Background: an optimization exercise with open tools, aiming at small area and a short achievable clock period. Do not read the settings as production practice.
At most, simulation tests tie the RTL to the original design; equivalence was not proved.
The series may have gaps, and a smaller design here may also do less where the tests do not look.
No functional check of the RTL was part of runs 2 to 10.

==> flow/design.v <==
module reciprocal_divider (
    input  clk,
    input  rst,
    input  [15:0] u,
    input  [15:0] v,
    output reg [15:0] q
);
    function [7:0] recip_lut;
        input [2:0] idx;
        begin
            case (idx)
                3'd0: recip_lut = 8'hFF;
                3'd1: recip_lut = 8'hE3;
                3'd2: recip_lut = 8'hCC;
                3'd3: recip_lut = 8'hBA;
                3'd4: recip_lut = 8'hAA;
                3'd5: recip_lut = 8'h9D;
                3'd6: recip_lut = 8'h92;
                default: recip_lut = 8'h88;
            endcase
        end
    endfunction
    reg [15:0] q_reg, u_reg, v_reg, r, v_shifted, temp;
    reg [4:0] n;
    reg [15:0] i, mul1, mul2, correction;
    function [4:0] clz16;
        input [15:0] x;
        integer j;
        reg found;
        begin
            clz16 = 16;
            found = 0;
            for (j = 15; j >= 0; j = j - 1) begin
                if (!found && x[j]) begin
                    clz16 = 15 - j;
                    found = 1;
                end
            end
            if (!found)
                clz16 = 16;   
        end
    endfunction
    function [15:0] MulHi_U16_U16;
        input [15:0] a, b;
        reg [31:0] product;
        begin
            product = a * b;
            MulHi_U16_U16 = product[31:16];
        end
    endfunction
    always @(posedge clk or posedge rst) begin
        if (rst) begin
            q <= 0;
        end else begin
            u_reg <= u;
            v_reg <= v;
            n = clz16(v);
            v_shifted = v << n;
            i = (v << n) >> 12;   
            r = {recip_lut(i[2:0]), 8'b00000000};   
            mul1 = MulHi_U16_U16(r, v_shifted);
            mul2 = MulHi_U16_U16(~mul1 + 1, r);
            r = mul2 << 1;
            mul1 = MulHi_U16_U16(r, v_shifted);
            mul2 = MulHi_U16_U16(~mul1 + 1, r);
            r = mul2 << 1;
            q_reg = MulHi_U16_U16(u, r);
            q_reg = q_reg >> (15 - n);
            if (q_reg > 0)
                q_reg = q_reg - 1;
            temp = u - q_reg * v;
            correction = 0;
            if (temp >= v) begin
                correction = correction + 1;
                temp = temp - v;
                if (temp >= v) begin
                    correction = correction + 1;
                    temp = temp - v;
                    if (temp >= v) begin
                        correction = correction + 1;
                    end
                end
            end
            q <= q_reg + correction;
        end
    end
endmodule
==> flow/run.sh <==
#!/bin/bash
# synth_recipe.tcl (not shown) runs the flow's synth.tcl, then flattens the netlist and writes it again
# the make line also repeats each setting of config.mk as NAME=value (left out here)
make -C /OpenROAD-flow-scripts/flow DESIGN_CONFIG=/design/flow/config.mk WORK_HOME=/design/flow/orfs CLKGATE_MAP_FILE= SYNTH_SCRIPT=/design/flow/synth_recipe.tcl finish
==> flow/config.mk <==
export PLATFORM = sky130hd
export DESIGN_NAME = reciprocal_divider
export DESIGN_NICKNAME = reciprocal_divider
export VERILOG_FILES = /design/flow/design.v
export SDC_FILE = /design/flow/constraint.sdc
export NUM_CORES = 4
export LEC_CHECK = 0
export CAP_MARGIN = 20
export CORE_MARGIN = 2
export CORE_UTILIZATION = 40
export SLEW_MARGIN = 20
==> flow/constraint.sdc <==
create_clock -name core_clock -period 55.0 [get_ports {clk}]
set_input_delay 11.0000 -clock core_clock [delete_from_list [all_inputs] [get_ports {clk}]]
set_output_delay 11.0000 -clock core_clock [all_outputs]
set_load 0.01 [all_outputs]
==> qor.csv, run 1 <==
stage,metric,value,unit
synthesis,"Top FF cell, synth",dfrtp_1,
synthesis,Syn Inst Count,4797,
cells_and_area,"leading cell type in the layout, fill and taps excluded",inv_1,
critical_path,CP most frequent cell,fa_1,
cells_and_area,multi-input logic area,0.0354,sq mm
synthesis,most common cell in the netlist,inv_1,
global_routing,M2 GR Usage,0.416,
place,Final GP Congestion,0.970,
drt,drt drc,0,
cts,clock tree buffer depth,2,
cells_and_area,nets,6220,
flow_run,max cap viols,0,
floorplan,Std-Cell Rows,115,
floorplan,core area,0.0983,sq mm
cts,CTS tree,done,
outcome,status,timing/DRC/antenna clean,
synthesis,async set-reset flop share out of synthesis,1.00,
place,number of port buffers,49,
cts,clock sink count,16,
timing,Max Slew Vio Count,0,
cts,CTS resizes,9,
timing,Slew @ Worst Pin,960,ps
critical_path,Critical Path Start Type,primary input,
cells_and_area,clock network area share,0.00203,
cts,H-tree level count,1,
critical_path,number of buffers and inverters on the critical path,34,
critical_path,CP Max Fanout,15,
drt,Vias,33200,
place,DP Area,0.0428,sq mm
drt,vias per inst,5.34,
cells_and_area,most frequent cells in the layout,"inv_1 (996), fa_1 (799), nor2_1 (537)",
cells_and_area,Reg area,400,sq um
cells_and_area,multi-input combinational area share,0.808,
global_routing,GRT Util Overall,0.246,
global_routing,largest net degree at the start of global routing,27,
global_routing,global-route layer with the greatest usage,met2,
synthesis,"flops & latches, synth",16,
synthesis,XOR/XNOR Fraction of Synth Area,0.0493,
drt,drt first-iter violations,2298,
critical_path,Crit Path Class,in2reg,
critical_path,worst stage delay on the critical path,560,ps
critical_path,Critical Path End Type,flip-flop,
synthesis,yosys warns,1,
global_routing,initial antenna violation count,14,
cts,"Reg clk slew, reported paths",50,ps
floorplan,chip height,319,um
global_routing,global-route wire length before repair,197,mm
cells_and_area,fillcell total,9874,
floorplan,die area,0.102,sq mm
run_1/clock_map.png
(1 px per um)
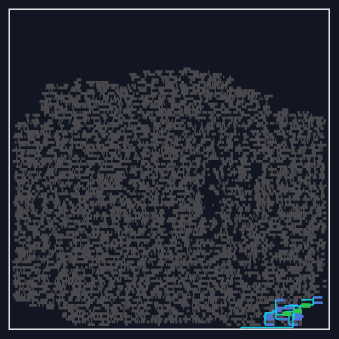
Key: flip-flops = blue [count 16]; cells driving clock nets = green [count 3]; clock wires = cyan [length 231 um]
Position of the flops: south-east. There are 4 routed clock nets.

run_1/met2.png
(1 px per um) Cells faint in the background.
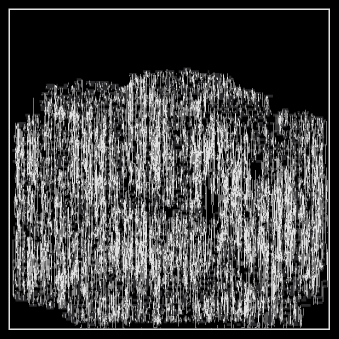
The wires run mostly vertical. The layer carries 58.5 mm of wire.

run_1/final_ir_drop.png
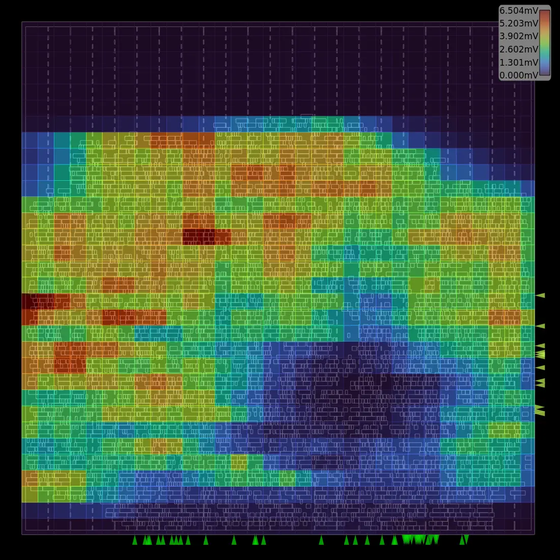

run_1/gate_families.png
(2 px per um)
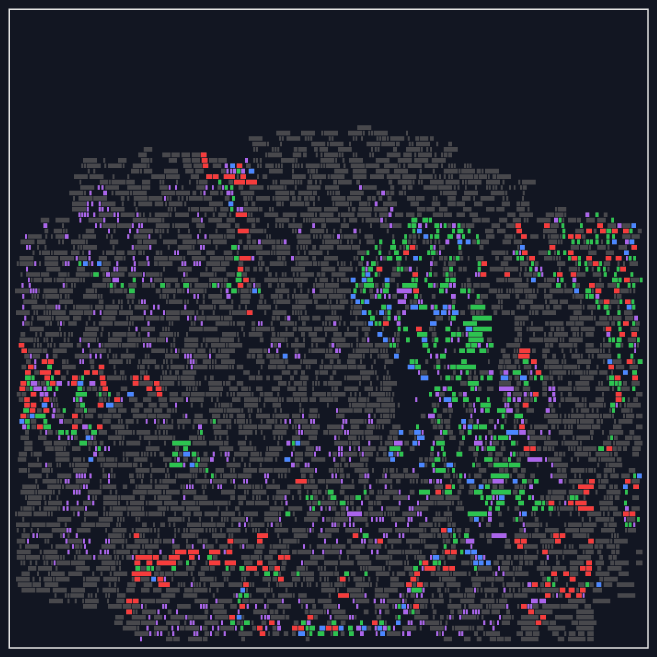
Key: AND-OR and OR-AND gates = blue [cells 100, most used a21o_1]; NOR gates = purple [cells 669, most used nor2_1]; inverting AOI/OAI gates = green [cells 424, most used a21oi_1]; XOR/XNOR gates = red [cells 218, most used xnor2_1]

==> run 2: changes to the inputs <==
==> flow/design.v (replaced) <==
module reciprocal_divider (
    input  clk,
    input  rst,
    input  [15:0] u,
    input  [15:0] v,
    output reg [15:0] q
);
    wire [16:0] hz;
    assign hz[16] = 1'b1;
    genvar k;
    generate
        for (k = 15; k >= 0; k = k - 1) begin : g_hz
            assign hz[k] = hz[k+1] & ~v[k];
        end
    endgenerate
    wire [15:0] rem [0:16];
    wire [15:0] qr;
    assign rem[16] = 16'd0;
    genvar j, b;
    generate
        for (j = 15; j >= 0; j = j - 1) begin : g_row
            localparam W = 16 - j;
            wire [W-1:0] p;
            wire [W:0]   br;
            wire [W-1:0] d;
            if (W > 1) begin : g_p
                assign p = {rem[j+1][W-2:0], u[j]};
            end else begin : g_p1
                assign p = u[j];
            end
            assign br[0] = 1'b0;
            for (b = 0; b < W; b = b + 1) begin : g_bit
                assign d[b]    = p[b] ^ v[b] ^ br[b];
                assign br[b+1] = (~p[b] & v[b]) | (~(p[b] ^ v[b]) & br[b]);
            end
            assign qr[j] = ~br[W] & hz[W];
            if (j > 0) begin : g_r
                assign rem[j] = {{(16-W){1'b0}}, (qr[j] ? d : p)};
            end
        end
    endgenerate
    assign rem[0] = 16'd0;
    wire vz = hz[0];
    always @(posedge clk or posedge rst) begin
        if (rst)
            q <= 16'd0;
        else
            q <= {qr[15:2] & {14{~vz}}, qr[1:0]};
    end
endmodule
==> run 2 against run 1 <==
The layout now fails its checks (negative setup slack). Fmax is 5.0% lower. Worst setup slack got worse by 2800 ps. Sequential share of layout area is 3.9 points higher. Clock-buffer cell count unchanged. Non-clock buffer count decreased by 113. Design area shrank 81%. Critical path depth is 19 lower. Synthesized cell count down 86%. Core utilization increased by 15 points. Area after synthesis shrank 86%. Global-route usage increased by 0.25 points. Worst hold slack got worse by 25 ps.
==> qor.csv, run 2 <==
stage,metric,value,unit,change
outcome,status,finished with violations,,was timing/DRC/antenna clean
outcome,Fail Reasons,negative setup slack,,
floorplan,core area,0.0139,sq mm,was 0.0983 sq mm
synthesis,XOR/XNOR Fraction of Synth Area,0,,was 0.0493
timing,Slew @ Worst Pin,673,ps,was 960 ps
critical_path,worst stage delay on the critical path,590,ps,was 560 ps
timing,setup ws final,-678,ps,was 2090 ps
critical_path,number of buffers and inverters on the critical path,27,,was 34
timing,Max Slew Vio Count,0,,unchanged
critical_path,CP most frequent cell,fa_2,,was fa_1
synthesis,most common cell in the netlist,fa_1,,was inv_1
cts,CTS tree,done,,unchanged
cells_and_area,clock network area share,0.0108,,was 0.00203
cells_and_area,Reg area,400,sq um,unchanged
cts,clock tree buffer depth,2,,unchanged
global_routing,M2 GR Usage,0.431,,was 0.416
cts,H-tree level count,1,,unchanged
timing,# setup viols final,1,,was 0
synthesis,async set-reset flop share out of synthesis,1.00,,unchanged
synthesis,yosys warns,1,,unchanged
place,Final GP Congestion,0.904,,was 0.970
cells_and_area,most frequent cells in the layout,"buf_4 (146), fa_2 (104), nor2_1 (77)",,"was inv_1 (996), fa_1 (799), nor2_1 (537)"
cells_and_area,fillcell total,1200,,was 9874
run_2/final_ir_drop.png
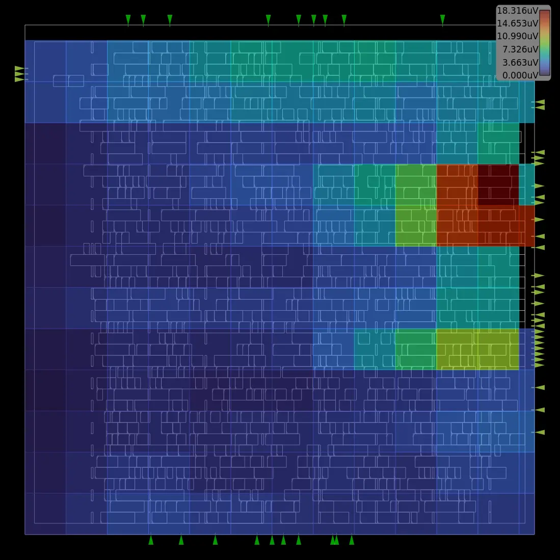

run_2/zoom.png
Window x 16 to 46, y 16 to 46 um. Cells in grey, sequential cells in the stronger grey; small squares are vias.
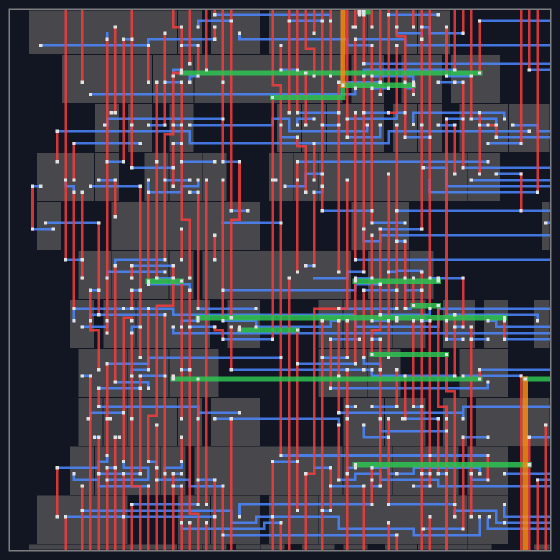
Key: met3 = green; met2 = red; met1 = blue; met4 = orange
Most frequent: buf_4 (11), nor2_1 (10), nand2_1 (8). 77 logic cells have their middle in the window. Sequential cells in the window: 0.

run_2/final_clocks.png
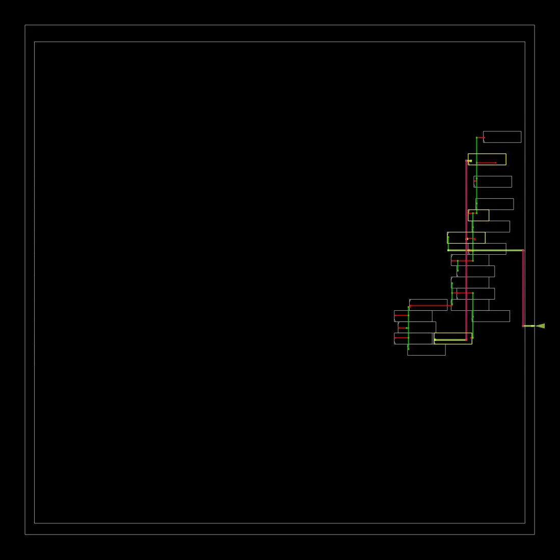
clock sink count: 16
CLK BUF: 4

==> run 3: changes to the inputs <==
--- a/flow/design.v
+++ b/flow/design.v
@@ -16,26 +16,21 @@
     wire [15:0] rem [0:16];
     wire [15:0] qr;
     assign rem[16] = 16'd0;
-    genvar j, b;
+    genvar j;
     generate
         for (j = 15; j >= 0; j = j - 1) begin : g_row
             localparam W = 16 - j;
             wire [W-1:0] p;
-            wire [W:0]   br;
-            wire [W-1:0] d;
+            wire [W:0]   d;
             if (W > 1) begin : g_p
                 assign p = {rem[j+1][W-2:0], u[j]};
             end else begin : g_p1
                 assign p = u[j];
             end
-            assign br[0] = 1'b0;
-            for (b = 0; b < W; b = b + 1) begin : g_bit
-                assign d[b]    = p[b] ^ v[b] ^ br[b];
-                assign br[b+1] = (~p[b] & v[b]) | (~(p[b] ^ v[b]) & br[b]);
-            end
-            assign qr[j] = ~br[W] & hz[W];
+            assign d = {1'b0, p} - {1'b0, v[W-1:0]};
+            assign qr[j] = ~d[W] & hz[W];
             if (j > 0) begin : g_r
-                assign rem[j] = {{(16-W){1'b0}}, (qr[j] ? d : p)};
+                assign rem[j] = {{(16-W){1'b0}}, (qr[j] ? d[W-1:0] : p)};
             end
         end
     endgenerate
==> run 3 against run 2 <==
Now clean on timing, DRC and antenna. Synthesized cell count rose by 59%. Via count rose by 49%. Non-clock buffer count fell by 137.
==> qor.csv, run 3 <==
stage,metric,value,unit,change
cts,clock sink count,16,,unchanged
cells_and_area,multi-input logic area,0.00718,sq mm,was 0.00559 sq mm
timing,Max Slew Vio Count,0,,unchanged
critical_path,worst stage delay on the critical path,780,ps,was 590 ps
synthesis,async set-reset flop share out of synthesis,1.00,,unchanged
outcome,status,timing/DRC/antenna clean,,was finished with violations
drt,drt drc,0,,unchanged
cells_and_area,clock network area share,0.0100,,was 0.0108
floorplan,chip height,145,um,was 124 um
global_routing,global-route layer with the greatest usage,met2,,unchanged
cells_and_area,fillcell total,1968,,was 1200
global_routing,largest net degree at the start of global routing,25,,was 26
floorplan,core area,0.0195,sq mm,was 0.0139 sq mm
critical_path,number of buffers and inverters on the critical path,8,,was 27
global_routing,global-route wire length before repair,41.5,mm,was 29.6 mm
cts,CTS resizes,0,,was 30
synthesis,XOR/XNOR Fraction of Synth Area,0.0608,,was 0
place,number of port buffers,49,,unchanged
place,Final GP Congestion,0.954,,was 0.904
place,DP Area,0.00876,sq mm,was 0.00781 sq mm
synthesis,"Top FF cell, synth",dfrtp_1,,unchanged
drt,drt first-iter violations,659,,was 259
synthesis,Syn Inst Count,1078,,was 680
floorplan,die area,0.0209,sq mm,was 0.0153 sq mm
synthesis,most common cell in the netlist,ha_1,,was fa_1
cells_and_area,most frequent cells in the layout,"ha_1 (134), nor2_1 (110), o21ai_0 (75), a21oi_1 (75), inv_1 (73)",,"was buf_4 (146), fa_2 (104), nor2_1 (77)"
critical_path,Critical Path Start Type,primary input,,unchanged
run_3/zoom.png
Window x 21 to 51, y 21 to 51 um. Cells in grey, sequential cells in the stronger grey; small squares are vias.
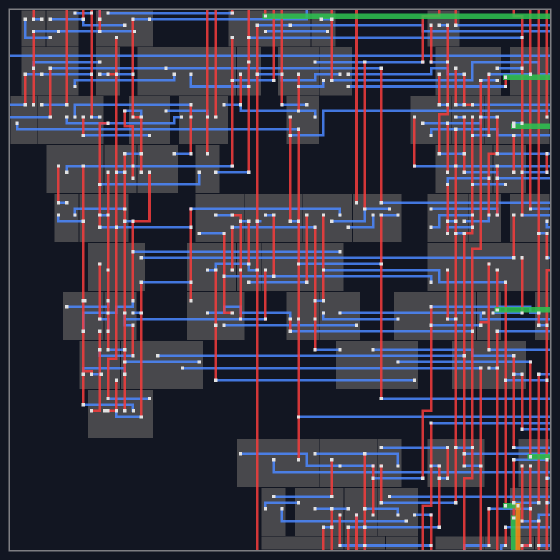
Key: met4 = orange; met1 = blue; met2 = red; met3 = green
63 logic cells have their middle in the window. Most frequent: ha_1 (7), nor2_1 (6), o21ai_0 (5). Sequential cells in the window: 0.

run_3/gate_families.png
(4 px per um)
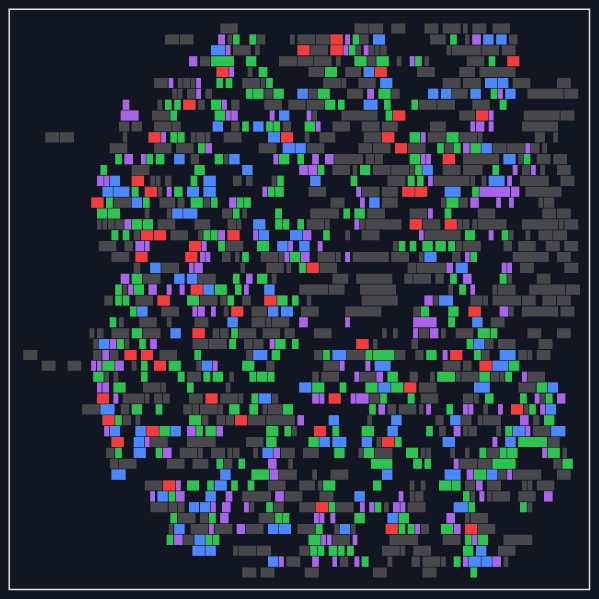
Key: XOR/XNOR gates = red [cells 55, most used xnor2_1]; NOR gates = purple [cells 181, most used nor2_1, where all over the die]; inverting AOI/OAI gates = green [cells 256]; AND-OR and OR-AND gates = blue [cells 114, most used o21a_1, where all over the die]

run_3/final_ir_drop.png
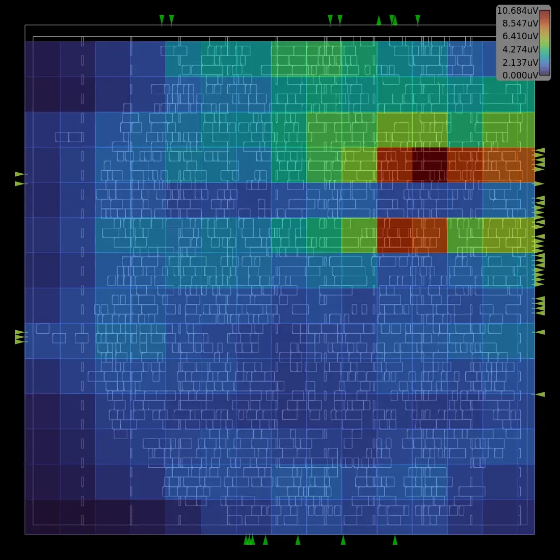

==> run 4: changes to the inputs <==
--- a/flow/config.mk
+++ b/flow/config.mk
@@ -5,6 +5,7 @@
 export SDC_FILE = /design/flow/constraint.sdc
 export NUM_CORES = 4
 export LEC_CHECK = 0
+export ABC_AREA = 1
 export CAP_MARGIN = 20
 export CORE_MARGIN = 2
 export CORE_UTILIZATION = 40
==> run 4 against run 3 <==
Worst hold slack improved by 1.0 ps. Design area decreased by 13%. Wire length decreased by 38%. Area after synthesis decreased by 13%. Via count decreased by 25%. Global-route usage decreased by 6.4 points. Synthesized cell count decreased by 4.5%. Non-clock buffer count decreased by 5. First-iteration DRC count decreased by 65%. Worst setup slack improved by 980 ps. Highest routed layer unchanged.
==> qor.csv, run 4 <==
stage,metric,value,unit,change
place,DP Area,0.00763,sq mm,was 0.00876 sq mm
synthesis,yosys warns,1,,unchanged
critical_path,worst stage delay on the critical path,560,ps,was 780 ps
synthesis,"Top FF cell, synth",dfrtp_1,,unchanged
cts,clock sink count,16,,unchanged
global_routing,GRT Util Overall,0.187,,was 0.251
drt,drt drc,0,,unchanged
cts,CTS tree,done,,unchanged
floorplan,chip height,135,um,was 145 um
drt,drt first-iter violations,229,,was 659
timing,# setup viols final,0,,unchanged
cells_and_area,most frequent cells in the layout,"nand2_1 (221), inv_1 (158), ha_1 (134)",,"was ha_1 (134), nor2_1 (110), o21ai_0 (75), a21oi_1 (75), inv_1 (73)"
timing,final worst-path cycle share,0.757,,was 0.775
critical_path,CP most frequent cell,a21oi_1,,was ha_1
timing,Slew @ Worst Pin,809,ps,was 914 ps
cts,H-tree level count,1,,unchanged
critical_path,CP Max Fanout,22,,was 21
timing,RSZ-0062 raised after global routing,false,,unchanged
place,number of port buffers,49,,unchanged
cells_and_area,clock network area share,0.0115,,was 0.0100
drt,Vias,6371,,was 8441
drt,First-pass DRT Iterations,4,,was 6
drt,vias per inst,4.90,,was 6.10
critical_path,Critical Path End Type,flip-flop,,unchanged
global_routing,M2 GR Usage,0.324,,was 0.421
place,Final GP Congestion,0.861,,was 0.954
cts,"Reg clk slew, reported paths",60,ps,about the same
timing,setup ws final,13380,ps,was 12400 ps
cells_and_area,multi-input combinational area share,0.752,,was 0.811
synthesis,most common cell in the netlist,nand2_1,,was ha_1
timing,Max Slew Vio Count,0,,unchanged
cells_and_area,fillcell total,1805,,was 1968
critical_path,Critical Path Start Type,primary input,,unchanged
floorplan,Std-Cell Rows,48,,was 51
cells_and_area,Seq cells,16,,unchanged
synthesis,async set-reset flop share out of synthesis,1.00,,unchanged
synthesis,"flops & latches, synth",16,,unchanged
global_routing,largest net degree at the start of global routing,23,,was 25
global_routing,global-route layer with the greatest usage,met2,,unchanged
synthesis,Syn Inst Count,1030,,was 1078
cts,clock tree buffer depth,2,,unchanged
synthesis,XOR/XNOR Fraction of Synth Area,0.0914,,was 0.0608
floorplan,core area,0.0171,sq mm,was 0.0195 sq mm
synthesis,Post-Syn Area per Cell,6.70,sq um,was 7.35 sq um
cells_and_area,multi-input logic area,0.00581,sq mm,was 0.00718 sq mm
flow_run,max cap viols,0,,unchanged
cells_and_area,Reg area,400,sq um,unchanged
critical_path,number of buffers and inverters on the critical path,22,,was 8
outcome,status,timing/DRC/antenna clean,,unchanged
run_4/final_ir_drop.png
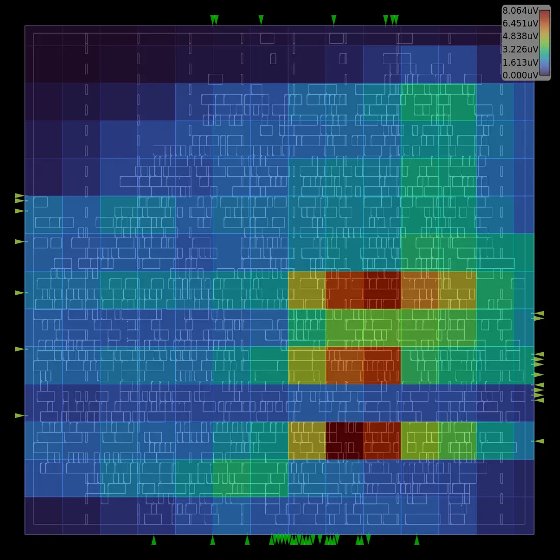

run_4/clock_map.png
(3 px per um)
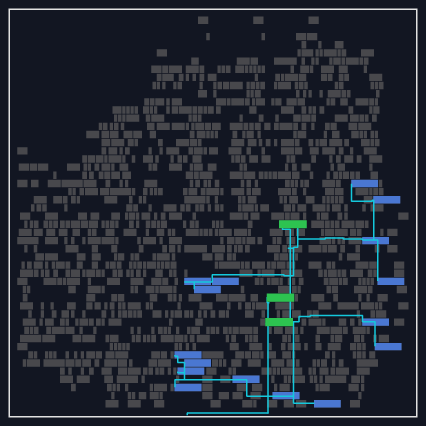
Key: clock wires = cyan [length 376 um]; cells driving clock nets = green [count 3]; flip-flops = blue [count 16]
There are 4 routed clock nets.

run_4/met2.png
(3 px per um) Cells faint in the background.
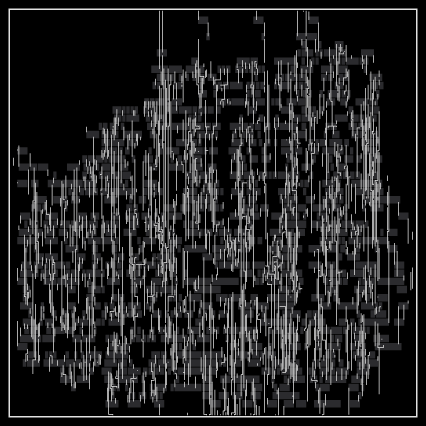
The wires run mostly vertical. The layer carries 7560 um of wire. The layer holds 46% of the routed length. 952 nets have wire on it.

==> run 5: a larger rewrite; changed files in full <==
==> flow/design.v <==
module reciprocal_divider (
    input  clk,
    input  rst,
    input  [15:0] u,
    input  [15:0] v,
    output reg [15:0] q
);
    wire [16:0] hz;
    assign hz[16] = 1'b1;
    assign hz[15] = hz[16] & ~v[15];
    assign hz[14] = hz[15] & ~v[14];
    assign hz[13] = hz[14] & ~v[13];
    assign hz[12] = hz[13] & ~v[12];
    assign hz[11] = hz[12] & ~v[11];
    assign hz[10] = hz[11] & ~v[10];
    assign hz[9] = hz[10] & ~v[9];
    assign hz[8] = hz[9] & ~v[8];
    assign hz[7] = hz[8] & ~v[7];
    assign hz[6] = hz[7] & ~v[6];
    assign hz[5] = hz[6] & ~v[5];
    assign hz[4] = hz[5] & ~v[4];
    assign hz[3] = hz[4] & ~v[3];
    assign hz[2] = hz[3] & ~v[2];
    assign hz[1] = hz[2] & ~v[1];
    assign hz[0] = hz[1] & ~v[0];
    wire [15:0] nv = ~v;
    wire [15:0] qr;
    wire [0:0] r15_a, r15_t, r15_g, r15_c;
    assign r15_a = u[15];
    assign r15_t = r15_a ^ nv[0:0];
    assign r15_g = r15_a & nv[0:0];
    wire r15_G0_0 = r15_a[0] | nv[0];
    assign r15_c[0] = r15_G0_0;
    assign qr[15] = hz[1] & r15_c[0];
    wire [0:0] r15_d = ~r15_t;
    wire [0:0] rm15 = qr[15] ? r15_d : r15_a;
    wire [1:0] r14_a, r14_t, r14_g, r14_c;
    assign r14_a = {rm15[0:0], u[14]};
    assign r14_t = r14_a ^ nv[1:0];
    assign r14_g = r14_a & nv[1:0];
    wire r14_G0_0 = r14_a[0] | nv[0];
    wire r14_G1_1 = r14_g[1] | (r14_t[1] & r14_G0_0);
    assign r14_c[0] = r14_G0_0;
    assign r14_c[1] = r14_G1_1;
    assign qr[14] = hz[2] & r14_c[1];
    wire [1:0] r14_d = r14_t ^ {r14_c[0:0], 1'b1};
    wire [1:0] rm14 = qr[14] ? r14_d : r14_a;
    wire [2:0] r13_a, r13_t, r13_g, r13_c;
    assign r13_a = {rm14[1:0], u[13]};
    assign r13_t = r13_a ^ nv[2:0];
    assign r13_g = r13_a & nv[2:0];
    wire r13_G0_0 = r13_a[0] | nv[0];
    wire r13_G1_1 = r13_g[1] | (r13_t[1] & r13_G0_0);
    wire r13_G2_2 = r13_g[2] | (r13_t[2] & r13_G1_1);
    assign r13_c[0] = r13_G0_0;
    assign r13_c[1] = r13_G1_1;
    assign r13_c[2] = r13_G2_2;
    assign qr[13] = hz[3] & r13_c[2];
    wire [2:0] r13_d = r13_t ^ {r13_c[1:0], 1'b1};
    wire [2:0] rm13 = qr[13] ? r13_d : r13_a;
    wire [3:0] r12_a, r12_t, r12_g, r12_c;
    assign r12_a = {rm13[2:0], u[12]};
    assign r12_t = r12_a ^ nv[3:0];
    assign r12_g = r12_a & nv[3:0];
    wire r12_G0_0 = r12_a[0] | nv[0];
    wire r12_G1_1 = r12_g[1] | (r12_t[1] & r12_G0_0);
    wire r12_G1_3 = r12_g[3] | (r12_t[3] & r12_g[2]);
    wire r12_P1_3 = r12_t[3] & r12_t[2];
    wire r12_G2_2 = r12_g[2] | (r12_t[2] & r12_G1_1);
    wire r12_G2_3 = r12_G1_3 | (r12_P1_3 & r12_G1_1);
    assign r12_c[0] = r12_G0_0;
    assign r12_c[1] = r12_G1_1;
    assign r12_c[2] = r12_G2_2;
    assign r12_c[3] = r12_G2_3;
    assign qr[12] = hz[4] & r12_c[3];
    wire [3:0] r12_d = r12_t ^ {r12_c[2:0], 1'b1};
    wire [3:0] rm12 = qr[12] ? r12_d : r12_a;
    wire [4:0] r11_a, r11_t, r11_g, r11_c;
    assign r11_a = {rm12[3:0], u[11]};
    assign r11_t = r11_a ^ nv[4:0];
    assign r11_g = r11_a & nv[4:0];
    wire r11_G0_0 = r11_a[0] | nv[0];
    wire r11_G1_1 = r11_g[1] | (r11_t[1] & r11_G0_0);
    wire r11_G1_3 = r11_g[3] | (r11_t[3] & r11_g[2]);
    wire r11_P1_3 = r11_t[3] & r11_t[2];
    wire r11_G2_2 = r11_g[2] | (r11_t[2] & r11_G1_1);
    wire r11_G2_3 = r11_G1_3 | (r11_P1_3 & r11_G1_1);
    wire r11_G3_4 = r11_g[4] | (r11_t[4] & r11_G2_3);
    assign r11_c[0] = r11_G0_0;
    assign r11_c[1] = r11_G1_1;
    assign r11_c[2] = r11_G2_2;
    assign r11_c[3] = r11_G2_3;
    assign r11_c[4] = r11_G3_4;
    assign qr[11] = hz[5] & r11_c[4];
    wire [4:0] r11_d = r11_t ^ {r11_c[3:0], 1'b1};
    wire [4:0] rm11 = qr[11] ? r11_d : r11_a;
    wire [5:0] r10_a, r10_t, r10_g, r10_c;
    assign r10_a = {rm11[4:0], u[10]};
    assign r10_t = r10_a ^ nv[5:0];
    assign r10_g = r10_a & nv[5:0];
    wire r10_G0_0 = r10_a[0] | nv[0];
    wire r10_G1_1 = r10_g[1] | (r10_t[1] & r10_G0_0);
    wire r10_G1_3 = r10_g[3] | (r10_t[3] & r10_g[2]);
    wire r10_P1_3 = r10_t[3] & r10_t[2];
    wire r10_G1_5 = r10_g[5] | (r10_t[5] & r10_g[4]);
    wire r10_P1_5 = r10_t[5] & r10_t[4];
    wire r10_G2_2 = r10_g[2] | (r10_t[2] & r10_G1_1);
    wire r10_G2_3 = r10_G1_3 | (r10_P1_3 & r10_G1_1);
    wire r10_G3_4 = r10_g[4] | (r10_t[4] & r10_G2_3);
    wire r10_G3_5 = r10_G1_5 | (r10_P1_5 & r10_G2_3);
    assign r10_c[0] = r10_G0_0;
    assign r10_c[1] = r10_G1_1;
    assign r10_c[2] = r10_G2_2;
    assign r10_c[3] = r10_G2_3;
    assign r10_c[4] = r10_G3_4;
    assign r10_c[5] = r10_G3_5;
    assign qr[10] = hz[6] & r10_c[5];
    wire [5:0] r10_d = r10_t ^ {r10_c[4:0], 1'b1};
    wire [5:0] rm10 = qr[10] ? r10_d : r10_a;
    wire [6:0] r9_a, r9_t, r9_g, r9_c;
    assign r9_a = {rm10[5:0], u[9]};
    assign r9_t = r9_a ^ nv[6:0];
    assign r9_g = r9_a & nv[6:0];
    wire r9_G0_0 = r9_a[0] | nv[0];
    wire r9_G1_1 = r9_g[1] | (r9_t[1] & r9_G0_0);
    wire r9_G1_3 = r9_g[3] | (r9_t[3] & r9_g[2]);
    wire r9_P1_3 = r9_t[3] & r9_t[2];
    wire r9_G1_5 = r9_g[5] | (r9_t[5] & r9_g[4]);
    wire r9_P1_5 = r9_t[5] & r9_t[4];
    wire r9_G2_2 = r9_g[2] | (r9_t[2] & r9_G1_1);
    wire r9_G2_3 = r9_G1_3 | (r9_P1_3 & r9_G1_1);
    wire r9_G2_6 = r9_g[6] | (r9_t[6] & r9_G1_5);
    wire r9_P2_6 = r9_t[6] & r9_P1_5;
    wire r9_G3_4 = r9_g[4] | (r9_t[4] & r9_G2_3);
    wire r9_G3_5 = r9_G1_5 | (r9_P1_5 & r9_G2_3);
    wire r9_G3_6 = r9_G2_6 | (r9_P2_6 & r9_G2_3);
    assign r9_c[0] = r9_G0_0;
    assign r9_c[1] = r9_G1_1;
    assign r9_c[2] = r9_G2_2;
    assign r9_c[3] = r9_G2_3;
    assign r9_c[4] = r9_G3_4;
    assign r9_c[5] = r9_G3_5;
    assign r9_c[6] = r9_G3_6;
    assign qr[9] = hz[7] & r9_c[6];
    wire [6:0] r9_d = r9_t ^ {r9_c[5:0], 1'b1};
    wire [6:0] rm9 = qr[9] ? r9_d : r9_a;
    wire [7:0] r8_a, r8_t, r8_g, r8_c;
    assign r8_a = {rm9[6:0], u[8]};
    assign r8_t = r8_a ^ nv[7:0];
    assign r8_g = r8_a & nv[7:0];
    wire r8_G0_0 = r8_a[0] | nv[0];
    wire r8_G1_1 = r8_g[1] | (r8_t[1] & r8_G0_0);
    wire r8_G1_3 = r8_g[3] | (r8_t[3] & r8_g[2]);
    wire r8_P1_3 = r8_t[3] & r8_t[2];
    wire r8_G1_5 = r8_g[5] | (r8_t[5] & r8_g[4]);
    wire r8_P1_5 = r8_t[5] & r8_t[4];
    wire r8_G1_7 = r8_g[7] | (r8_t[7] & r8_g[6]);
    wire r8_P1_7 = r8_t[7] & r8_t[6];
    wire r8_G2_2 = r8_g[2] | (r8_t[2] & r8_G1_1);
    wire r8_G2_3 = r8_G1_3 | (r8_P1_3 & r8_G1_1);
    wire r8_G2_6 = r8_g[6] | (r8_t[6] & r8_G1_5);
    wire r8_P2_6 = r8_t[6] & r8_P1_5;
    wire r8_G2_7 = r8_G1_7 | (r8_P1_7 & r8_G1_5);
    wire r8_P2_7 = r8_P1_7 & r8_P1_5;
    wire r8_G3_4 = r8_g[4] | (r8_t[4] & r8_G2_3);
    wire r8_G3_5 = r8_G1_5 | (r8_P1_5 & r8_G2_3);
    wire r8_G3_6 = r8_G2_6 | (r8_P2_6 & r8_G2_3);
    wire r8_G3_7 = r8_G2_7 | (r8_P2_7 & r8_G2_3);
    assign r8_c[0] = r8_G0_0;
    assign r8_c[1] = r8_G1_1;
    assign r8_c[2] = r8_G2_2;
    assign r8_c[3] = r8_G2_3;
    assign r8_c[4] = r8_G3_4;
    assign r8_c[5] = r8_G3_5;
    assign r8_c[6] = r8_G3_6;
    assign r8_c[7] = r8_G3_7;
    assign qr[8] = hz[8] & r8_c[7];
    wire [7:0] r8_d = r8_t ^ {r8_c[6:0], 1'b1};
    wire [7:0] rm8 = qr[8] ? r8_d : r8_a;
    wire [8:0] r7_a, r7_t, r7_g, r7_c;
    assign r7_a = {rm8[7:0], u[7]};
    assign r7_t = r7_a ^ nv[8:0];
    assign r7_g = r7_a & nv[8:0];
    wire r7_G0_0 = r7_a[0] | nv[0];
    wire r7_G1_1 = r7_g[1] | (r7_t[1] & r7_G0_0);
    wire r7_G1_3 = r7_g[3] | (r7_t[3] & r7_g[2]);
    wire r7_P1_3 = r7_t[3] & r7_t[2];
    wire r7_G1_5 = r7_g[5] | (r7_t[5] & r7_g[4]);
    wire r7_P1_5 = r7_t[5] & r7_t[4];
    wire r7_G1_7 = r7_g[7] | (r7_t[7] & r7_g[6]);
    wire r7_P1_7 = r7_t[7] & r7_t[6];
    wire r7_G2_2 = r7_g[2] | (r7_t[2] & r7_G1_1);
    wire r7_G2_3 = r7_G1_3 | (r7_P1_3 & r7_G1_1);
    wire r7_G2_6 = r7_g[6] | (r7_t[6] & r7_G1_5);
    wire r7_P2_6 = r7_t[6] & r7_P1_5;
    wire r7_G2_7 = r7_G1_7 | (r7_P1_7 & r7_G1_5);
    wire r7_P2_7 = r7_P1_7 & r7_P1_5;
    wire r7_G3_4 = r7_g[4] | (r7_t[4] & r7_G2_3);
    wire r7_G3_5 = r7_G1_5 | (r7_P1_5 & r7_G2_3);
    wire r7_G3_6 = r7_G2_6 | (r7_P2_6 & r7_G2_3);
    wire r7_G3_7 = r7_G2_7 | (r7_P2_7 & r7_G2_3);
    wire r7_G4_8 = r7_g[8] | (r7_t[8] & r7_G3_7);
    assign r7_c[0] = r7_G0_0;
    assign r7_c[1] = r7_G1_1;
    assign r7_c[2] = r7_G2_2;
    assign r7_c[3] = r7_G2_3;
    assign r7_c[4] = r7_G3_4;
    assign r7_c[5] = r7_G3_5;
    assign r7_c[6] = r7_G3_6;
    assign r7_c[7] = r7_G3_7;
    assign r7_c[8] = r7_G4_8;
    assign qr[7] = hz[9] & r7_c[8];
    wire [8:0] r7_d = r7_t ^ {r7_c[7:0], 1'b1};
    wire [8:0] rm7 = qr[7] ? r7_d : r7_a;
    wire [9:0] r6_a, r6_t, r6_g, r6_c;
    assign r6_a = {rm7[8:0], u[6]};
    assign r6_t = r6_a ^ nv[9:0];
    assign r6_g = r6_a & nv[9:0];
    wire r6_G0_0 = r6_a[0] | nv[0];
    wire r6_G1_1 = r6_g[1] | (r6_t[1] & r6_G0_0);
    wire r6_G1_3 = r6_g[3] | (r6_t[3] & r6_g[2]);
    wire r6_P1_3 = r6_t[3] & r6_t[2];
    wire r6_G1_5 = r6_g[5] | (r6_t[5] & r6_g[4]);
    wire r6_P1_5 = r6_t[5] & r6_t[4];
    wire r6_G1_7 = r6_g[7] | (r6_t[7] & r6_g[6]);
    wire r6_P1_7 = r6_t[7] & r6_t[6];
    wire r6_G1_9 = r6_g[9] | (r6_t[9] & r6_g[8]);
    wire r6_P1_9 = r6_t[9] & r6_t[8];
    wire r6_G2_2 = r6_g[2] | (r6_t[2] & r6_G1_1);
    wire r6_G2_3 = r6_G1_3 | (r6_P1_3 & r6_G1_1);
    wire r6_G2_6 = r6_g[6] | (r6_t[6] & r6_G1_5);
    wire r6_P2_6 = r6_t[6] & r6_P1_5;
    wire r6_G2_7 = r6_G1_7 | (r6_P1_7 & r6_G1_5);
    wire r6_P2_7 = r6_P1_7 & r6_P1_5;
    wire r6_G3_4 = r6_g[4] | (r6_t[4] & r6_G2_3);
    wire r6_G3_5 = r6_G1_5 | (r6_P1_5 & r6_G2_3);
    wire r6_G3_6 = r6_G2_6 | (r6_P2_6 & r6_G2_3);
    wire r6_G3_7 = r6_G2_7 | (r6_P2_7 & r6_G2_3);
    wire r6_G4_8 = r6_g[8] | (r6_t[8] & r6_G3_7);
    wire r6_G4_9 = r6_G1_9 | (r6_P1_9 & r6_G3_7);
    assign r6_c[0] = r6_G0_0;
    assign r6_c[1] = r6_G1_1;
    assign r6_c[2] = r6_G2_2;
    assign r6_c[3] = r6_G2_3;
    assign r6_c[4] = r6_G3_4;
    assign r6_c[5] = r6_G3_5;
    assign r6_c[6] = r6_G3_6;
    assign r6_c[7] = r6_G3_7;
    assign r6_c[8] = r6_G4_8;
    assign r6_c[9] = r6_G4_9;
    assign qr[6] = hz[10] & r6_c[9];
    wire [9:0] r6_d = r6_t ^ {r6_c[8:0], 1'b1};
    wire [9:0] rm6 = qr[6] ? r6_d : r6_a;
    wire [10:0] r5_a, r5_t, r5_g, r5_c;
    assign r5_a = {rm6[9:0], u[5]};
    assign r5_t = r5_a ^ nv[10:0];
    assign r5_g = r5_a & nv[10:0];
    wire r5_G0_0 = r5_a[0] | nv[0];
    wire r5_G1_1 = r5_g[1] | (r5_t[1] & r5_G0_0);
    wire r5_G1_3 = r5_g[3] | (r5_t[3] & r5_g[2]);
    wire r5_P1_3 = r5_t[3] & r5_t[2];
    wire r5_G1_5 = r5_g[5] | (r5_t[5] & r5_g[4]);
    wire r5_P1_5 = r5_t[5] & r5_t[4];
    wire r5_G1_7 = r5_g[7] | (r5_t[7] & r5_g[6]);
    wire r5_P1_7 = r5_t[7] & r5_t[6];
    wire r5_G1_9 = r5_g[9] | (r5_t[9] & r5_g[8]);
    wire r5_P1_9 = r5_t[9] & r5_t[8];
    wire r5_G2_2 = r5_g[2] | (r5_t[2] & r5_G1_1);
    wire r5_G2_3 = r5_G1_3 | (r5_P1_3 & r5_G1_1);
    wire r5_G2_6 = r5_g[6] | (r5_t[6] & r5_G1_5);
    wire r5_P2_6 = r5_t[6] & r5_P1_5;
    wire r5_G2_7 = r5_G1_7 | (r5_P1_7 & r5_G1_5);
    wire r5_P2_7 = r5_P1_7 & r5_P1_5;
    wire r5_G2_10 = r5_g[10] | (r5_t[10] & r5_G1_9);
    wire r5_P2_10 = r5_t[10] & r5_P1_9;
    wire r5_G3_4 = r5_g[4] | (r5_t[4] & r5_G2_3);
    wire r5_G3_5 = r5_G1_5 | (r5_P1_5 & r5_G2_3);
    wire r5_G3_6 = r5_G2_6 | (r5_P2_6 & r5_G2_3);
    wire r5_G3_7 = r5_G2_7 | (r5_P2_7 & r5_G2_3);
    wire r5_G4_8 = r5_g[8] | (r5_t[8] & r5_G3_7);
    wire r5_G4_9 = r5_G1_9 | (r5_P1_9 & r5_G3_7);
    wire r5_G4_10 = r5_G2_10 | (r5_P2_10 & r5_G3_7);
    assign r5_c[0] = r5_G0_0;
    assign r5_c[1] = r5_G1_1;
    assign r5_c[2] = r5_G2_2;
    assign r5_c[3] = r5_G2_3;
    assign r5_c[4] = r5_G3_4;
    assign r5_c[5] = r5_G3_5;
    assign r5_c[6] = r5_G3_6;
    assign r5_c[7] = r5_G3_7;
    assign r5_c[8] = r5_G4_8;
    assign r5_c[9] = r5_G4_9;
    assign r5_c[10] = r5_G4_10;
    assign qr[5] = hz[11] & r5_c[10];
    wire [10:0] r5_d = r5_t ^ {r5_c[9:0], 1'b1};
    wire [10:0] rm5 = qr[5] ? r5_d : r5_a;
    wire [11:0] r4_a, r4_t, r4_g, r4_c;
    assign r4_a = {rm5[10:0], u[4]};
    assign r4_t = r4_a ^ nv[11:0];
    assign r4_g = r4_a & nv[11:0];
    wire r4_G0_0 = r4_a[0] | nv[0];
    wire r4_G1_1 = r4_g[1] | (r4_t[1] & r4_G0_0);
    wire r4_G1_3 = r4_g[3] | (r4_t[3] & r4_g[2]);
    wire r4_P1_3 = r4_t[3] & r4_t[2];
    wire r4_G1_5 = r4_g[5] | (r4_t[5] & r4_g[4]);
    wire r4_P1_5 = r4_t[5] & r4_t[4];
    wire r4_G1_7 = r4_g[7] | (r4_t[7] & r4_g[6]);
    wire r4_P1_7 = r4_t[7] & r4_t[6];
    wire r4_G1_9 = r4_g[9] | (r4_t[9] & r4_g[8]);
    wire r4_P1_9 = r4_t[9] & r4_t[8];
    wire r4_G1_11 = r4_g[11] | (r4_t[11] & r4_g[10]);
    wire r4_P1_11 = r4_t[11] & r4_t[10];
    wire r4_G2_2 = r4_g[2] | (r4_t[2] & r4_G1_1);
    wire r4_G2_3 = r4_G1_3 | (r4_P1_3 & r4_G1_1);
    wire r4_G2_6 = r4_g[6] | (r4_t[6] & r4_G1_5);
    wire r4_P2_6 = r4_t[6] & r4_P1_5;
    wire r4_G2_7 = r4_G1_7 | (r4_P1_7 & r4_G1_5);
    wire r4_P2_7 = r4_P1_7 & r4_P1_5;
    wire r4_G2_10 = r4_g[10] | (r4_t[10] & r4_G1_9);
    wire r4_P2_10 = r4_t[10] & r4_P1_9;
    wire r4_G2_11 = r4_G1_11 | (r4_P1_11 & r4_G1_9);
    wire r4_P2_11 = r4_P1_11 & r4_P1_9;
    wire r4_G3_4 = r4_g[4] | (r4_t[4] & r4_G2_3);
    wire r4_G3_5 = r4_G1_5 | (r4_P1_5 & r4_G2_3);
    wire r4_G3_6 = r4_G2_6 | (r4_P2_6 & r4_G2_3);
    wire r4_G3_7 = r4_G2_7 | (r4_P2_7 & r4_G2_3);
    wire r4_G4_8 = r4_g[8] | (r4_t[8] & r4_G3_7);
    wire r4_G4_9 = r4_G1_9 | (r4_P1_9 & r4_G3_7);
    wire r4_G4_10 = r4_G2_10 | (r4_P2_10 & r4_G3_7);
    wire r4_G4_11 = r4_G2_11 | (r4_P2_11 & r4_G3_7);
    assign r4_c[0] = r4_G0_0;
    assign r4_c[1] = r4_G1_1;
    assign r4_c[2] = r4_G2_2;
    assign r4_c[3] = r4_G2_3;
    assign r4_c[4] = r4_G3_4;
    assign r4_c[5] = r4_G3_5;
    assign r4_c[6] = r4_G3_6;
    assign r4_c[7] = r4_G3_7;
    assign r4_c[8] = r4_G4_8;
    assign r4_c[9] = r4_G4_9;
    assign r4_c[10] = r4_G4_10;
    assign r4_c[11] = r4_G4_11;
    assign qr[4] = hz[12] & r4_c[11];
    wire [11:0] r4_d = r4_t ^ {r4_c[10:0], 1'b1};
    wire [11:0] rm4 = qr[4] ? r4_d : r4_a;
    wire [12:0] r3_a, r3_t, r3_g, r3_c;
    assign r3_a = {rm4[11:0], u[3]};
    assign r3_t = r3_a ^ nv[12:0];
    assign r3_g = r3_a & nv[12:0];
    wire r3_G0_0 = r3_a[0] | nv[0];
    wire r3_G1_1 = r3_g[1] | (r3_t[1] & r3_G0_0);
    wire r3_G1_3 = r3_g[3] | (r3_t[3] & r3_g[2]);
    wire r3_P1_3 = r3_t[3] & r3_t[2];
    wire r3_G1_5 = r3_g[5] | (r3_t[5] & r3_g[4]);
    wire r3_P1_5 = r3_t[5] & r3_t[4];
    wire r3_G1_7 = r3_g[7] | (r3_t[7] & r3_g[6]);
    wire r3_P1_7 = r3_t[7] & r3_t[6];
    wire r3_G1_9 = r3_g[9] | (r3_t[9] & r3_g[8]);
    wire r3_P1_9 = r3_t[9] & r3_t[8];
    wire r3_G1_11 = r3_g[11] | (r3_t[11] & r3_g[10]);
    wire r3_P1_11 = r3_t[11] & r3_t[10];
    wire r3_G2_2 = r3_g[2] | (r3_t[2] & r3_G1_1);
    wire r3_G2_3 = r3_G1_3 | (r3_P1_3 & r3_G1_1);
    wire r3_G2_6 = r3_g[6] | (r3_t[6] & r3_G1_5);
    wire r3_P2_6 = r3_t[6] & r3_P1_5;
    wire r3_G2_7 = r3_G1_7 | (r3_P1_7 & r3_G1_5);
    wire r3_P2_7 = r3_P1_7 & r3_P1_5;
    wire r3_G2_10 = r3_g[10] | (r3_t[10] & r3_G1_9);
    wire r3_P2_10 = r3_t[10] & r3_P1_9;
    wire r3_G2_11 = r3_G1_11 | (r3_P1_11 & r3_G1_9);
    wire r3_P2_11 = r3_P1_11 & r3_P1_9;
    wire r3_G3_4 = r3_g[4] | (r3_t[4] & r3_G2_3);
    wire r3_G3_5 = r3_G1_5 | (r3_P1_5 & r3_G2_3);
    wire r3_G3_6 = r3_G2_6 | (r3_P2_6 & r3_G2_3);
    wire r3_G3_7 = r3_G2_7 | (r3_P2_7 & r3_G2_3);
    wire r3_G3_12 = r3_g[12] | (r3_t[12] & r3_G2_11);
    wire r3_P3_12 = r3_t[12] & r3_P2_11;
    wire r3_G4_8 = r3_g[8] | (r3_t[8] & r3_G3_7);
    wire r3_G4_9 = r3_G1_9 | (r3_P1_9 & r3_G3_7);
    wire r3_G4_10 = r3_G2_10 | (r3_P2_10 & r3_G3_7);
    wire r3_G4_11 = r3_G2_11 | (r3_P2_11 & r3_G3_7);
    wire r3_G4_12 = r3_G3_12 | (r3_P3_12 & r3_G3_7);
    assign r3_c[0] = r3_G0_0;
    assign r3_c[1] = r3_G1_1;
    assign r3_c[2] = r3_G2_2;
    assign r3_c[3] = r3_G2_3;
    assign r3_c[4] = r3_G3_4;
    assign r3_c[5] = r3_G3_5;
    assign r3_c[6] = r3_G3_6;
    assign r3_c[7] = r3_G3_7;
    assign r3_c[8] = r3_G4_8;
    assign r3_c[9] = r3_G4_9;
    assign r3_c[10] = r3_G4_10;
    assign r3_c[11] = r3_G4_11;
    assign r3_c[12] = r3_G4_12;
    assign qr[3] = hz[13] & r3_c[12];
    wire [12:0] r3_d = r3_t ^ {r3_c[11:0], 1'b1};
    wire [12:0] rm3 = qr[3] ? r3_d : r3_a;
    wire [13:0] r2_a, r2_t, r2_g, r2_c;
    assign r2_a = {rm3[12:0], u[2]};
    assign r2_t = r2_a ^ nv[13:0];
    assign r2_g = r2_a & nv[13:0];
    wire r2_G0_0 = r2_a[0] | nv[0];
    wire r2_G1_1 = r2_g[1] | (r2_t[1] & r2_G0_0);
    wire r2_G1_3 = r2_g[3] | (r2_t[3] & r2_g[2]);
    wire r2_P1_3 = r2_t[3] & r2_t[2];
    wire r2_G1_5 = r2_g[5] | (r2_t[5] & r2_g[4]);
    wire r2_P1_5 = r2_t[5] & r2_t[4];
    wire r2_G1_7 = r2_g[7] | (r2_t[7] & r2_g[6]);
    wire r2_P1_7 = r2_t[7] & r2_t[6];
    wire r2_G1_9 = r2_g[9] | (r2_t[9] & r2_g[8]);
    wire r2_P1_9 = r2_t[9] & r2_t[8];
    wire r2_G1_11 = r2_g[11] | (r2_t[11] & r2_g[10]);
    wire r2_P1_11 = r2_t[11] & r2_t[10];
    wire r2_G1_13 = r2_g[13] | (r2_t[13] & r2_g[12]);
    wire r2_P1_13 = r2_t[13] & r2_t[12];
    wire r2_G2_2 = r2_g[2] | (r2_t[2] & r2_G1_1);
    wire r2_G2_3 = r2_G1_3 | (r2_P1_3 & r2_G1_1);
    wire r2_G2_6 = r2_g[6] | (r2_t[6] & r2_G1_5);
    wire r2_P2_6 = r2_t[6] & r2_P1_5;
    wire r2_G2_7 = r2_G1_7 | (r2_P1_7 & r2_G1_5);
    wire r2_P2_7 = r2_P1_7 & r2_P1_5;
    wire r2_G2_10 = r2_g[10] | (r2_t[10] & r2_G1_9);
    wire r2_P2_10 = r2_t[10] & r2_P1_9;
    wire r2_G2_11 = r2_G1_11 | (r2_P1_11 & r2_G1_9);
    wire r2_P2_11 = r2_P1_11 & r2_P1_9;
    wire r2_G3_4 = r2_g[4] | (r2_t[4] & r2_G2_3);
    wire r2_G3_5 = r2_G1_5 | (r2_P1_5 & r2_G2_3);
    wire r2_G3_6 = r2_G2_6 | (r2_P2_6 & r2_G2_3);
    wire r2_G3_7 = r2_G2_7 | (r2_P2_7 & r2_G2_3);
    wire r2_G3_12 = r2_g[12] | (r2_t[12] & r2_G2_11);
    wire r2_P3_12 = r2_t[12] & r2_P2_11;
    wire r2_G3_13 = r2_G1_13 | (r2_P1_13 & r2_G2_11);
    wire r2_P3_13 = r2_P1_13 & r2_P2_11;
    wire r2_G4_8 = r2_g[8] | (r2_t[8] & r2_G3_7);
    wire r2_G4_9 = r2_G1_9 | (r2_P1_9 & r2_G3_7);
    wire r2_G4_10 = r2_G2_10 | (r2_P2_10 & r2_G3_7);
    wire r2_G4_11 = r2_G2_11 | (r2_P2_11 & r2_G3_7);
    wire r2_G4_12 = r2_G3_12 | (r2_P3_12 & r2_G3_7);
    wire r2_G4_13 = r2_G3_13 | (r2_P3_13 & r2_G3_7);
    assign r2_c[0] = r2_G0_0;
    assign r2_c[1] = r2_G1_1;
    assign r2_c[2] = r2_G2_2;
    assign r2_c[3] = r2_G2_3;
    assign r2_c[4] = r2_G3_4;
    assign r2_c[5] = r2_G3_5;
    assign r2_c[6] = r2_G3_6;
    assign r2_c[7] = r2_G3_7;
    assign r2_c[8] = r2_G4_8;
    assign r2_c[9] = r2_G4_9;
    assign r2_c[10] = r2_G4_10;
    assign r2_c[11] = r2_G4_11;
    assign r2_c[12] = r2_G4_12;
    assign r2_c[13] = r2_G4_13;
    assign qr[2] = hz[14] & r2_c[13];
    wire [13:0] r2_d = r2_t ^ {r2_c[12:0], 1'b1};
    wire [13:0] rm2 = qr[2] ? r2_d : r2_a;
    wire [14:0] r1_a, r1_t, r1_g, r1_c;
    assign r1_a = {rm2[13:0], u[1]};
    assign r1_t = r1_a ^ nv[14:0];
    assign r1_g = r1_a & nv[14:0];
    wire r1_G0_0 = r1_a[0] | nv[0];
    wire r1_G1_1 = r1_g[1] | (r1_t[1] & r1_G0_0);
    wire r1_G1_3 = r1_g[3] | (r1_t[3] & r1_g[2]);
    wire r1_P1_3 = r1_t[3] & r1_t[2];
    wire r1_G1_5 = r1_g[5] | (r1_t[5] & r1_g[4]);
    wire r1_P1_5 = r1_t[5] & r1_t[4];
    wire r1_G1_7 = r1_g[7] | (r1_t[7] & r1_g[6]);
    wire r1_P1_7 = r1_t[7] & r1_t[6];
    wire r1_G1_9 = r1_g[9] | (r1_t[9] & r1_g[8]);
    wire r1_P1_9 = r1_t[9] & r1_t[8];
    wire r1_G1_11 = r1_g[11] | (r1_t[11] & r1_g[10]);
    wire r1_P1_11 = r1_t[11] & r1_t[10];
    wire r1_G1_13 = r1_g[13] | (r1_t[13] & r1_g[12]);
    wire r1_P1_13 = r1_t[13] & r1_t[12];
    wire r1_G2_2 = r1_g[2] | (r1_t[2] & r1_G1_1);
    wire r1_G2_3 = r1_G1_3 | (r1_P1_3 & r1_G1_1);
    wire r1_G2_6 = r1_g[6] | (r1_t[6] & r1_G1_5);
    wire r1_P2_6 = r1_t[6] & r1_P1_5;
    wire r1_G2_7 = r1_G1_7 | (r1_P1_7 & r1_G1_5);
    wire r1_P2_7 = r1_P1_7 & r1_P1_5;
    wire r1_G2_10 = r1_g[10] | (r1_t[10] & r1_G1_9);
    wire r1_P2_10 = r1_t[10] & r1_P1_9;
    wire r1_G2_11 = r1_G1_11 | (r1_P1_11 & r1_G1_9);
    wire r1_P2_11 = r1_P1_11 & r1_P1_9;
    wire r1_G2_14 = r1_g[14] | (r1_t[14] & r1_G1_13);
    wire r1_P2_14 = r1_t[14] & r1_P1_13;
    wire r1_G3_4 = r1_g[4] | (r1_t[4] & r1_G2_3);
    wire r1_G3_5 = r1_G1_5 | (r1_P1_5 & r1_G2_3);
    wire r1_G3_6 = r1_G2_6 | (r1_P2_6 & r1_G2_3);
    wire r1_G3_7 = r1_G2_7 | (r1_P2_7 & r1_G2_3);
    wire r1_G3_12 = r1_g[12] | (r1_t[12] & r1_G2_11);
    wire r1_P3_12 = r1_t[12] & r1_P2_11;
    wire r1_G3_13 = r1_G1_13 | (r1_P1_13 & r1_G2_11);
    wire r1_P3_13 = r1_P1_13 & r1_P2_11;
    wire r1_G3_14 = r1_G2_14 | (r1_P2_14 & r1_G2_11);
    wire r1_P3_14 = r1_P2_14 & r1_P2_11;
    wire r1_G4_8 = r1_g[8] | (r1_t[8] & r1_G3_7);
    wire r1_G4_9 = r1_G1_9 | (r1_P1_9 & r1_G3_7);
    wire r1_G4_10 = r1_G2_10 | (r1_P2_10 & r1_G3_7);
    wire r1_G4_11 = r1_G2_11 | (r1_P2_11 & r1_G3_7);
    wire r1_G4_12 = r1_G3_12 | (r1_P3_12 & r1_G3_7);
    wire r1_G4_13 = r1_G3_13 | (r1_P3_13 & r1_G3_7);
    wire r1_G4_14 = r1_G3_14 | (r1_P3_14 & r1_G3_7);
    assign r1_c[0] = r1_G0_0;
    assign r1_c[1] = r1_G1_1;
    assign r1_c[2] = r1_G2_2;
    assign r1_c[3] = r1_G2_3;
    assign r1_c[4] = r1_G3_4;
    assign r1_c[5] = r1_G3_5;
    assign r1_c[6] = r1_G3_6;
    assign r1_c[7] = r1_G3_7;
    assign r1_c[8] = r1_G4_8;
    assign r1_c[9] = r1_G4_9;
    assign r1_c[10] = r1_G4_10;
    assign r1_c[11] = r1_G4_11;
    assign r1_c[12] = r1_G4_12;
    assign r1_c[13] = r1_G4_13;
    assign r1_c[14] = r1_G4_14;
    assign qr[1] = hz[15] & r1_c[14];
    wire [14:0] r1_d = r1_t ^ {r1_c[13:0], 1'b1};
    wire [14:0] rm1 = qr[1] ? r1_d : r1_a;
    wire [15:0] r0_a, r0_t, r0_g, r0_c;
    assign r0_a = {rm1[14:0], u[0]};
    assign r0_t = r0_a ^ nv[15:0];
    assign r0_g = r0_a & nv[15:0];
    wire r0_G0_0 = r0_a[0] | nv[0];
    wire r0_G1_1 = r0_g[1] | (r0_t[1] & r0_G0_0);
    wire r0_G1_3 = r0_g[3] | (r0_t[3] & r0_g[2]);
    wire r0_P1_3 = r0_t[3] & r0_t[2];
    wire r0_G1_5 = r0_g[5] | (r0_t[5] & r0_g[4]);
    wire r0_P1_5 = r0_t[5] & r0_t[4];
    wire r0_G1_7 = r0_g[7] | (r0_t[7] & r0_g[6]);
    wire r0_P1_7 = r0_t[7] & r0_t[6];
    wire r0_G1_9 = r0_g[9] | (r0_t[9] & r0_g[8]);
    wire r0_P1_9 = r0_t[9] & r0_t[8];
    wire r0_G1_11 = r0_g[11] | (r0_t[11] & r0_g[10]);
    wire r0_P1_11 = r0_t[11] & r0_t[10];
    wire r0_G1_13 = r0_g[13] | (r0_t[13] & r0_g[12]);
    wire r0_P1_13 = r0_t[13] & r0_t[12];
    wire r0_G1_15 = r0_g[15] | (r0_t[15] & r0_g[14]);
    wire r0_P1_15 = r0_t[15] & r0_t[14];
    wire r0_G2_2 = r0_g[2] | (r0_t[2] & r0_G1_1);
    wire r0_G2_3 = r0_G1_3 | (r0_P1_3 & r0_G1_1);
    wire r0_G2_6 = r0_g[6] | (r0_t[6] & r0_G1_5);
    wire r0_P2_6 = r0_t[6] & r0_P1_5;
    wire r0_G2_7 = r0_G1_7 | (r0_P1_7 & r0_G1_5);
    wire r0_P2_7 = r0_P1_7 & r0_P1_5;
    wire r0_G2_10 = r0_g[10] | (r0_t[10] & r0_G1_9);
    wire r0_P2_10 = r0_t[10] & r0_P1_9;
    wire r0_G2_11 = r0_G1_11 | (r0_P1_11 & r0_G1_9);
    wire r0_P2_11 = r0_P1_11 & r0_P1_9;
    wire r0_G2_14 = r0_g[14] | (r0_t[14] & r0_G1_13);
    wire r0_P2_14 = r0_t[14] & r0_P1_13;
    wire r0_G2_15 = r0_G1_15 | (r0_P1_15 & r0_G1_13);
    wire r0_P2_15 = r0_P1_15 & r0_P1_13;
    wire r0_G3_4 = r0_g[4] | (r0_t[4] & r0_G2_3);
    wire r0_G3_5 = r0_G1_5 | (r0_P1_5 & r0_G2_3);
    wire r0_G3_6 = r0_G2_6 | (r0_P2_6 & r0_G2_3);
    wire r0_G3_7 = r0_G2_7 | (r0_P2_7 & r0_G2_3);
    wire r0_G3_12 = r0_g[12] | (r0_t[12] & r0_G2_11);
    wire r0_P3_12 = r0_t[12] & r0_P2_11;
    wire r0_G3_13 = r0_G1_13 | (r0_P1_13 & r0_G2_11);
    wire r0_P3_13 = r0_P1_13 & r0_P2_11;
    wire r0_G3_14 = r0_G2_14 | (r0_P2_14 & r0_G2_11);
    wire r0_P3_14 = r0_P2_14 & r0_P2_11;
    wire r0_G3_15 = r0_G2_15 | (r0_P2_15 & r0_G2_11);
    wire r0_P3_15 = r0_P2_15 & r0_P2_11;
    wire r0_G4_8 = r0_g[8] | (r0_t[8] & r0_G3_7);
    wire r0_G4_9 = r0_G1_9 | (r0_P1_9 & r0_G3_7);
    wire r0_G4_10 = r0_G2_10 | (r0_P2_10 & r0_G3_7);
    wire r0_G4_11 = r0_G2_11 | (r0_P2_11 & r0_G3_7);
    wire r0_G4_12 = r0_G3_12 | (r0_P3_12 & r0_G3_7);
    wire r0_G4_13 = r0_G3_13 | (r0_P3_13 & r0_G3_7);
    wire r0_G4_14 = r0_G3_14 | (r0_P3_14 & r0_G3_7);
    wire r0_G4_15 = r0_G3_15 | (r0_P3_15 & r0_G3_7);
    assign r0_c[0] = r0_G0_0;
    assign r0_c[1] = r0_G1_1;
    assign r0_c[2] = r0_G2_2;
    assign r0_c[3] = r0_G2_3;
    assign r0_c[4] = r0_G3_4;
    assign r0_c[5] = r0_G3_5;
    assign r0_c[6] = r0_G3_6;
    assign r0_c[7] = r0_G3_7;
    assign r0_c[8] = r0_G4_8;
    assign r0_c[9] = r0_G4_9;
    assign r0_c[10] = r0_G4_10;
    assign r0_c[11] = r0_G4_11;
    assign r0_c[12] = r0_G4_12;
    assign r0_c[13] = r0_G4_13;
    assign r0_c[14] = r0_G4_14;
    assign r0_c[15] = r0_G4_15;
    assign qr[0] = hz[16] & r0_c[15];
    always @(posedge clk or posedge rst) begin
        if (rst)
            q <= 16'd0;
        else
            q <= {qr[15:2] & {14{~hz[0]}}, qr[1:0]};
    end
endmodule
==> run 5 against run 4 <==
Still clean. Synthesized cell count down 18%. Die area decreased by 7.3%. Non-clock buffer count shrank 2. Global-route usage is essentially flat. Sequential share of layout area is 0.40 points higher. Final cell count fell by 15%. Critical path depth shrank 23. Worst hold slack lost 4.9 ps. Highest routed layer unchanged.
==> qor.csv, run 5 <==
stage,metric,value,unit,change
cells_and_area,nets,1089,,was 1257
cells_and_area,clock network area share,0.0105,,was 0.0115
global_routing,global-route wire length before repair,25.9,mm,was 28.2 mm
outcome,status,timing/DRC/antenna clean,,unchanged
critical_path,number of buffers and inverters on the critical path,17,,was 22
cts,CTS tree,done,,unchanged
global_routing,global-route layer with the greatest usage,met2,,unchanged
cts,clock tree buffer depth,2,,unchanged
synthesis,"Top FF cell, synth",dfrtp_1,,unchanged
cts,clock sink count,16,,unchanged
critical_path,CP Max Fanout,24,,was 22
place,DP Area,0.00709,sq mm,was 0.00763 sq mm
drt,drt first-iter violations,245,,was 229
drt,drt drc,0,,unchanged
place,number of port buffers,49,,unchanged
drt,First-pass DRT Iterations,5,,was 4
timing,final worst-path cycle share,0.749,,was 0.757
floorplan,chip height,130,um,was 135 um
synthesis,async set-reset flop share out of synthesis,1.00,,unchanged
timing,RSZ-0062 raised after global routing,false,,unchanged
cells_and_area,multi-input combinational area share,0.762,,was 0.752
critical_path,worst stage delay on the critical path,660,ps,was 560 ps
global_routing,M2 GR Usage,0.325,,was 0.324
drt,vias per inst,4.86,,was 4.90
global_routing,GRT Util Overall,0.187,,about the same
timing,# setup viols final,0,,unchanged
flow_run,max cap viols,0,,unchanged
synthesis,XOR/XNOR Fraction of Synth Area,0.0618,,was 0.0914
floorplan,core area,0.0157,sq mm,was 0.0171 sq mm
global_routing,initial antenna violation count,0,,unchanged
cells_and_area,"leading cell type in the layout, fill and taps excluded",nand2_1,,unchanged
floorplan,die area,0.0170,sq mm,was 0.0183 sq mm
cts,CTS resizes,0,,unchanged
global_routing,largest net degree at the start of global routing,25,,was 23
critical_path,Crit Path Class,in2reg,,unchanged
synthesis,Post-Syn Area per Cell,7.55,sq um,was 6.70 sq um
run_5/final_clocks.png
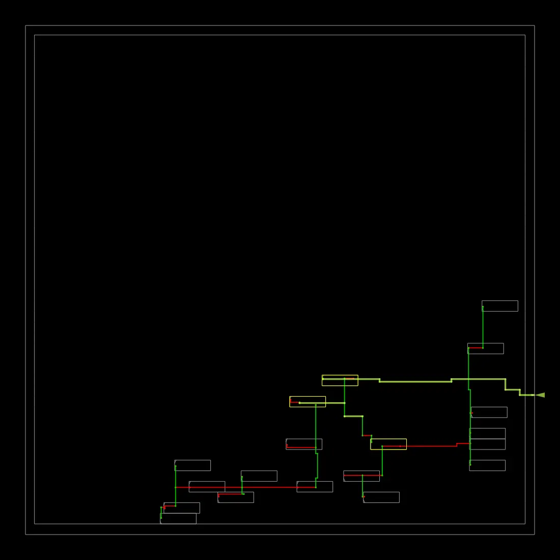
Inserted Clock Buffers: 3
Seq cells: 16
CLK BUF: 3

run_5/final_ir_drop.png
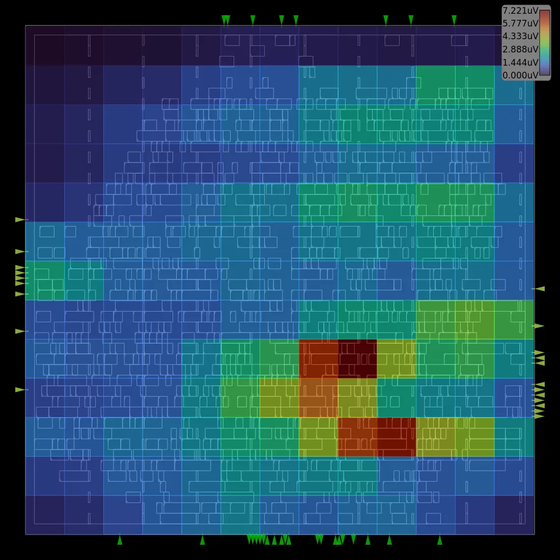

run_5/zoom.png
Window x 18 to 48, y 18 to 48 um. Cells in grey, sequential cells in the stronger grey; small squares are vias.
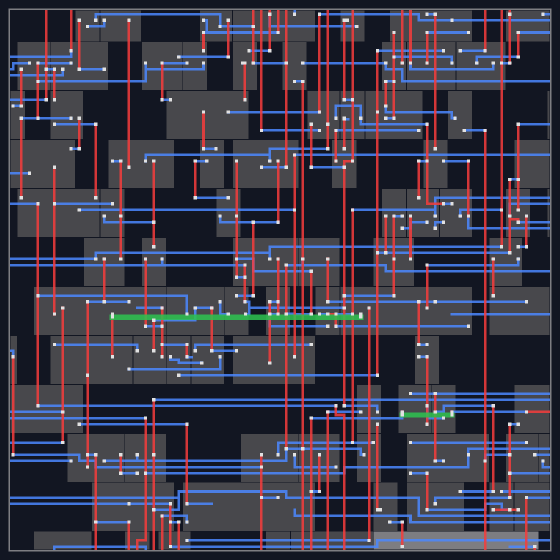
Key: met3 = green; met1 = blue; met2 = red
Most frequent: nand2_1 (20), ha_1 (12). Sequential cells in the window: 0. 71 logic cells have their middle in the window.

==> run 6: changes to the inputs <==
--- a/flow/config.mk
+++ b/flow/config.mk
@@ -8,5 +8,5 @@
 export ABC_AREA = 1
 export CAP_MARGIN = 20
 export CORE_MARGIN = 2
-export CORE_UTILIZATION = 40
+export CORE_UTILIZATION = 70
 export SLEW_MARGIN = 20
==> run 6 against run 5 <==
Fmax down 1.6%. Critical path depth down 1. Via count grew 6.8%. Still clean. Synthesized cell count is the same. Worst hold slack got worse by 7.2 ps. Design area decreased by 2.2%.
==> qor.csv, run 6 <==
stage,metric,value,unit,change
global_routing,largest net degree at the start of global routing,25,,unchanged
cells_and_area,Seq cells,16,,unchanged
floorplan,chip height,99.5,um,was 130 um
cells_and_area,"leading cell type in the layout, fill and taps excluded",nand2_1,,unchanged
cells_and_area,multi-input logic area,0.00546,sq mm,unchanged
synthesis,XOR/XNOR Fraction of Synth Area,0.0618,,unchanged
drt,Vias,5736,,was 5371
critical_path,number of buffers and inverters on the critical path,16,,was 17
critical_path,Critical Path Start Type,primary input,,unchanged
place,number of port buffers,49,,unchanged
synthesis,"flops & latches, synth",16,,unchanged
timing,final worst-path cycle share,0.762,,was 0.749
synthesis,async set-reset flop share out of synthesis,1.00,,unchanged
critical_path,Critical Path End Type,flip-flop,,unchanged
critical_path,Crit Path Class,in2reg,,unchanged
flow_run,max cap viols,0,,unchanged
global_routing,global-route layer with the greatest usage,met2,,unchanged
global_routing,M2 GR Usage,0.573,,was 0.325
synthesis,most common cell in the netlist,nand2_1,,unchanged
cts,CTS tree,done,,unchanged
cts,clock sink count,16,,unchanged
place,Final GP Congestion,0.928,,was 0.839
floorplan,die area,0.00989,sq mm,was 0.0170 sq mm
synthesis,Syn Inst Count,845,,unchanged
floorplan,Std-Cell Rows,34,,was 46
timing,Slew @ Worst Pin,867,ps,was 874 ps
global_routing,GRT Util Overall,0.326,,was 0.187
cts,clock tree buffer depth,2,,unchanged
cts,Inserted Clock Buffers,3,,unchanged
timing,Max Slew Vio Count,0,,unchanged
drt,First-pass DRT Iterations,5,,unchanged
cells_and_area,clock network area share,0.00785,,was 0.0105
cts,H-tree level count,1,,unchanged
critical_path,CP most frequent cell,nand2_1,,unchanged
cells_and_area,most frequent cells in the layout,"nand2_1 (192), ha_1 (118), inv_1 (97)",,unchanged
cts,CTS resizes,0,,unchanged
synthesis,"Top FF cell, synth",dfrtp_1,,unchanged
critical_path,CP Max Fanout,24,,unchanged
cells_and_area,Reg area,400,sq um,unchanged
cells_and_area,n_diodes,0,,unchanged
global_routing,initial antenna violation count,0,,unchanged
drt,drt drc,0,,unchanged
drt,vias per inst,5.74,,was 4.86
critical_path,worst stage delay on the critical path,670,ps,was 660 ps
cells_and_area,multi-input combinational area share,0.778,,was 0.762
timing,# setup viols final,0,,unchanged
timing,RSZ-0062 raised after global routing,false,,unchanged
cells_and_area,fillcell total,655,,was 1615
outcome,status,timing/DRC/antenna clean,,unchanged
drt,drt first-iter violations,291,,was 245
cells_and_area,nets,1089,,unchanged
synthesis,Post-Syn Area per Cell,7.55,sq um,unchanged
run_6/clock_map.png
(4 px per um)
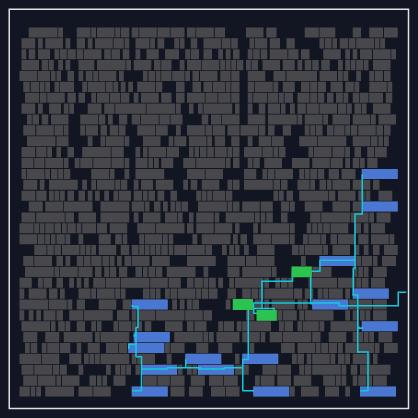
Key: flip-flops = blue [count 16]; clock wires = cyan [length 246 um]; cells driving clock nets = green [count 3]
There are 4 routed clock nets.

run_6/zoom.png
Window x 10 to 40, y 10 to 40 um. Cells in grey, sequential cells in the stronger grey; small squares are vias.
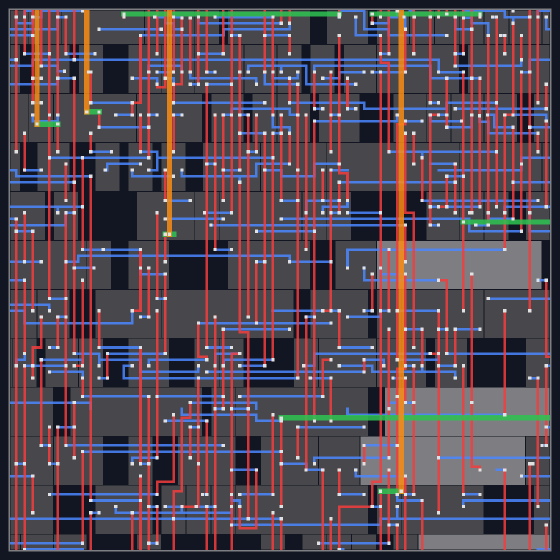
Key: met3 = green; met4 = orange; met2 = red; met1 = blue
100 logic cells have their middle in the window. Most frequent: nand2_1 (27), ha_1 (12). Sequential cells in the window: 3. Netlist names of flops here include `q` (3).

run_6/gate_families.png
(6 px per um)
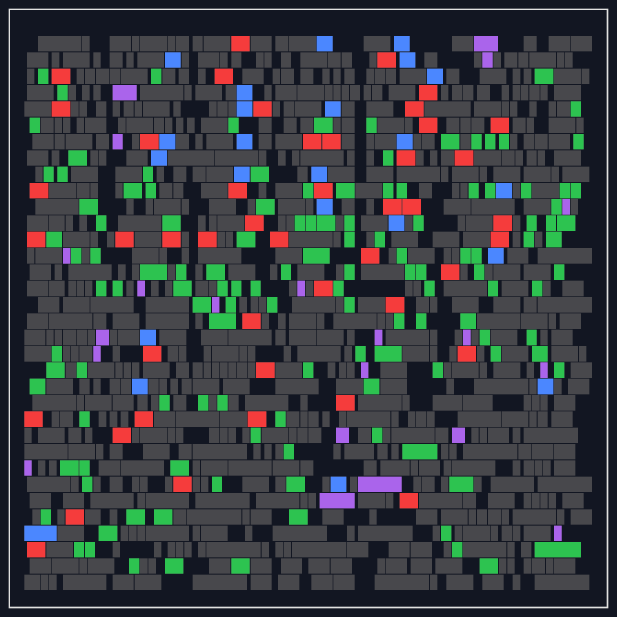
Key: AND-OR and OR-AND gates = blue [cells 23, most used a21o_1]; NOR gates = purple [cells 21, most used nor2_1, where all over the die]; XOR/XNOR gates = red [cells 45, most used xnor2_1]; inverting AOI/OAI gates = green [cells 127, most used o21ai_1, where all over the die]

==> run 7: changes to the inputs <==
==> flow/flow/run.sh (new file) <==
#!/bin/bash
# Standard ORFS layout, with repair_timing aiming for 20 ns of setup slack
# at the design's clock period and constraints.
set -euo pipefail
bash standard.sh SETUP_SLACK_MARGIN=20 finish > standard.log 2>&1
==> flow/standard.sh (new file) <==
#!/bin/bash
# synth_recipe.tcl (not shown) runs the flow's synth.tcl, then flattens the netlist and writes it again
# the make line also repeats each setting of config.mk as NAME=value (left out here)
make -C /OpenROAD-flow-scripts/flow DESIGN_CONFIG=/design/flow/config.mk WORK_HOME=/design/flow/orfs CLKGATE_MAP_FILE= SYNTH_SCRIPT=/design/flow/synth_recipe.tcl "${@:-finish}"
--- a/flow/config.mk
+++ b/flow/config.mk
@@ -8,5 +8,5 @@
 export ABC_AREA = 1
 export CAP_MARGIN = 20
 export CORE_MARGIN = 2
-export CORE_UTILIZATION = 70
+export CORE_UTILIZATION = 40
 export SLEW_MARGIN = 20
removed: flow/run.sh
==> run 7 against run 6 <==
Still clean on timing, DRC and antenna. First-iteration DRC count fell by 16%. Non-clock buffer count is 193 higher. Worst hold slack lost 14 ps. Critical path depth increased by 9. Worst setup slack improved by 6400 ps. Clock-buffer cell count did not move. Wire length rose by 30%. Die area rose by 72%. Flip-flop and latch count stayed put. Core utilization fell by 16 points. Critical endpoint unchanged.
==> qor.csv, run 7 <==
stage,metric,value,unit,change
cells_and_area,multi-input logic area,0.00668,sq mm,was 0.00546 sq mm
floorplan,core area,0.0157,sq mm,was 0.00876 sq mm
cells_and_area,"leading cell type in the layout, fill and taps excluded",buf_4,,was nand2_1
global_routing,GRT Util Overall,0.220,,was 0.326
drt,drt drc,0,,unchanged
floorplan,chip height,130,um,was 99.5 um
cells_and_area,Seq cells,16,,unchanged
place,DP Area,0.00723,sq mm,was 0.00696 sq mm
cts,clock tree buffer depth,2,,unchanged
synthesis,Syn Inst Count,845,,unchanged
synthesis,async set-reset flop share out of synthesis,1.00,,unchanged
flow_run,max cap viols,0,,unchanged
timing,Slew @ Worst Pin,1130,ps,was 867 ps
cells_and_area,Reg area,400,sq um,unchanged
cells_and_area,most frequent cells in the layout,"buf_4 (183), nand2_1 (138), ha_1 (92)",,"was nand2_1 (192), ha_1 (118), inv_1 (97)"
cells_and_area,n_diodes,0,,unchanged
floorplan,die area,0.0170,sq mm,was 0.00989 sq mm
synthesis,XOR/XNOR Fraction of Synth Area,0.0618,,unchanged
place,number of port buffers,49,,unchanged
cells_and_area,multi-input combinational area share,0.667,,was 0.778
critical_path,Critical Path End Type,flip-flop,,unchanged
global_routing,global-route wire length before repair,29.9,mm,was 26.7 mm
cts,H-tree level count,1,,unchanged
place,Final GP Congestion,0.806,,was 0.928
timing,Max Slew Vio Count,0,,unchanged
critical_path,Critical Path Start Type,primary input,,unchanged
outcome,status,timing/DRC/antenna clean,,unchanged
cts,CTS tree,done,,unchanged
synthesis,Post-Syn Area per Cell,7.55,sq um,unchanged
drt,vias per inst,5.04,,was 5.74
synthesis,most common cell in the netlist,nand2_1,,unchanged
cells_and_area,clock network area share,0.00888,,was 0.00785
cts,clock sink count,16,,unchanged
critical_path,number of buffers and inverters on the critical path,47,,was 16
global_routing,initial antenna violation count,0,,unchanged
cts,"Reg clk slew, reported paths",50,ps,was 70 ps
synthesis,"flops & latches, synth",16,,unchanged
cts,Inserted Clock Buffers,3,,unchanged
critical_path,Crit Path Class,in2reg,,unchanged
timing,final worst-path cycle share,0.645,,was 0.762
timing,RSZ-0062 raised after global routing,true,,was false
cts,CTS resizes,130,,was 0
synthesis,yosys warns,1,,unchanged
run_7/final_ir_drop.png
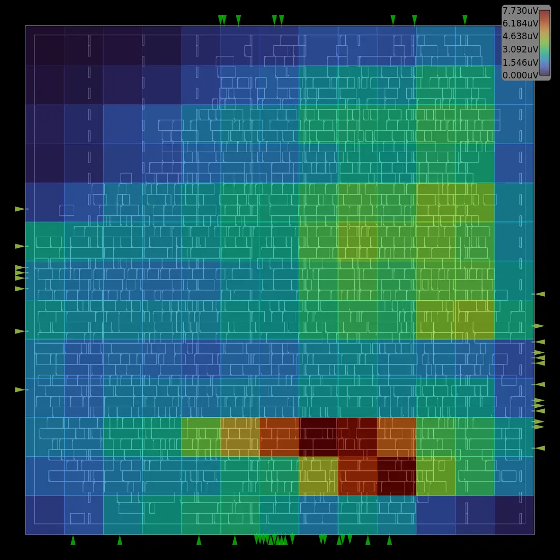

run_7/final_clocks.png
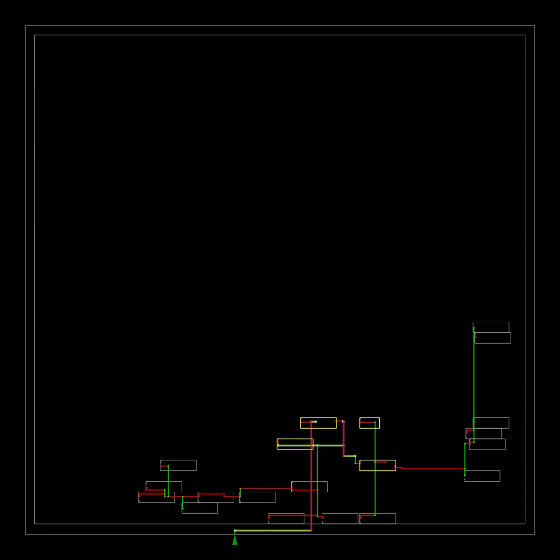
CLK BUF: 4

run_7/met2.png
(3 px per um) Cells faint in the background.
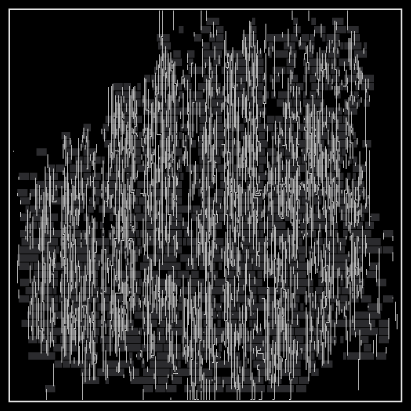
The wires run mostly vertical. The longest straight run is 65.3 um. 1096 nets have wire on it. The layer carries 10300 um of wire. The layer holds 52% of the routed length.

==> run 8: changes to the inputs <==
==> flow/flow/run.sh (replaced) <==
#!/bin/bash
# Standard ORFS layout, with repair_timing aiming for 10 ns of setup slack
# at the design's clock period and constraints.
set -euo pipefail
bash standard.sh SETUP_SLACK_MARGIN=10 finish > standard.log 2>&1
==> run 8 against run 7 <==
Critical path depth is 8 lower. Worst setup slack worse by 5700 ps. Wire length is 26% lower. Still clean. Global-route usage is 3.3 points lower.
==> qor.csv, run 8 <==
stage,metric,value,unit,change
place,number of port buffers,49,,unchanged
timing,setup ws final,13790,ps,was 19520 ps
drt,Vias,5371,,was 6566
cells_and_area,fillcell total,1615,,was 1287
cts,clock sink count,16,,unchanged
cts,clock tree buffer depth,2,,unchanged
outcome,status,timing/DRC/antenna clean,,unchanged
drt,drt drc,0,,unchanged
cells_and_area,nets,1089,,was 1285
global_routing,global-route layer with the greatest usage,met2,,unchanged
global_routing,largest net degree at the start of global routing,25,,was 17
critical_path,Crit Path Class,in2reg,,unchanged
synthesis,XOR/XNOR Fraction of Synth Area,0.0618,,unchanged
synthesis,"flops & latches, synth",16,,unchanged
synthesis,synthesized area,0.00638,sq mm,unchanged
cells_and_area,multi-input logic area,0.00546,sq mm,was 0.00668 sq mm
synthesis,async set-reset flop share out of synthesis,1.00,,unchanged
synthesis,most common cell in the netlist,nand2_1,,unchanged
critical_path,number of buffers and inverters on the critical path,17,,was 47
timing,Slew @ Worst Pin,874,ps,was 1130 ps
cells_and_area,Seq cells,16,,unchanged
global_routing,initial antenna violation count,0,,unchanged
timing,RSZ-0062 raised after global routing,false,,was true
cts,"Reg clk slew, reported paths",50,ps,about the same
floorplan,Std-Cell Rows,46,,unchanged
critical_path,CP most frequent cell,nand2_1,,was buf_4
cells_and_area,clock network area share,0.0105,,was 0.00888
critical_path,CP Max Fanout,24,,was 8
drt,drt first-iter violations,245,,unchanged
synthesis,Syn Inst Count,845,,unchanged
drt,vias per inst,4.86,,was 5.04
global_routing,global-route wire length before repair,25.9,mm,was 29.9 mm
critical_path,Critical Path Start Type,primary input,,unchanged
cts,H-tree level count,1,,unchanged
timing,Max Slew Vio Count,0,,unchanged
synthesis,yosys warns,1,,unchanged
cts,CTS resizes,0,,was 130
cts,CTS tree,done,,unchanged
place,DP Area,0.00709,sq mm,was 0.00723 sq mm
timing,final worst-path cycle share,0.749,,was 0.645
synthesis,Post-Syn Area per Cell,7.55,sq um,unchanged
cells_and_area,Reg area,400,sq um,unchanged
cells_and_area,multi-input combinational area share,0.762,,was 0.667
synthesis,"Top FF cell, synth",dfrtp_1,,unchanged
cts,Inserted Clock Buffers,3,,unchanged
timing,# setup viols final,0,,unchanged
run_8/gate_families.png
(4 px per um)
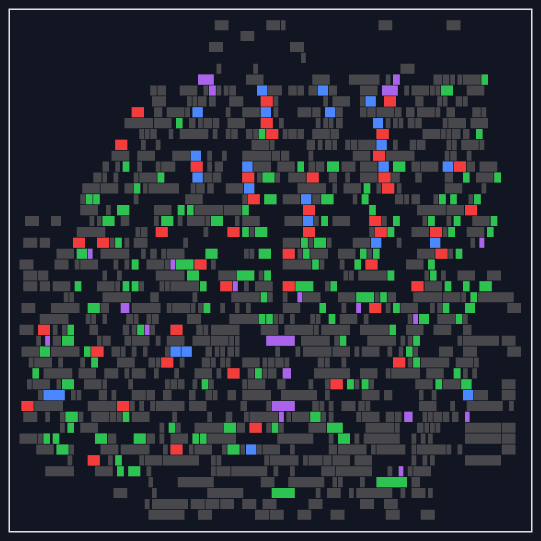
Key: AND-OR and OR-AND gates = blue [cells 23, most used a21o_1]; NOR gates = purple [cells 21, most used nor2_1]; inverting AOI/OAI gates = green [cells 127, most used o21ai_1]; XOR/XNOR gates = red [cells 45, most used xnor2_1]

run_8/clock_map.png
(3 px per um)
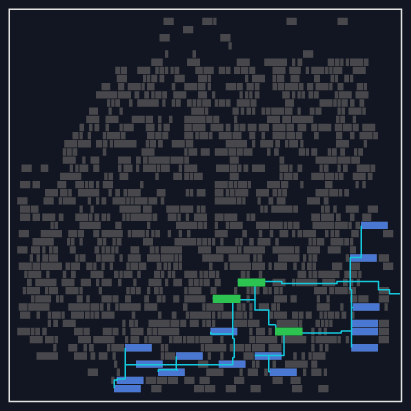
Key: flip-flops = blue [count 16]; cells driving clock nets = green [count 3]; clock wires = cyan [length 286 um]
There are 4 routed clock nets.

run_8/met2.png
(3 px per um) Cells faint in the background.
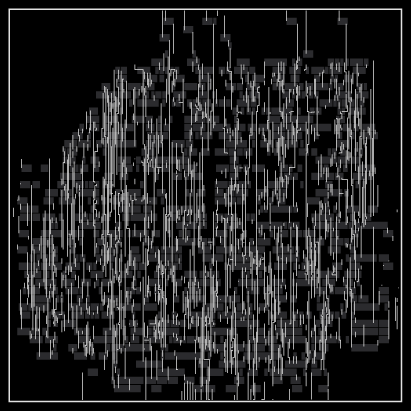
The wires run mostly vertical. The layer carries 6830 um of wire. 819 nets have wire on it.

==> run 9: changes to the inputs <==
==> flow/flow/run.sh (replaced) <==
#!/bin/bash
# Standard ORFS layout; the ports are buffered with the smallest buffer
# (buf_1) instead of the resizer's default choice.
set -euo pipefail
bash standard.sh "BUFFER_PORTS_ARGS=-buffer_cell sky130_fd_sc_hd__buf_1" finish > standard.log 2>&1
--- a/flow/config.mk
+++ b/flow/config.mk
@@ -8,5 +8,5 @@
 export ABC_AREA = 1
 export CAP_MARGIN = 20
 export CORE_MARGIN = 2
-export CORE_UTILIZATION = 40
+export CORE_UTILIZATION = 70
 export SLEW_MARGIN = 20
==> run 9 against run 8 <==
Highest routed layer unchanged. Sequential share of layout area up 0.38 points. Core utilization up 31 points. First-iteration DRC count down 13%. Final cell count down 9.6%. Clock-buffer cell count up 1. Global-route usage up 13 points. Synthesized cell count unchanged. Design area down 6.3%. Still clean on timing, DRC and antenna.
==> qor.csv, run 9 <==
stage,metric,value,unit,change
critical_path,Critical Path Start Type,primary input,,unchanged
floorplan,chip height,99.5,um,was 130 um
place,number of port buffers,49,,unchanged
synthesis,"flops & latches, synth",16,,unchanged
cts,H-tree level count,1,,unchanged
drt,drt drc,0,,unchanged
cells_and_area,most frequent cells in the layout,"nand2_1 (192), ha_1 (118), inv_1 (97)",,unchanged
synthesis,"Top FF cell, synth",dfrtp_1,,unchanged
cts,CTS resizes,0,,unchanged
global_routing,global-route layer with the greatest usage,met2,,unchanged
cts,clock tree buffer depth,2,,unchanged
timing,final worst-path cycle share,0.748,,was 0.749
global_routing,largest net degree at the start of global routing,25,,unchanged
place,Final GP Congestion,0.908,,was 0.839
drt,drt first-iter violations,212,,was 245
cells_and_area,multi-input combinational area share,0.813,,was 0.762
global_routing,initial antenna violation count,0,,unchanged
cells_and_area,Reg area,400,sq um,unchanged
synthesis,most common cell in the netlist,nand2_1,,unchanged
synthesis,Post-Syn Area per Cell,7.55,sq um,unchanged
drt,vias per inst,5.66,,was 4.86
synthesis,Syn Inst Count,845,,unchanged
critical_path,Critical Path End Type,flip-flop,,unchanged
cells_and_area,nets,1090,,was 1089
critical_path,worst stage delay on the critical path,540,ps,was 660 ps
place,DP Area,0.00666,sq mm,was 0.00709 sq mm
drt,First-pass DRT Iterations,5,,unchanged
timing,# setup viols final,0,,unchanged
synthesis,yosys warns,1,,unchanged
cts,clock sink count,16,,unchanged
synthesis,XOR/XNOR Fraction of Synth Area,0.0618,,unchanged
cts,CTS tree,done,,unchanged
floorplan,Std-Cell Rows,34,,was 46
timing,setup ws final,13870,ps,was 13790 ps
outcome,status,timing/DRC/antenna clean,,unchanged
cells_and_area,fillcell total,681,,was 1615
cells_and_area,multi-input logic area,0.00546,sq mm,unchanged
cells_and_area,clock network area share,0.00820,,was 0.0105
cts,"Reg clk slew, reported paths",70,ps,was 50 ps
critical_path,CP Max Fanout,24,,unchanged
floorplan,core area,0.00876,sq mm,was 0.0157 sq mm
global_routing,GRT Util Overall,0.322,,was 0.187
critical_path,number of buffers and inverters on the critical path,18,,was 17
global_routing,global-route wire length before repair,26.2,mm,was 25.9 mm
cells_and_area,Seq cells,16,,unchanged
floorplan,die area,0.00989,sq mm,was 0.0170 sq mm
timing,RSZ-0062 raised after global routing,false,,unchanged
timing,Max Slew Vio Count,0,,unchanged
run_9/final_ir_drop.png
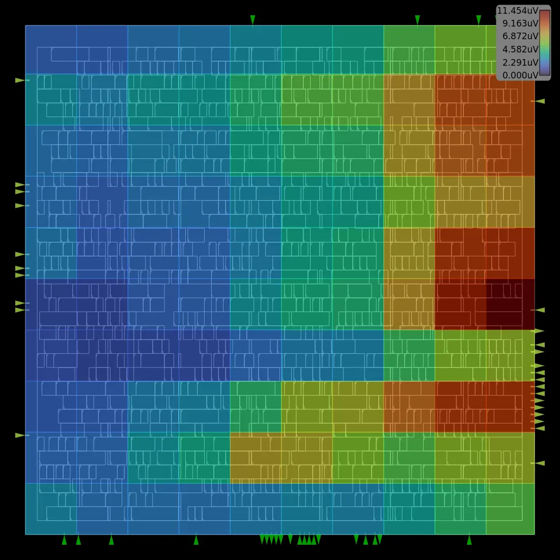

run_9/met2.png
(4 px per um) Cells faint in the background.
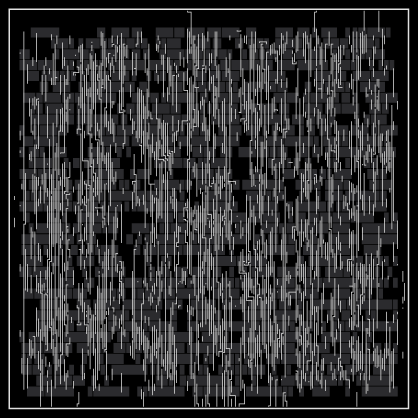
The wires run mostly vertical. The layer carries 7070 um of wire.

run_9/clock_map.png
(4 px per um)
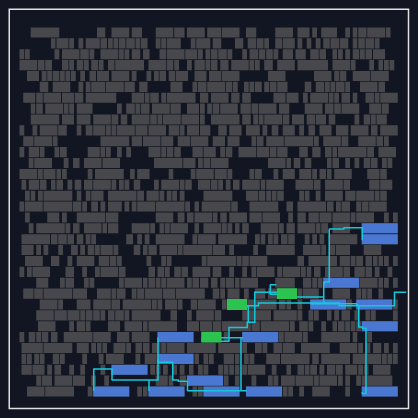
Key: clock wires = cyan [length 261 um]; flip-flops = blue [count 16]; cells driving clock nets = green [count 3]
There are 4 routed clock nets.

--- run 10: outline of the changes from run 9 ---
flow/design.v: 600 -> 928 lines; modules unchanged: 0
  reciprocal_divider: edited, 600 -> 928 lines
==> flow/run.sh (new file) <==
#!/bin/bash
# synth_recipe.tcl (not shown) runs the flow's synth.tcl, then flattens the netlist and writes it again
# the make line also repeats each setting of config.mk as NAME=value (left out here)
make -C /OpenROAD-flow-scripts/flow DESIGN_CONFIG=/design/flow/config.mk WORK_HOME=/design/flow/orfs CLKGATE_MAP_FILE= SYNTH_SCRIPT=/design/flow/synth_recipe.tcl finish
--- a/flow/config.mk
+++ b/flow/config.mk
@@ -9,4 +9,4 @@
 export CAP_MARGIN = 20
 export CORE_MARGIN = 2
-export CORE_UTILIZATION = 70
+export CORE_UTILIZATION = 40
 export SLEW_MARGIN = 20
removed: flow/flow/run.sh
removed: flow/standard.sh
==> run 10 against run 9 <==
Design area increased by 52%. Worst hold slack improved by 440 ps. Wire length increased by 99%. Clock-buffer cell count decreased by 1. Worst setup slack improved by 11000 ps. Critical path depth decreased by 61. Sequential share of layout area decreased by 2.0 points. Final cell count increased by 62%.
==> qor.csv, run 10 <==
stage,metric,value,unit,change
synthesis,"flops & latches, synth",16,,unchanged
cts,H-tree level count,1,,unchanged
critical_path,worst stage delay on the critical path,550,ps,was 540 ps
cells_and_area,nets,1644,,was 1090
cells_and_area,n_diodes,0,,unchanged
critical_path,number of buffers and inverters on the critical path,18,,unchanged
timing,Slew @ Worst Pin,941,ps,was 858 ps
flow_run,max cap viols,0,,unchanged
floorplan,die area,0.0242,sq mm,was 0.00989 sq mm
cells_and_area,multi-input combinational area share,0.787,,was 0.813
synthesis,most common cell in the netlist,nand2_1,,unchanged
global_routing,initial antenna violation count,0,,unchanged
synthesis,Post-Syn Area per Cell,7.18,sq um,was 7.55 sq um
drt,vias per inst,5.39,,was 5.66
cts,clock tree buffer depth,2,,unchanged
place,DP Area,0.0101,sq mm,was 0.00666 sq mm
outcome,status,timing/DRC/antenna clean,,unchanged
cts,clock sink count,16,,unchanged
place,number of port buffers,49,,unchanged
cells_and_area,Reg area,400,sq um,unchanged
floorplan,Std-Cell Rows,55,,was 34
cts,Inserted Clock Buffers,3,,unchanged
critical_path,Critical Path End Type,flip-flop,,unchanged
global_routing,largest net degree at the start of global routing,20,,was 25
cts,CTS resizes,0,,unchanged
place,Final GP Congestion,0.986,,was 0.908
drt,drt first-iter violations,622,,was 212
cells_and_area,fillcell total,2337,,was 681
critical_path,CP Max Fanout,18,,was 24
drt,First-pass DRT Iterations,5,,unchanged
cells_and_area,Seq cells,16,,unchanged
timing,RSZ-0062 raised after global routing,false,,unchanged
cells_and_area,clock network area share,0.00738,,was 0.00820
timing,Max Slew Vio Count,0,,unchanged
global_routing,global-route layer with the greatest usage,met2,,unchanged
cells_and_area,multi-input logic area,0.00801,sq mm,was 0.00546 sq mm
critical_path,CP most frequent cell,nand2_1,,unchanged
critical_path,Critical Path Start Type,primary input,,unchanged
synthesis,"Top FF cell, synth",dfrtp_1,,unchanged
synthesis,XOR/XNOR Fraction of Synth Area,0.0782,,was 0.0618
timing,final worst-path cycle share,0.546,,was 0.748
drt,drt drc,0,,unchanged
synthesis,async set-reset flop share out of synthesis,1.00,,unchanged
drt,Vias,8755,,was 5660
global_routing,M2 GR Usage,0.390,,was 0.569
synthesis,synthesized area,0.00919,sq mm,was 0.00638 sq mm
synthesis,Syn Inst Count,1280,,was 845
floorplan,chip height,156,um,was 99.5 um
timing,setup ws final,24990,ps,was 13870 ps
run_10/final_clocks.png
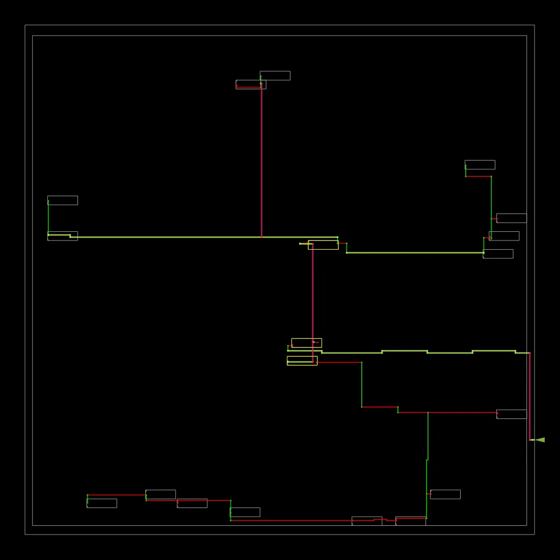
CLK BUF: 3

run_10/gate_families.png
(4 px per um)
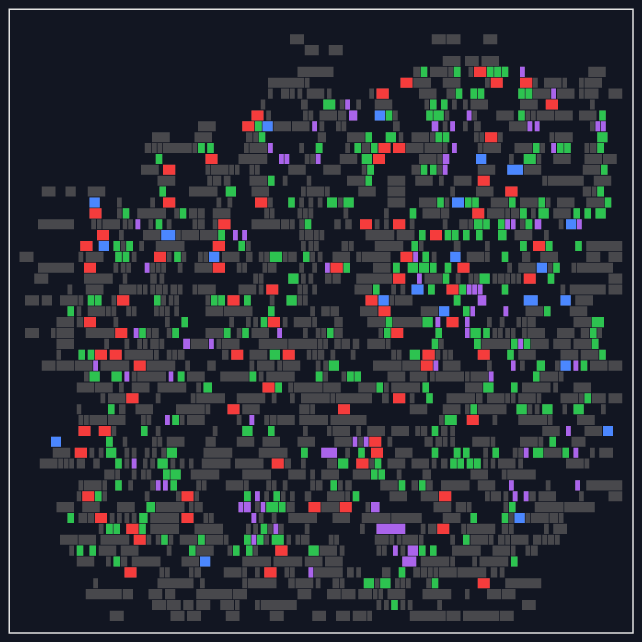
Key: AND-OR and OR-AND gates = blue [cells 22, most used a21o_1]; inverting AOI/OAI gates = green [cells 239, most used a21oi_1, where all over the die]; NOR gates = purple [cells 80, most used nor2_1, where all over the die]; XOR/XNOR gates = red [cells 82, most used xnor2_1, where all over the die]

run_10/clock_map.png
(2 px per um)
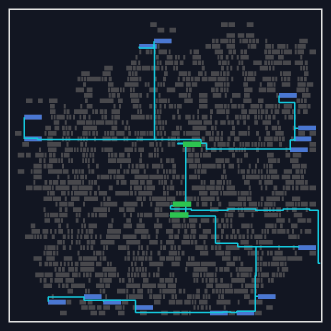
Key: flip-flops = blue [count 16]; cells driving clock nets = green [count 3]; clock wires = cyan [length 628 um]
There are 4 routed clock nets. Position of the flops: all over the die.


## Gallery

Signal wires on met2.
shot_01.png
(3 px per um) Cells faint in the background.
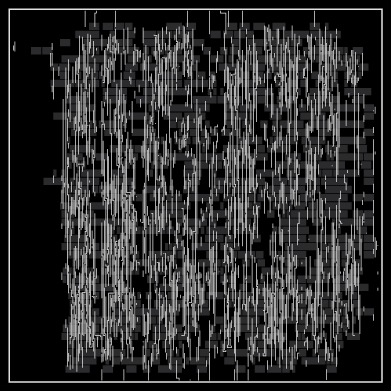
shot_02.png
(2 px per um) Cells faint in the background.
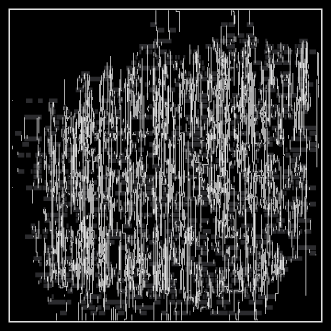
shot_03.png
(4 px per um) Cells faint in the background.
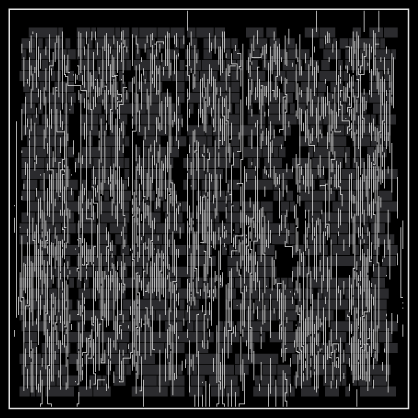
shot_04.png
(2 px per um) Cells faint in the background.
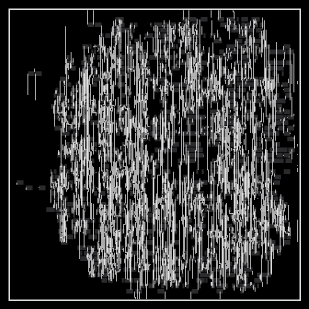
The one with the smallest die is shot_03.png.
For run 2, see shot_01.png.
For run 10, see shot_02.png.
For run 3, see shot_04.png.
For run 6, see shot_03.png.

Key to shot_02.png:
The layer holds 44% of the routed length. The wires run mostly vertical. The layer carries 12900 um of wire. The longest straight run is 59.2 um. 1298 nets have wire on it.

## re-timing with driven ports
The results above use ideal ports. As a check the final layouts listed here were re-extracted and re-timed, cells and wires unchanged.
Step 1: set_driving_cell puts a clkbuf_16 on clk and a buf_2 on each other input, an assumption about the parent block.
Step 2 times the ports against the registers' clock, not the clock port: input delays grow and output delays shrink by t, the midpoint of the rising clock arrivals with the driver on.
Three values: no drivers, after step 1, after step 2; two values: the first two.
| run | t, ns | setup WS [ns] | latest minus earliest clock arrival (ns) | cell pins on the clock port's net |
|---|---|---|---|---|
| run 1 | 0.274 | 2.091 / 2.076 / 1.802 | 0.003 / 0.002 | 1 |
| run 2 | 0.273 | -0.678 / -0.671 / -0.944 | 0.001 / 0.001 | 1 |
| run 3 | 0.283 | 12.397 / 12.408 / 12.125 | 0.004 / 0.004 | 1 |
| run 4 | 0.287 | 13.377 / 13.391 / 13.104 | 0.002 / 0.002 | 1 |
| run 5 | 0.276 | 13.790 / 13.797 / 13.521 | 0.002 / 0.002 | 1 |
| run 6 | 0.276 | 13.118 / 13.113 / 12.837 | 0.003 / 0.003 | 1 |
| run 7 | 0.280 | 19.524 / 19.532 / 19.252 | 0.002 / 0.002 | 1 |
| run 8 | 0.276 | 13.790 / 13.797 / 13.521 | 0.002 / 0.002 | 1 |
| run 9 | 0.278 | 13.865 / 13.869 / 13.591 | 0.003 / 0.003 | 1 |
| run 10 | 0.308 | 24.985 / 25.000 / 24.692 | 0.008 / 0.008 | 1 |
The setup slack of run 10, which loses most, moves by +0.015 ns with the drivers and by -0.293 ns with both steps.
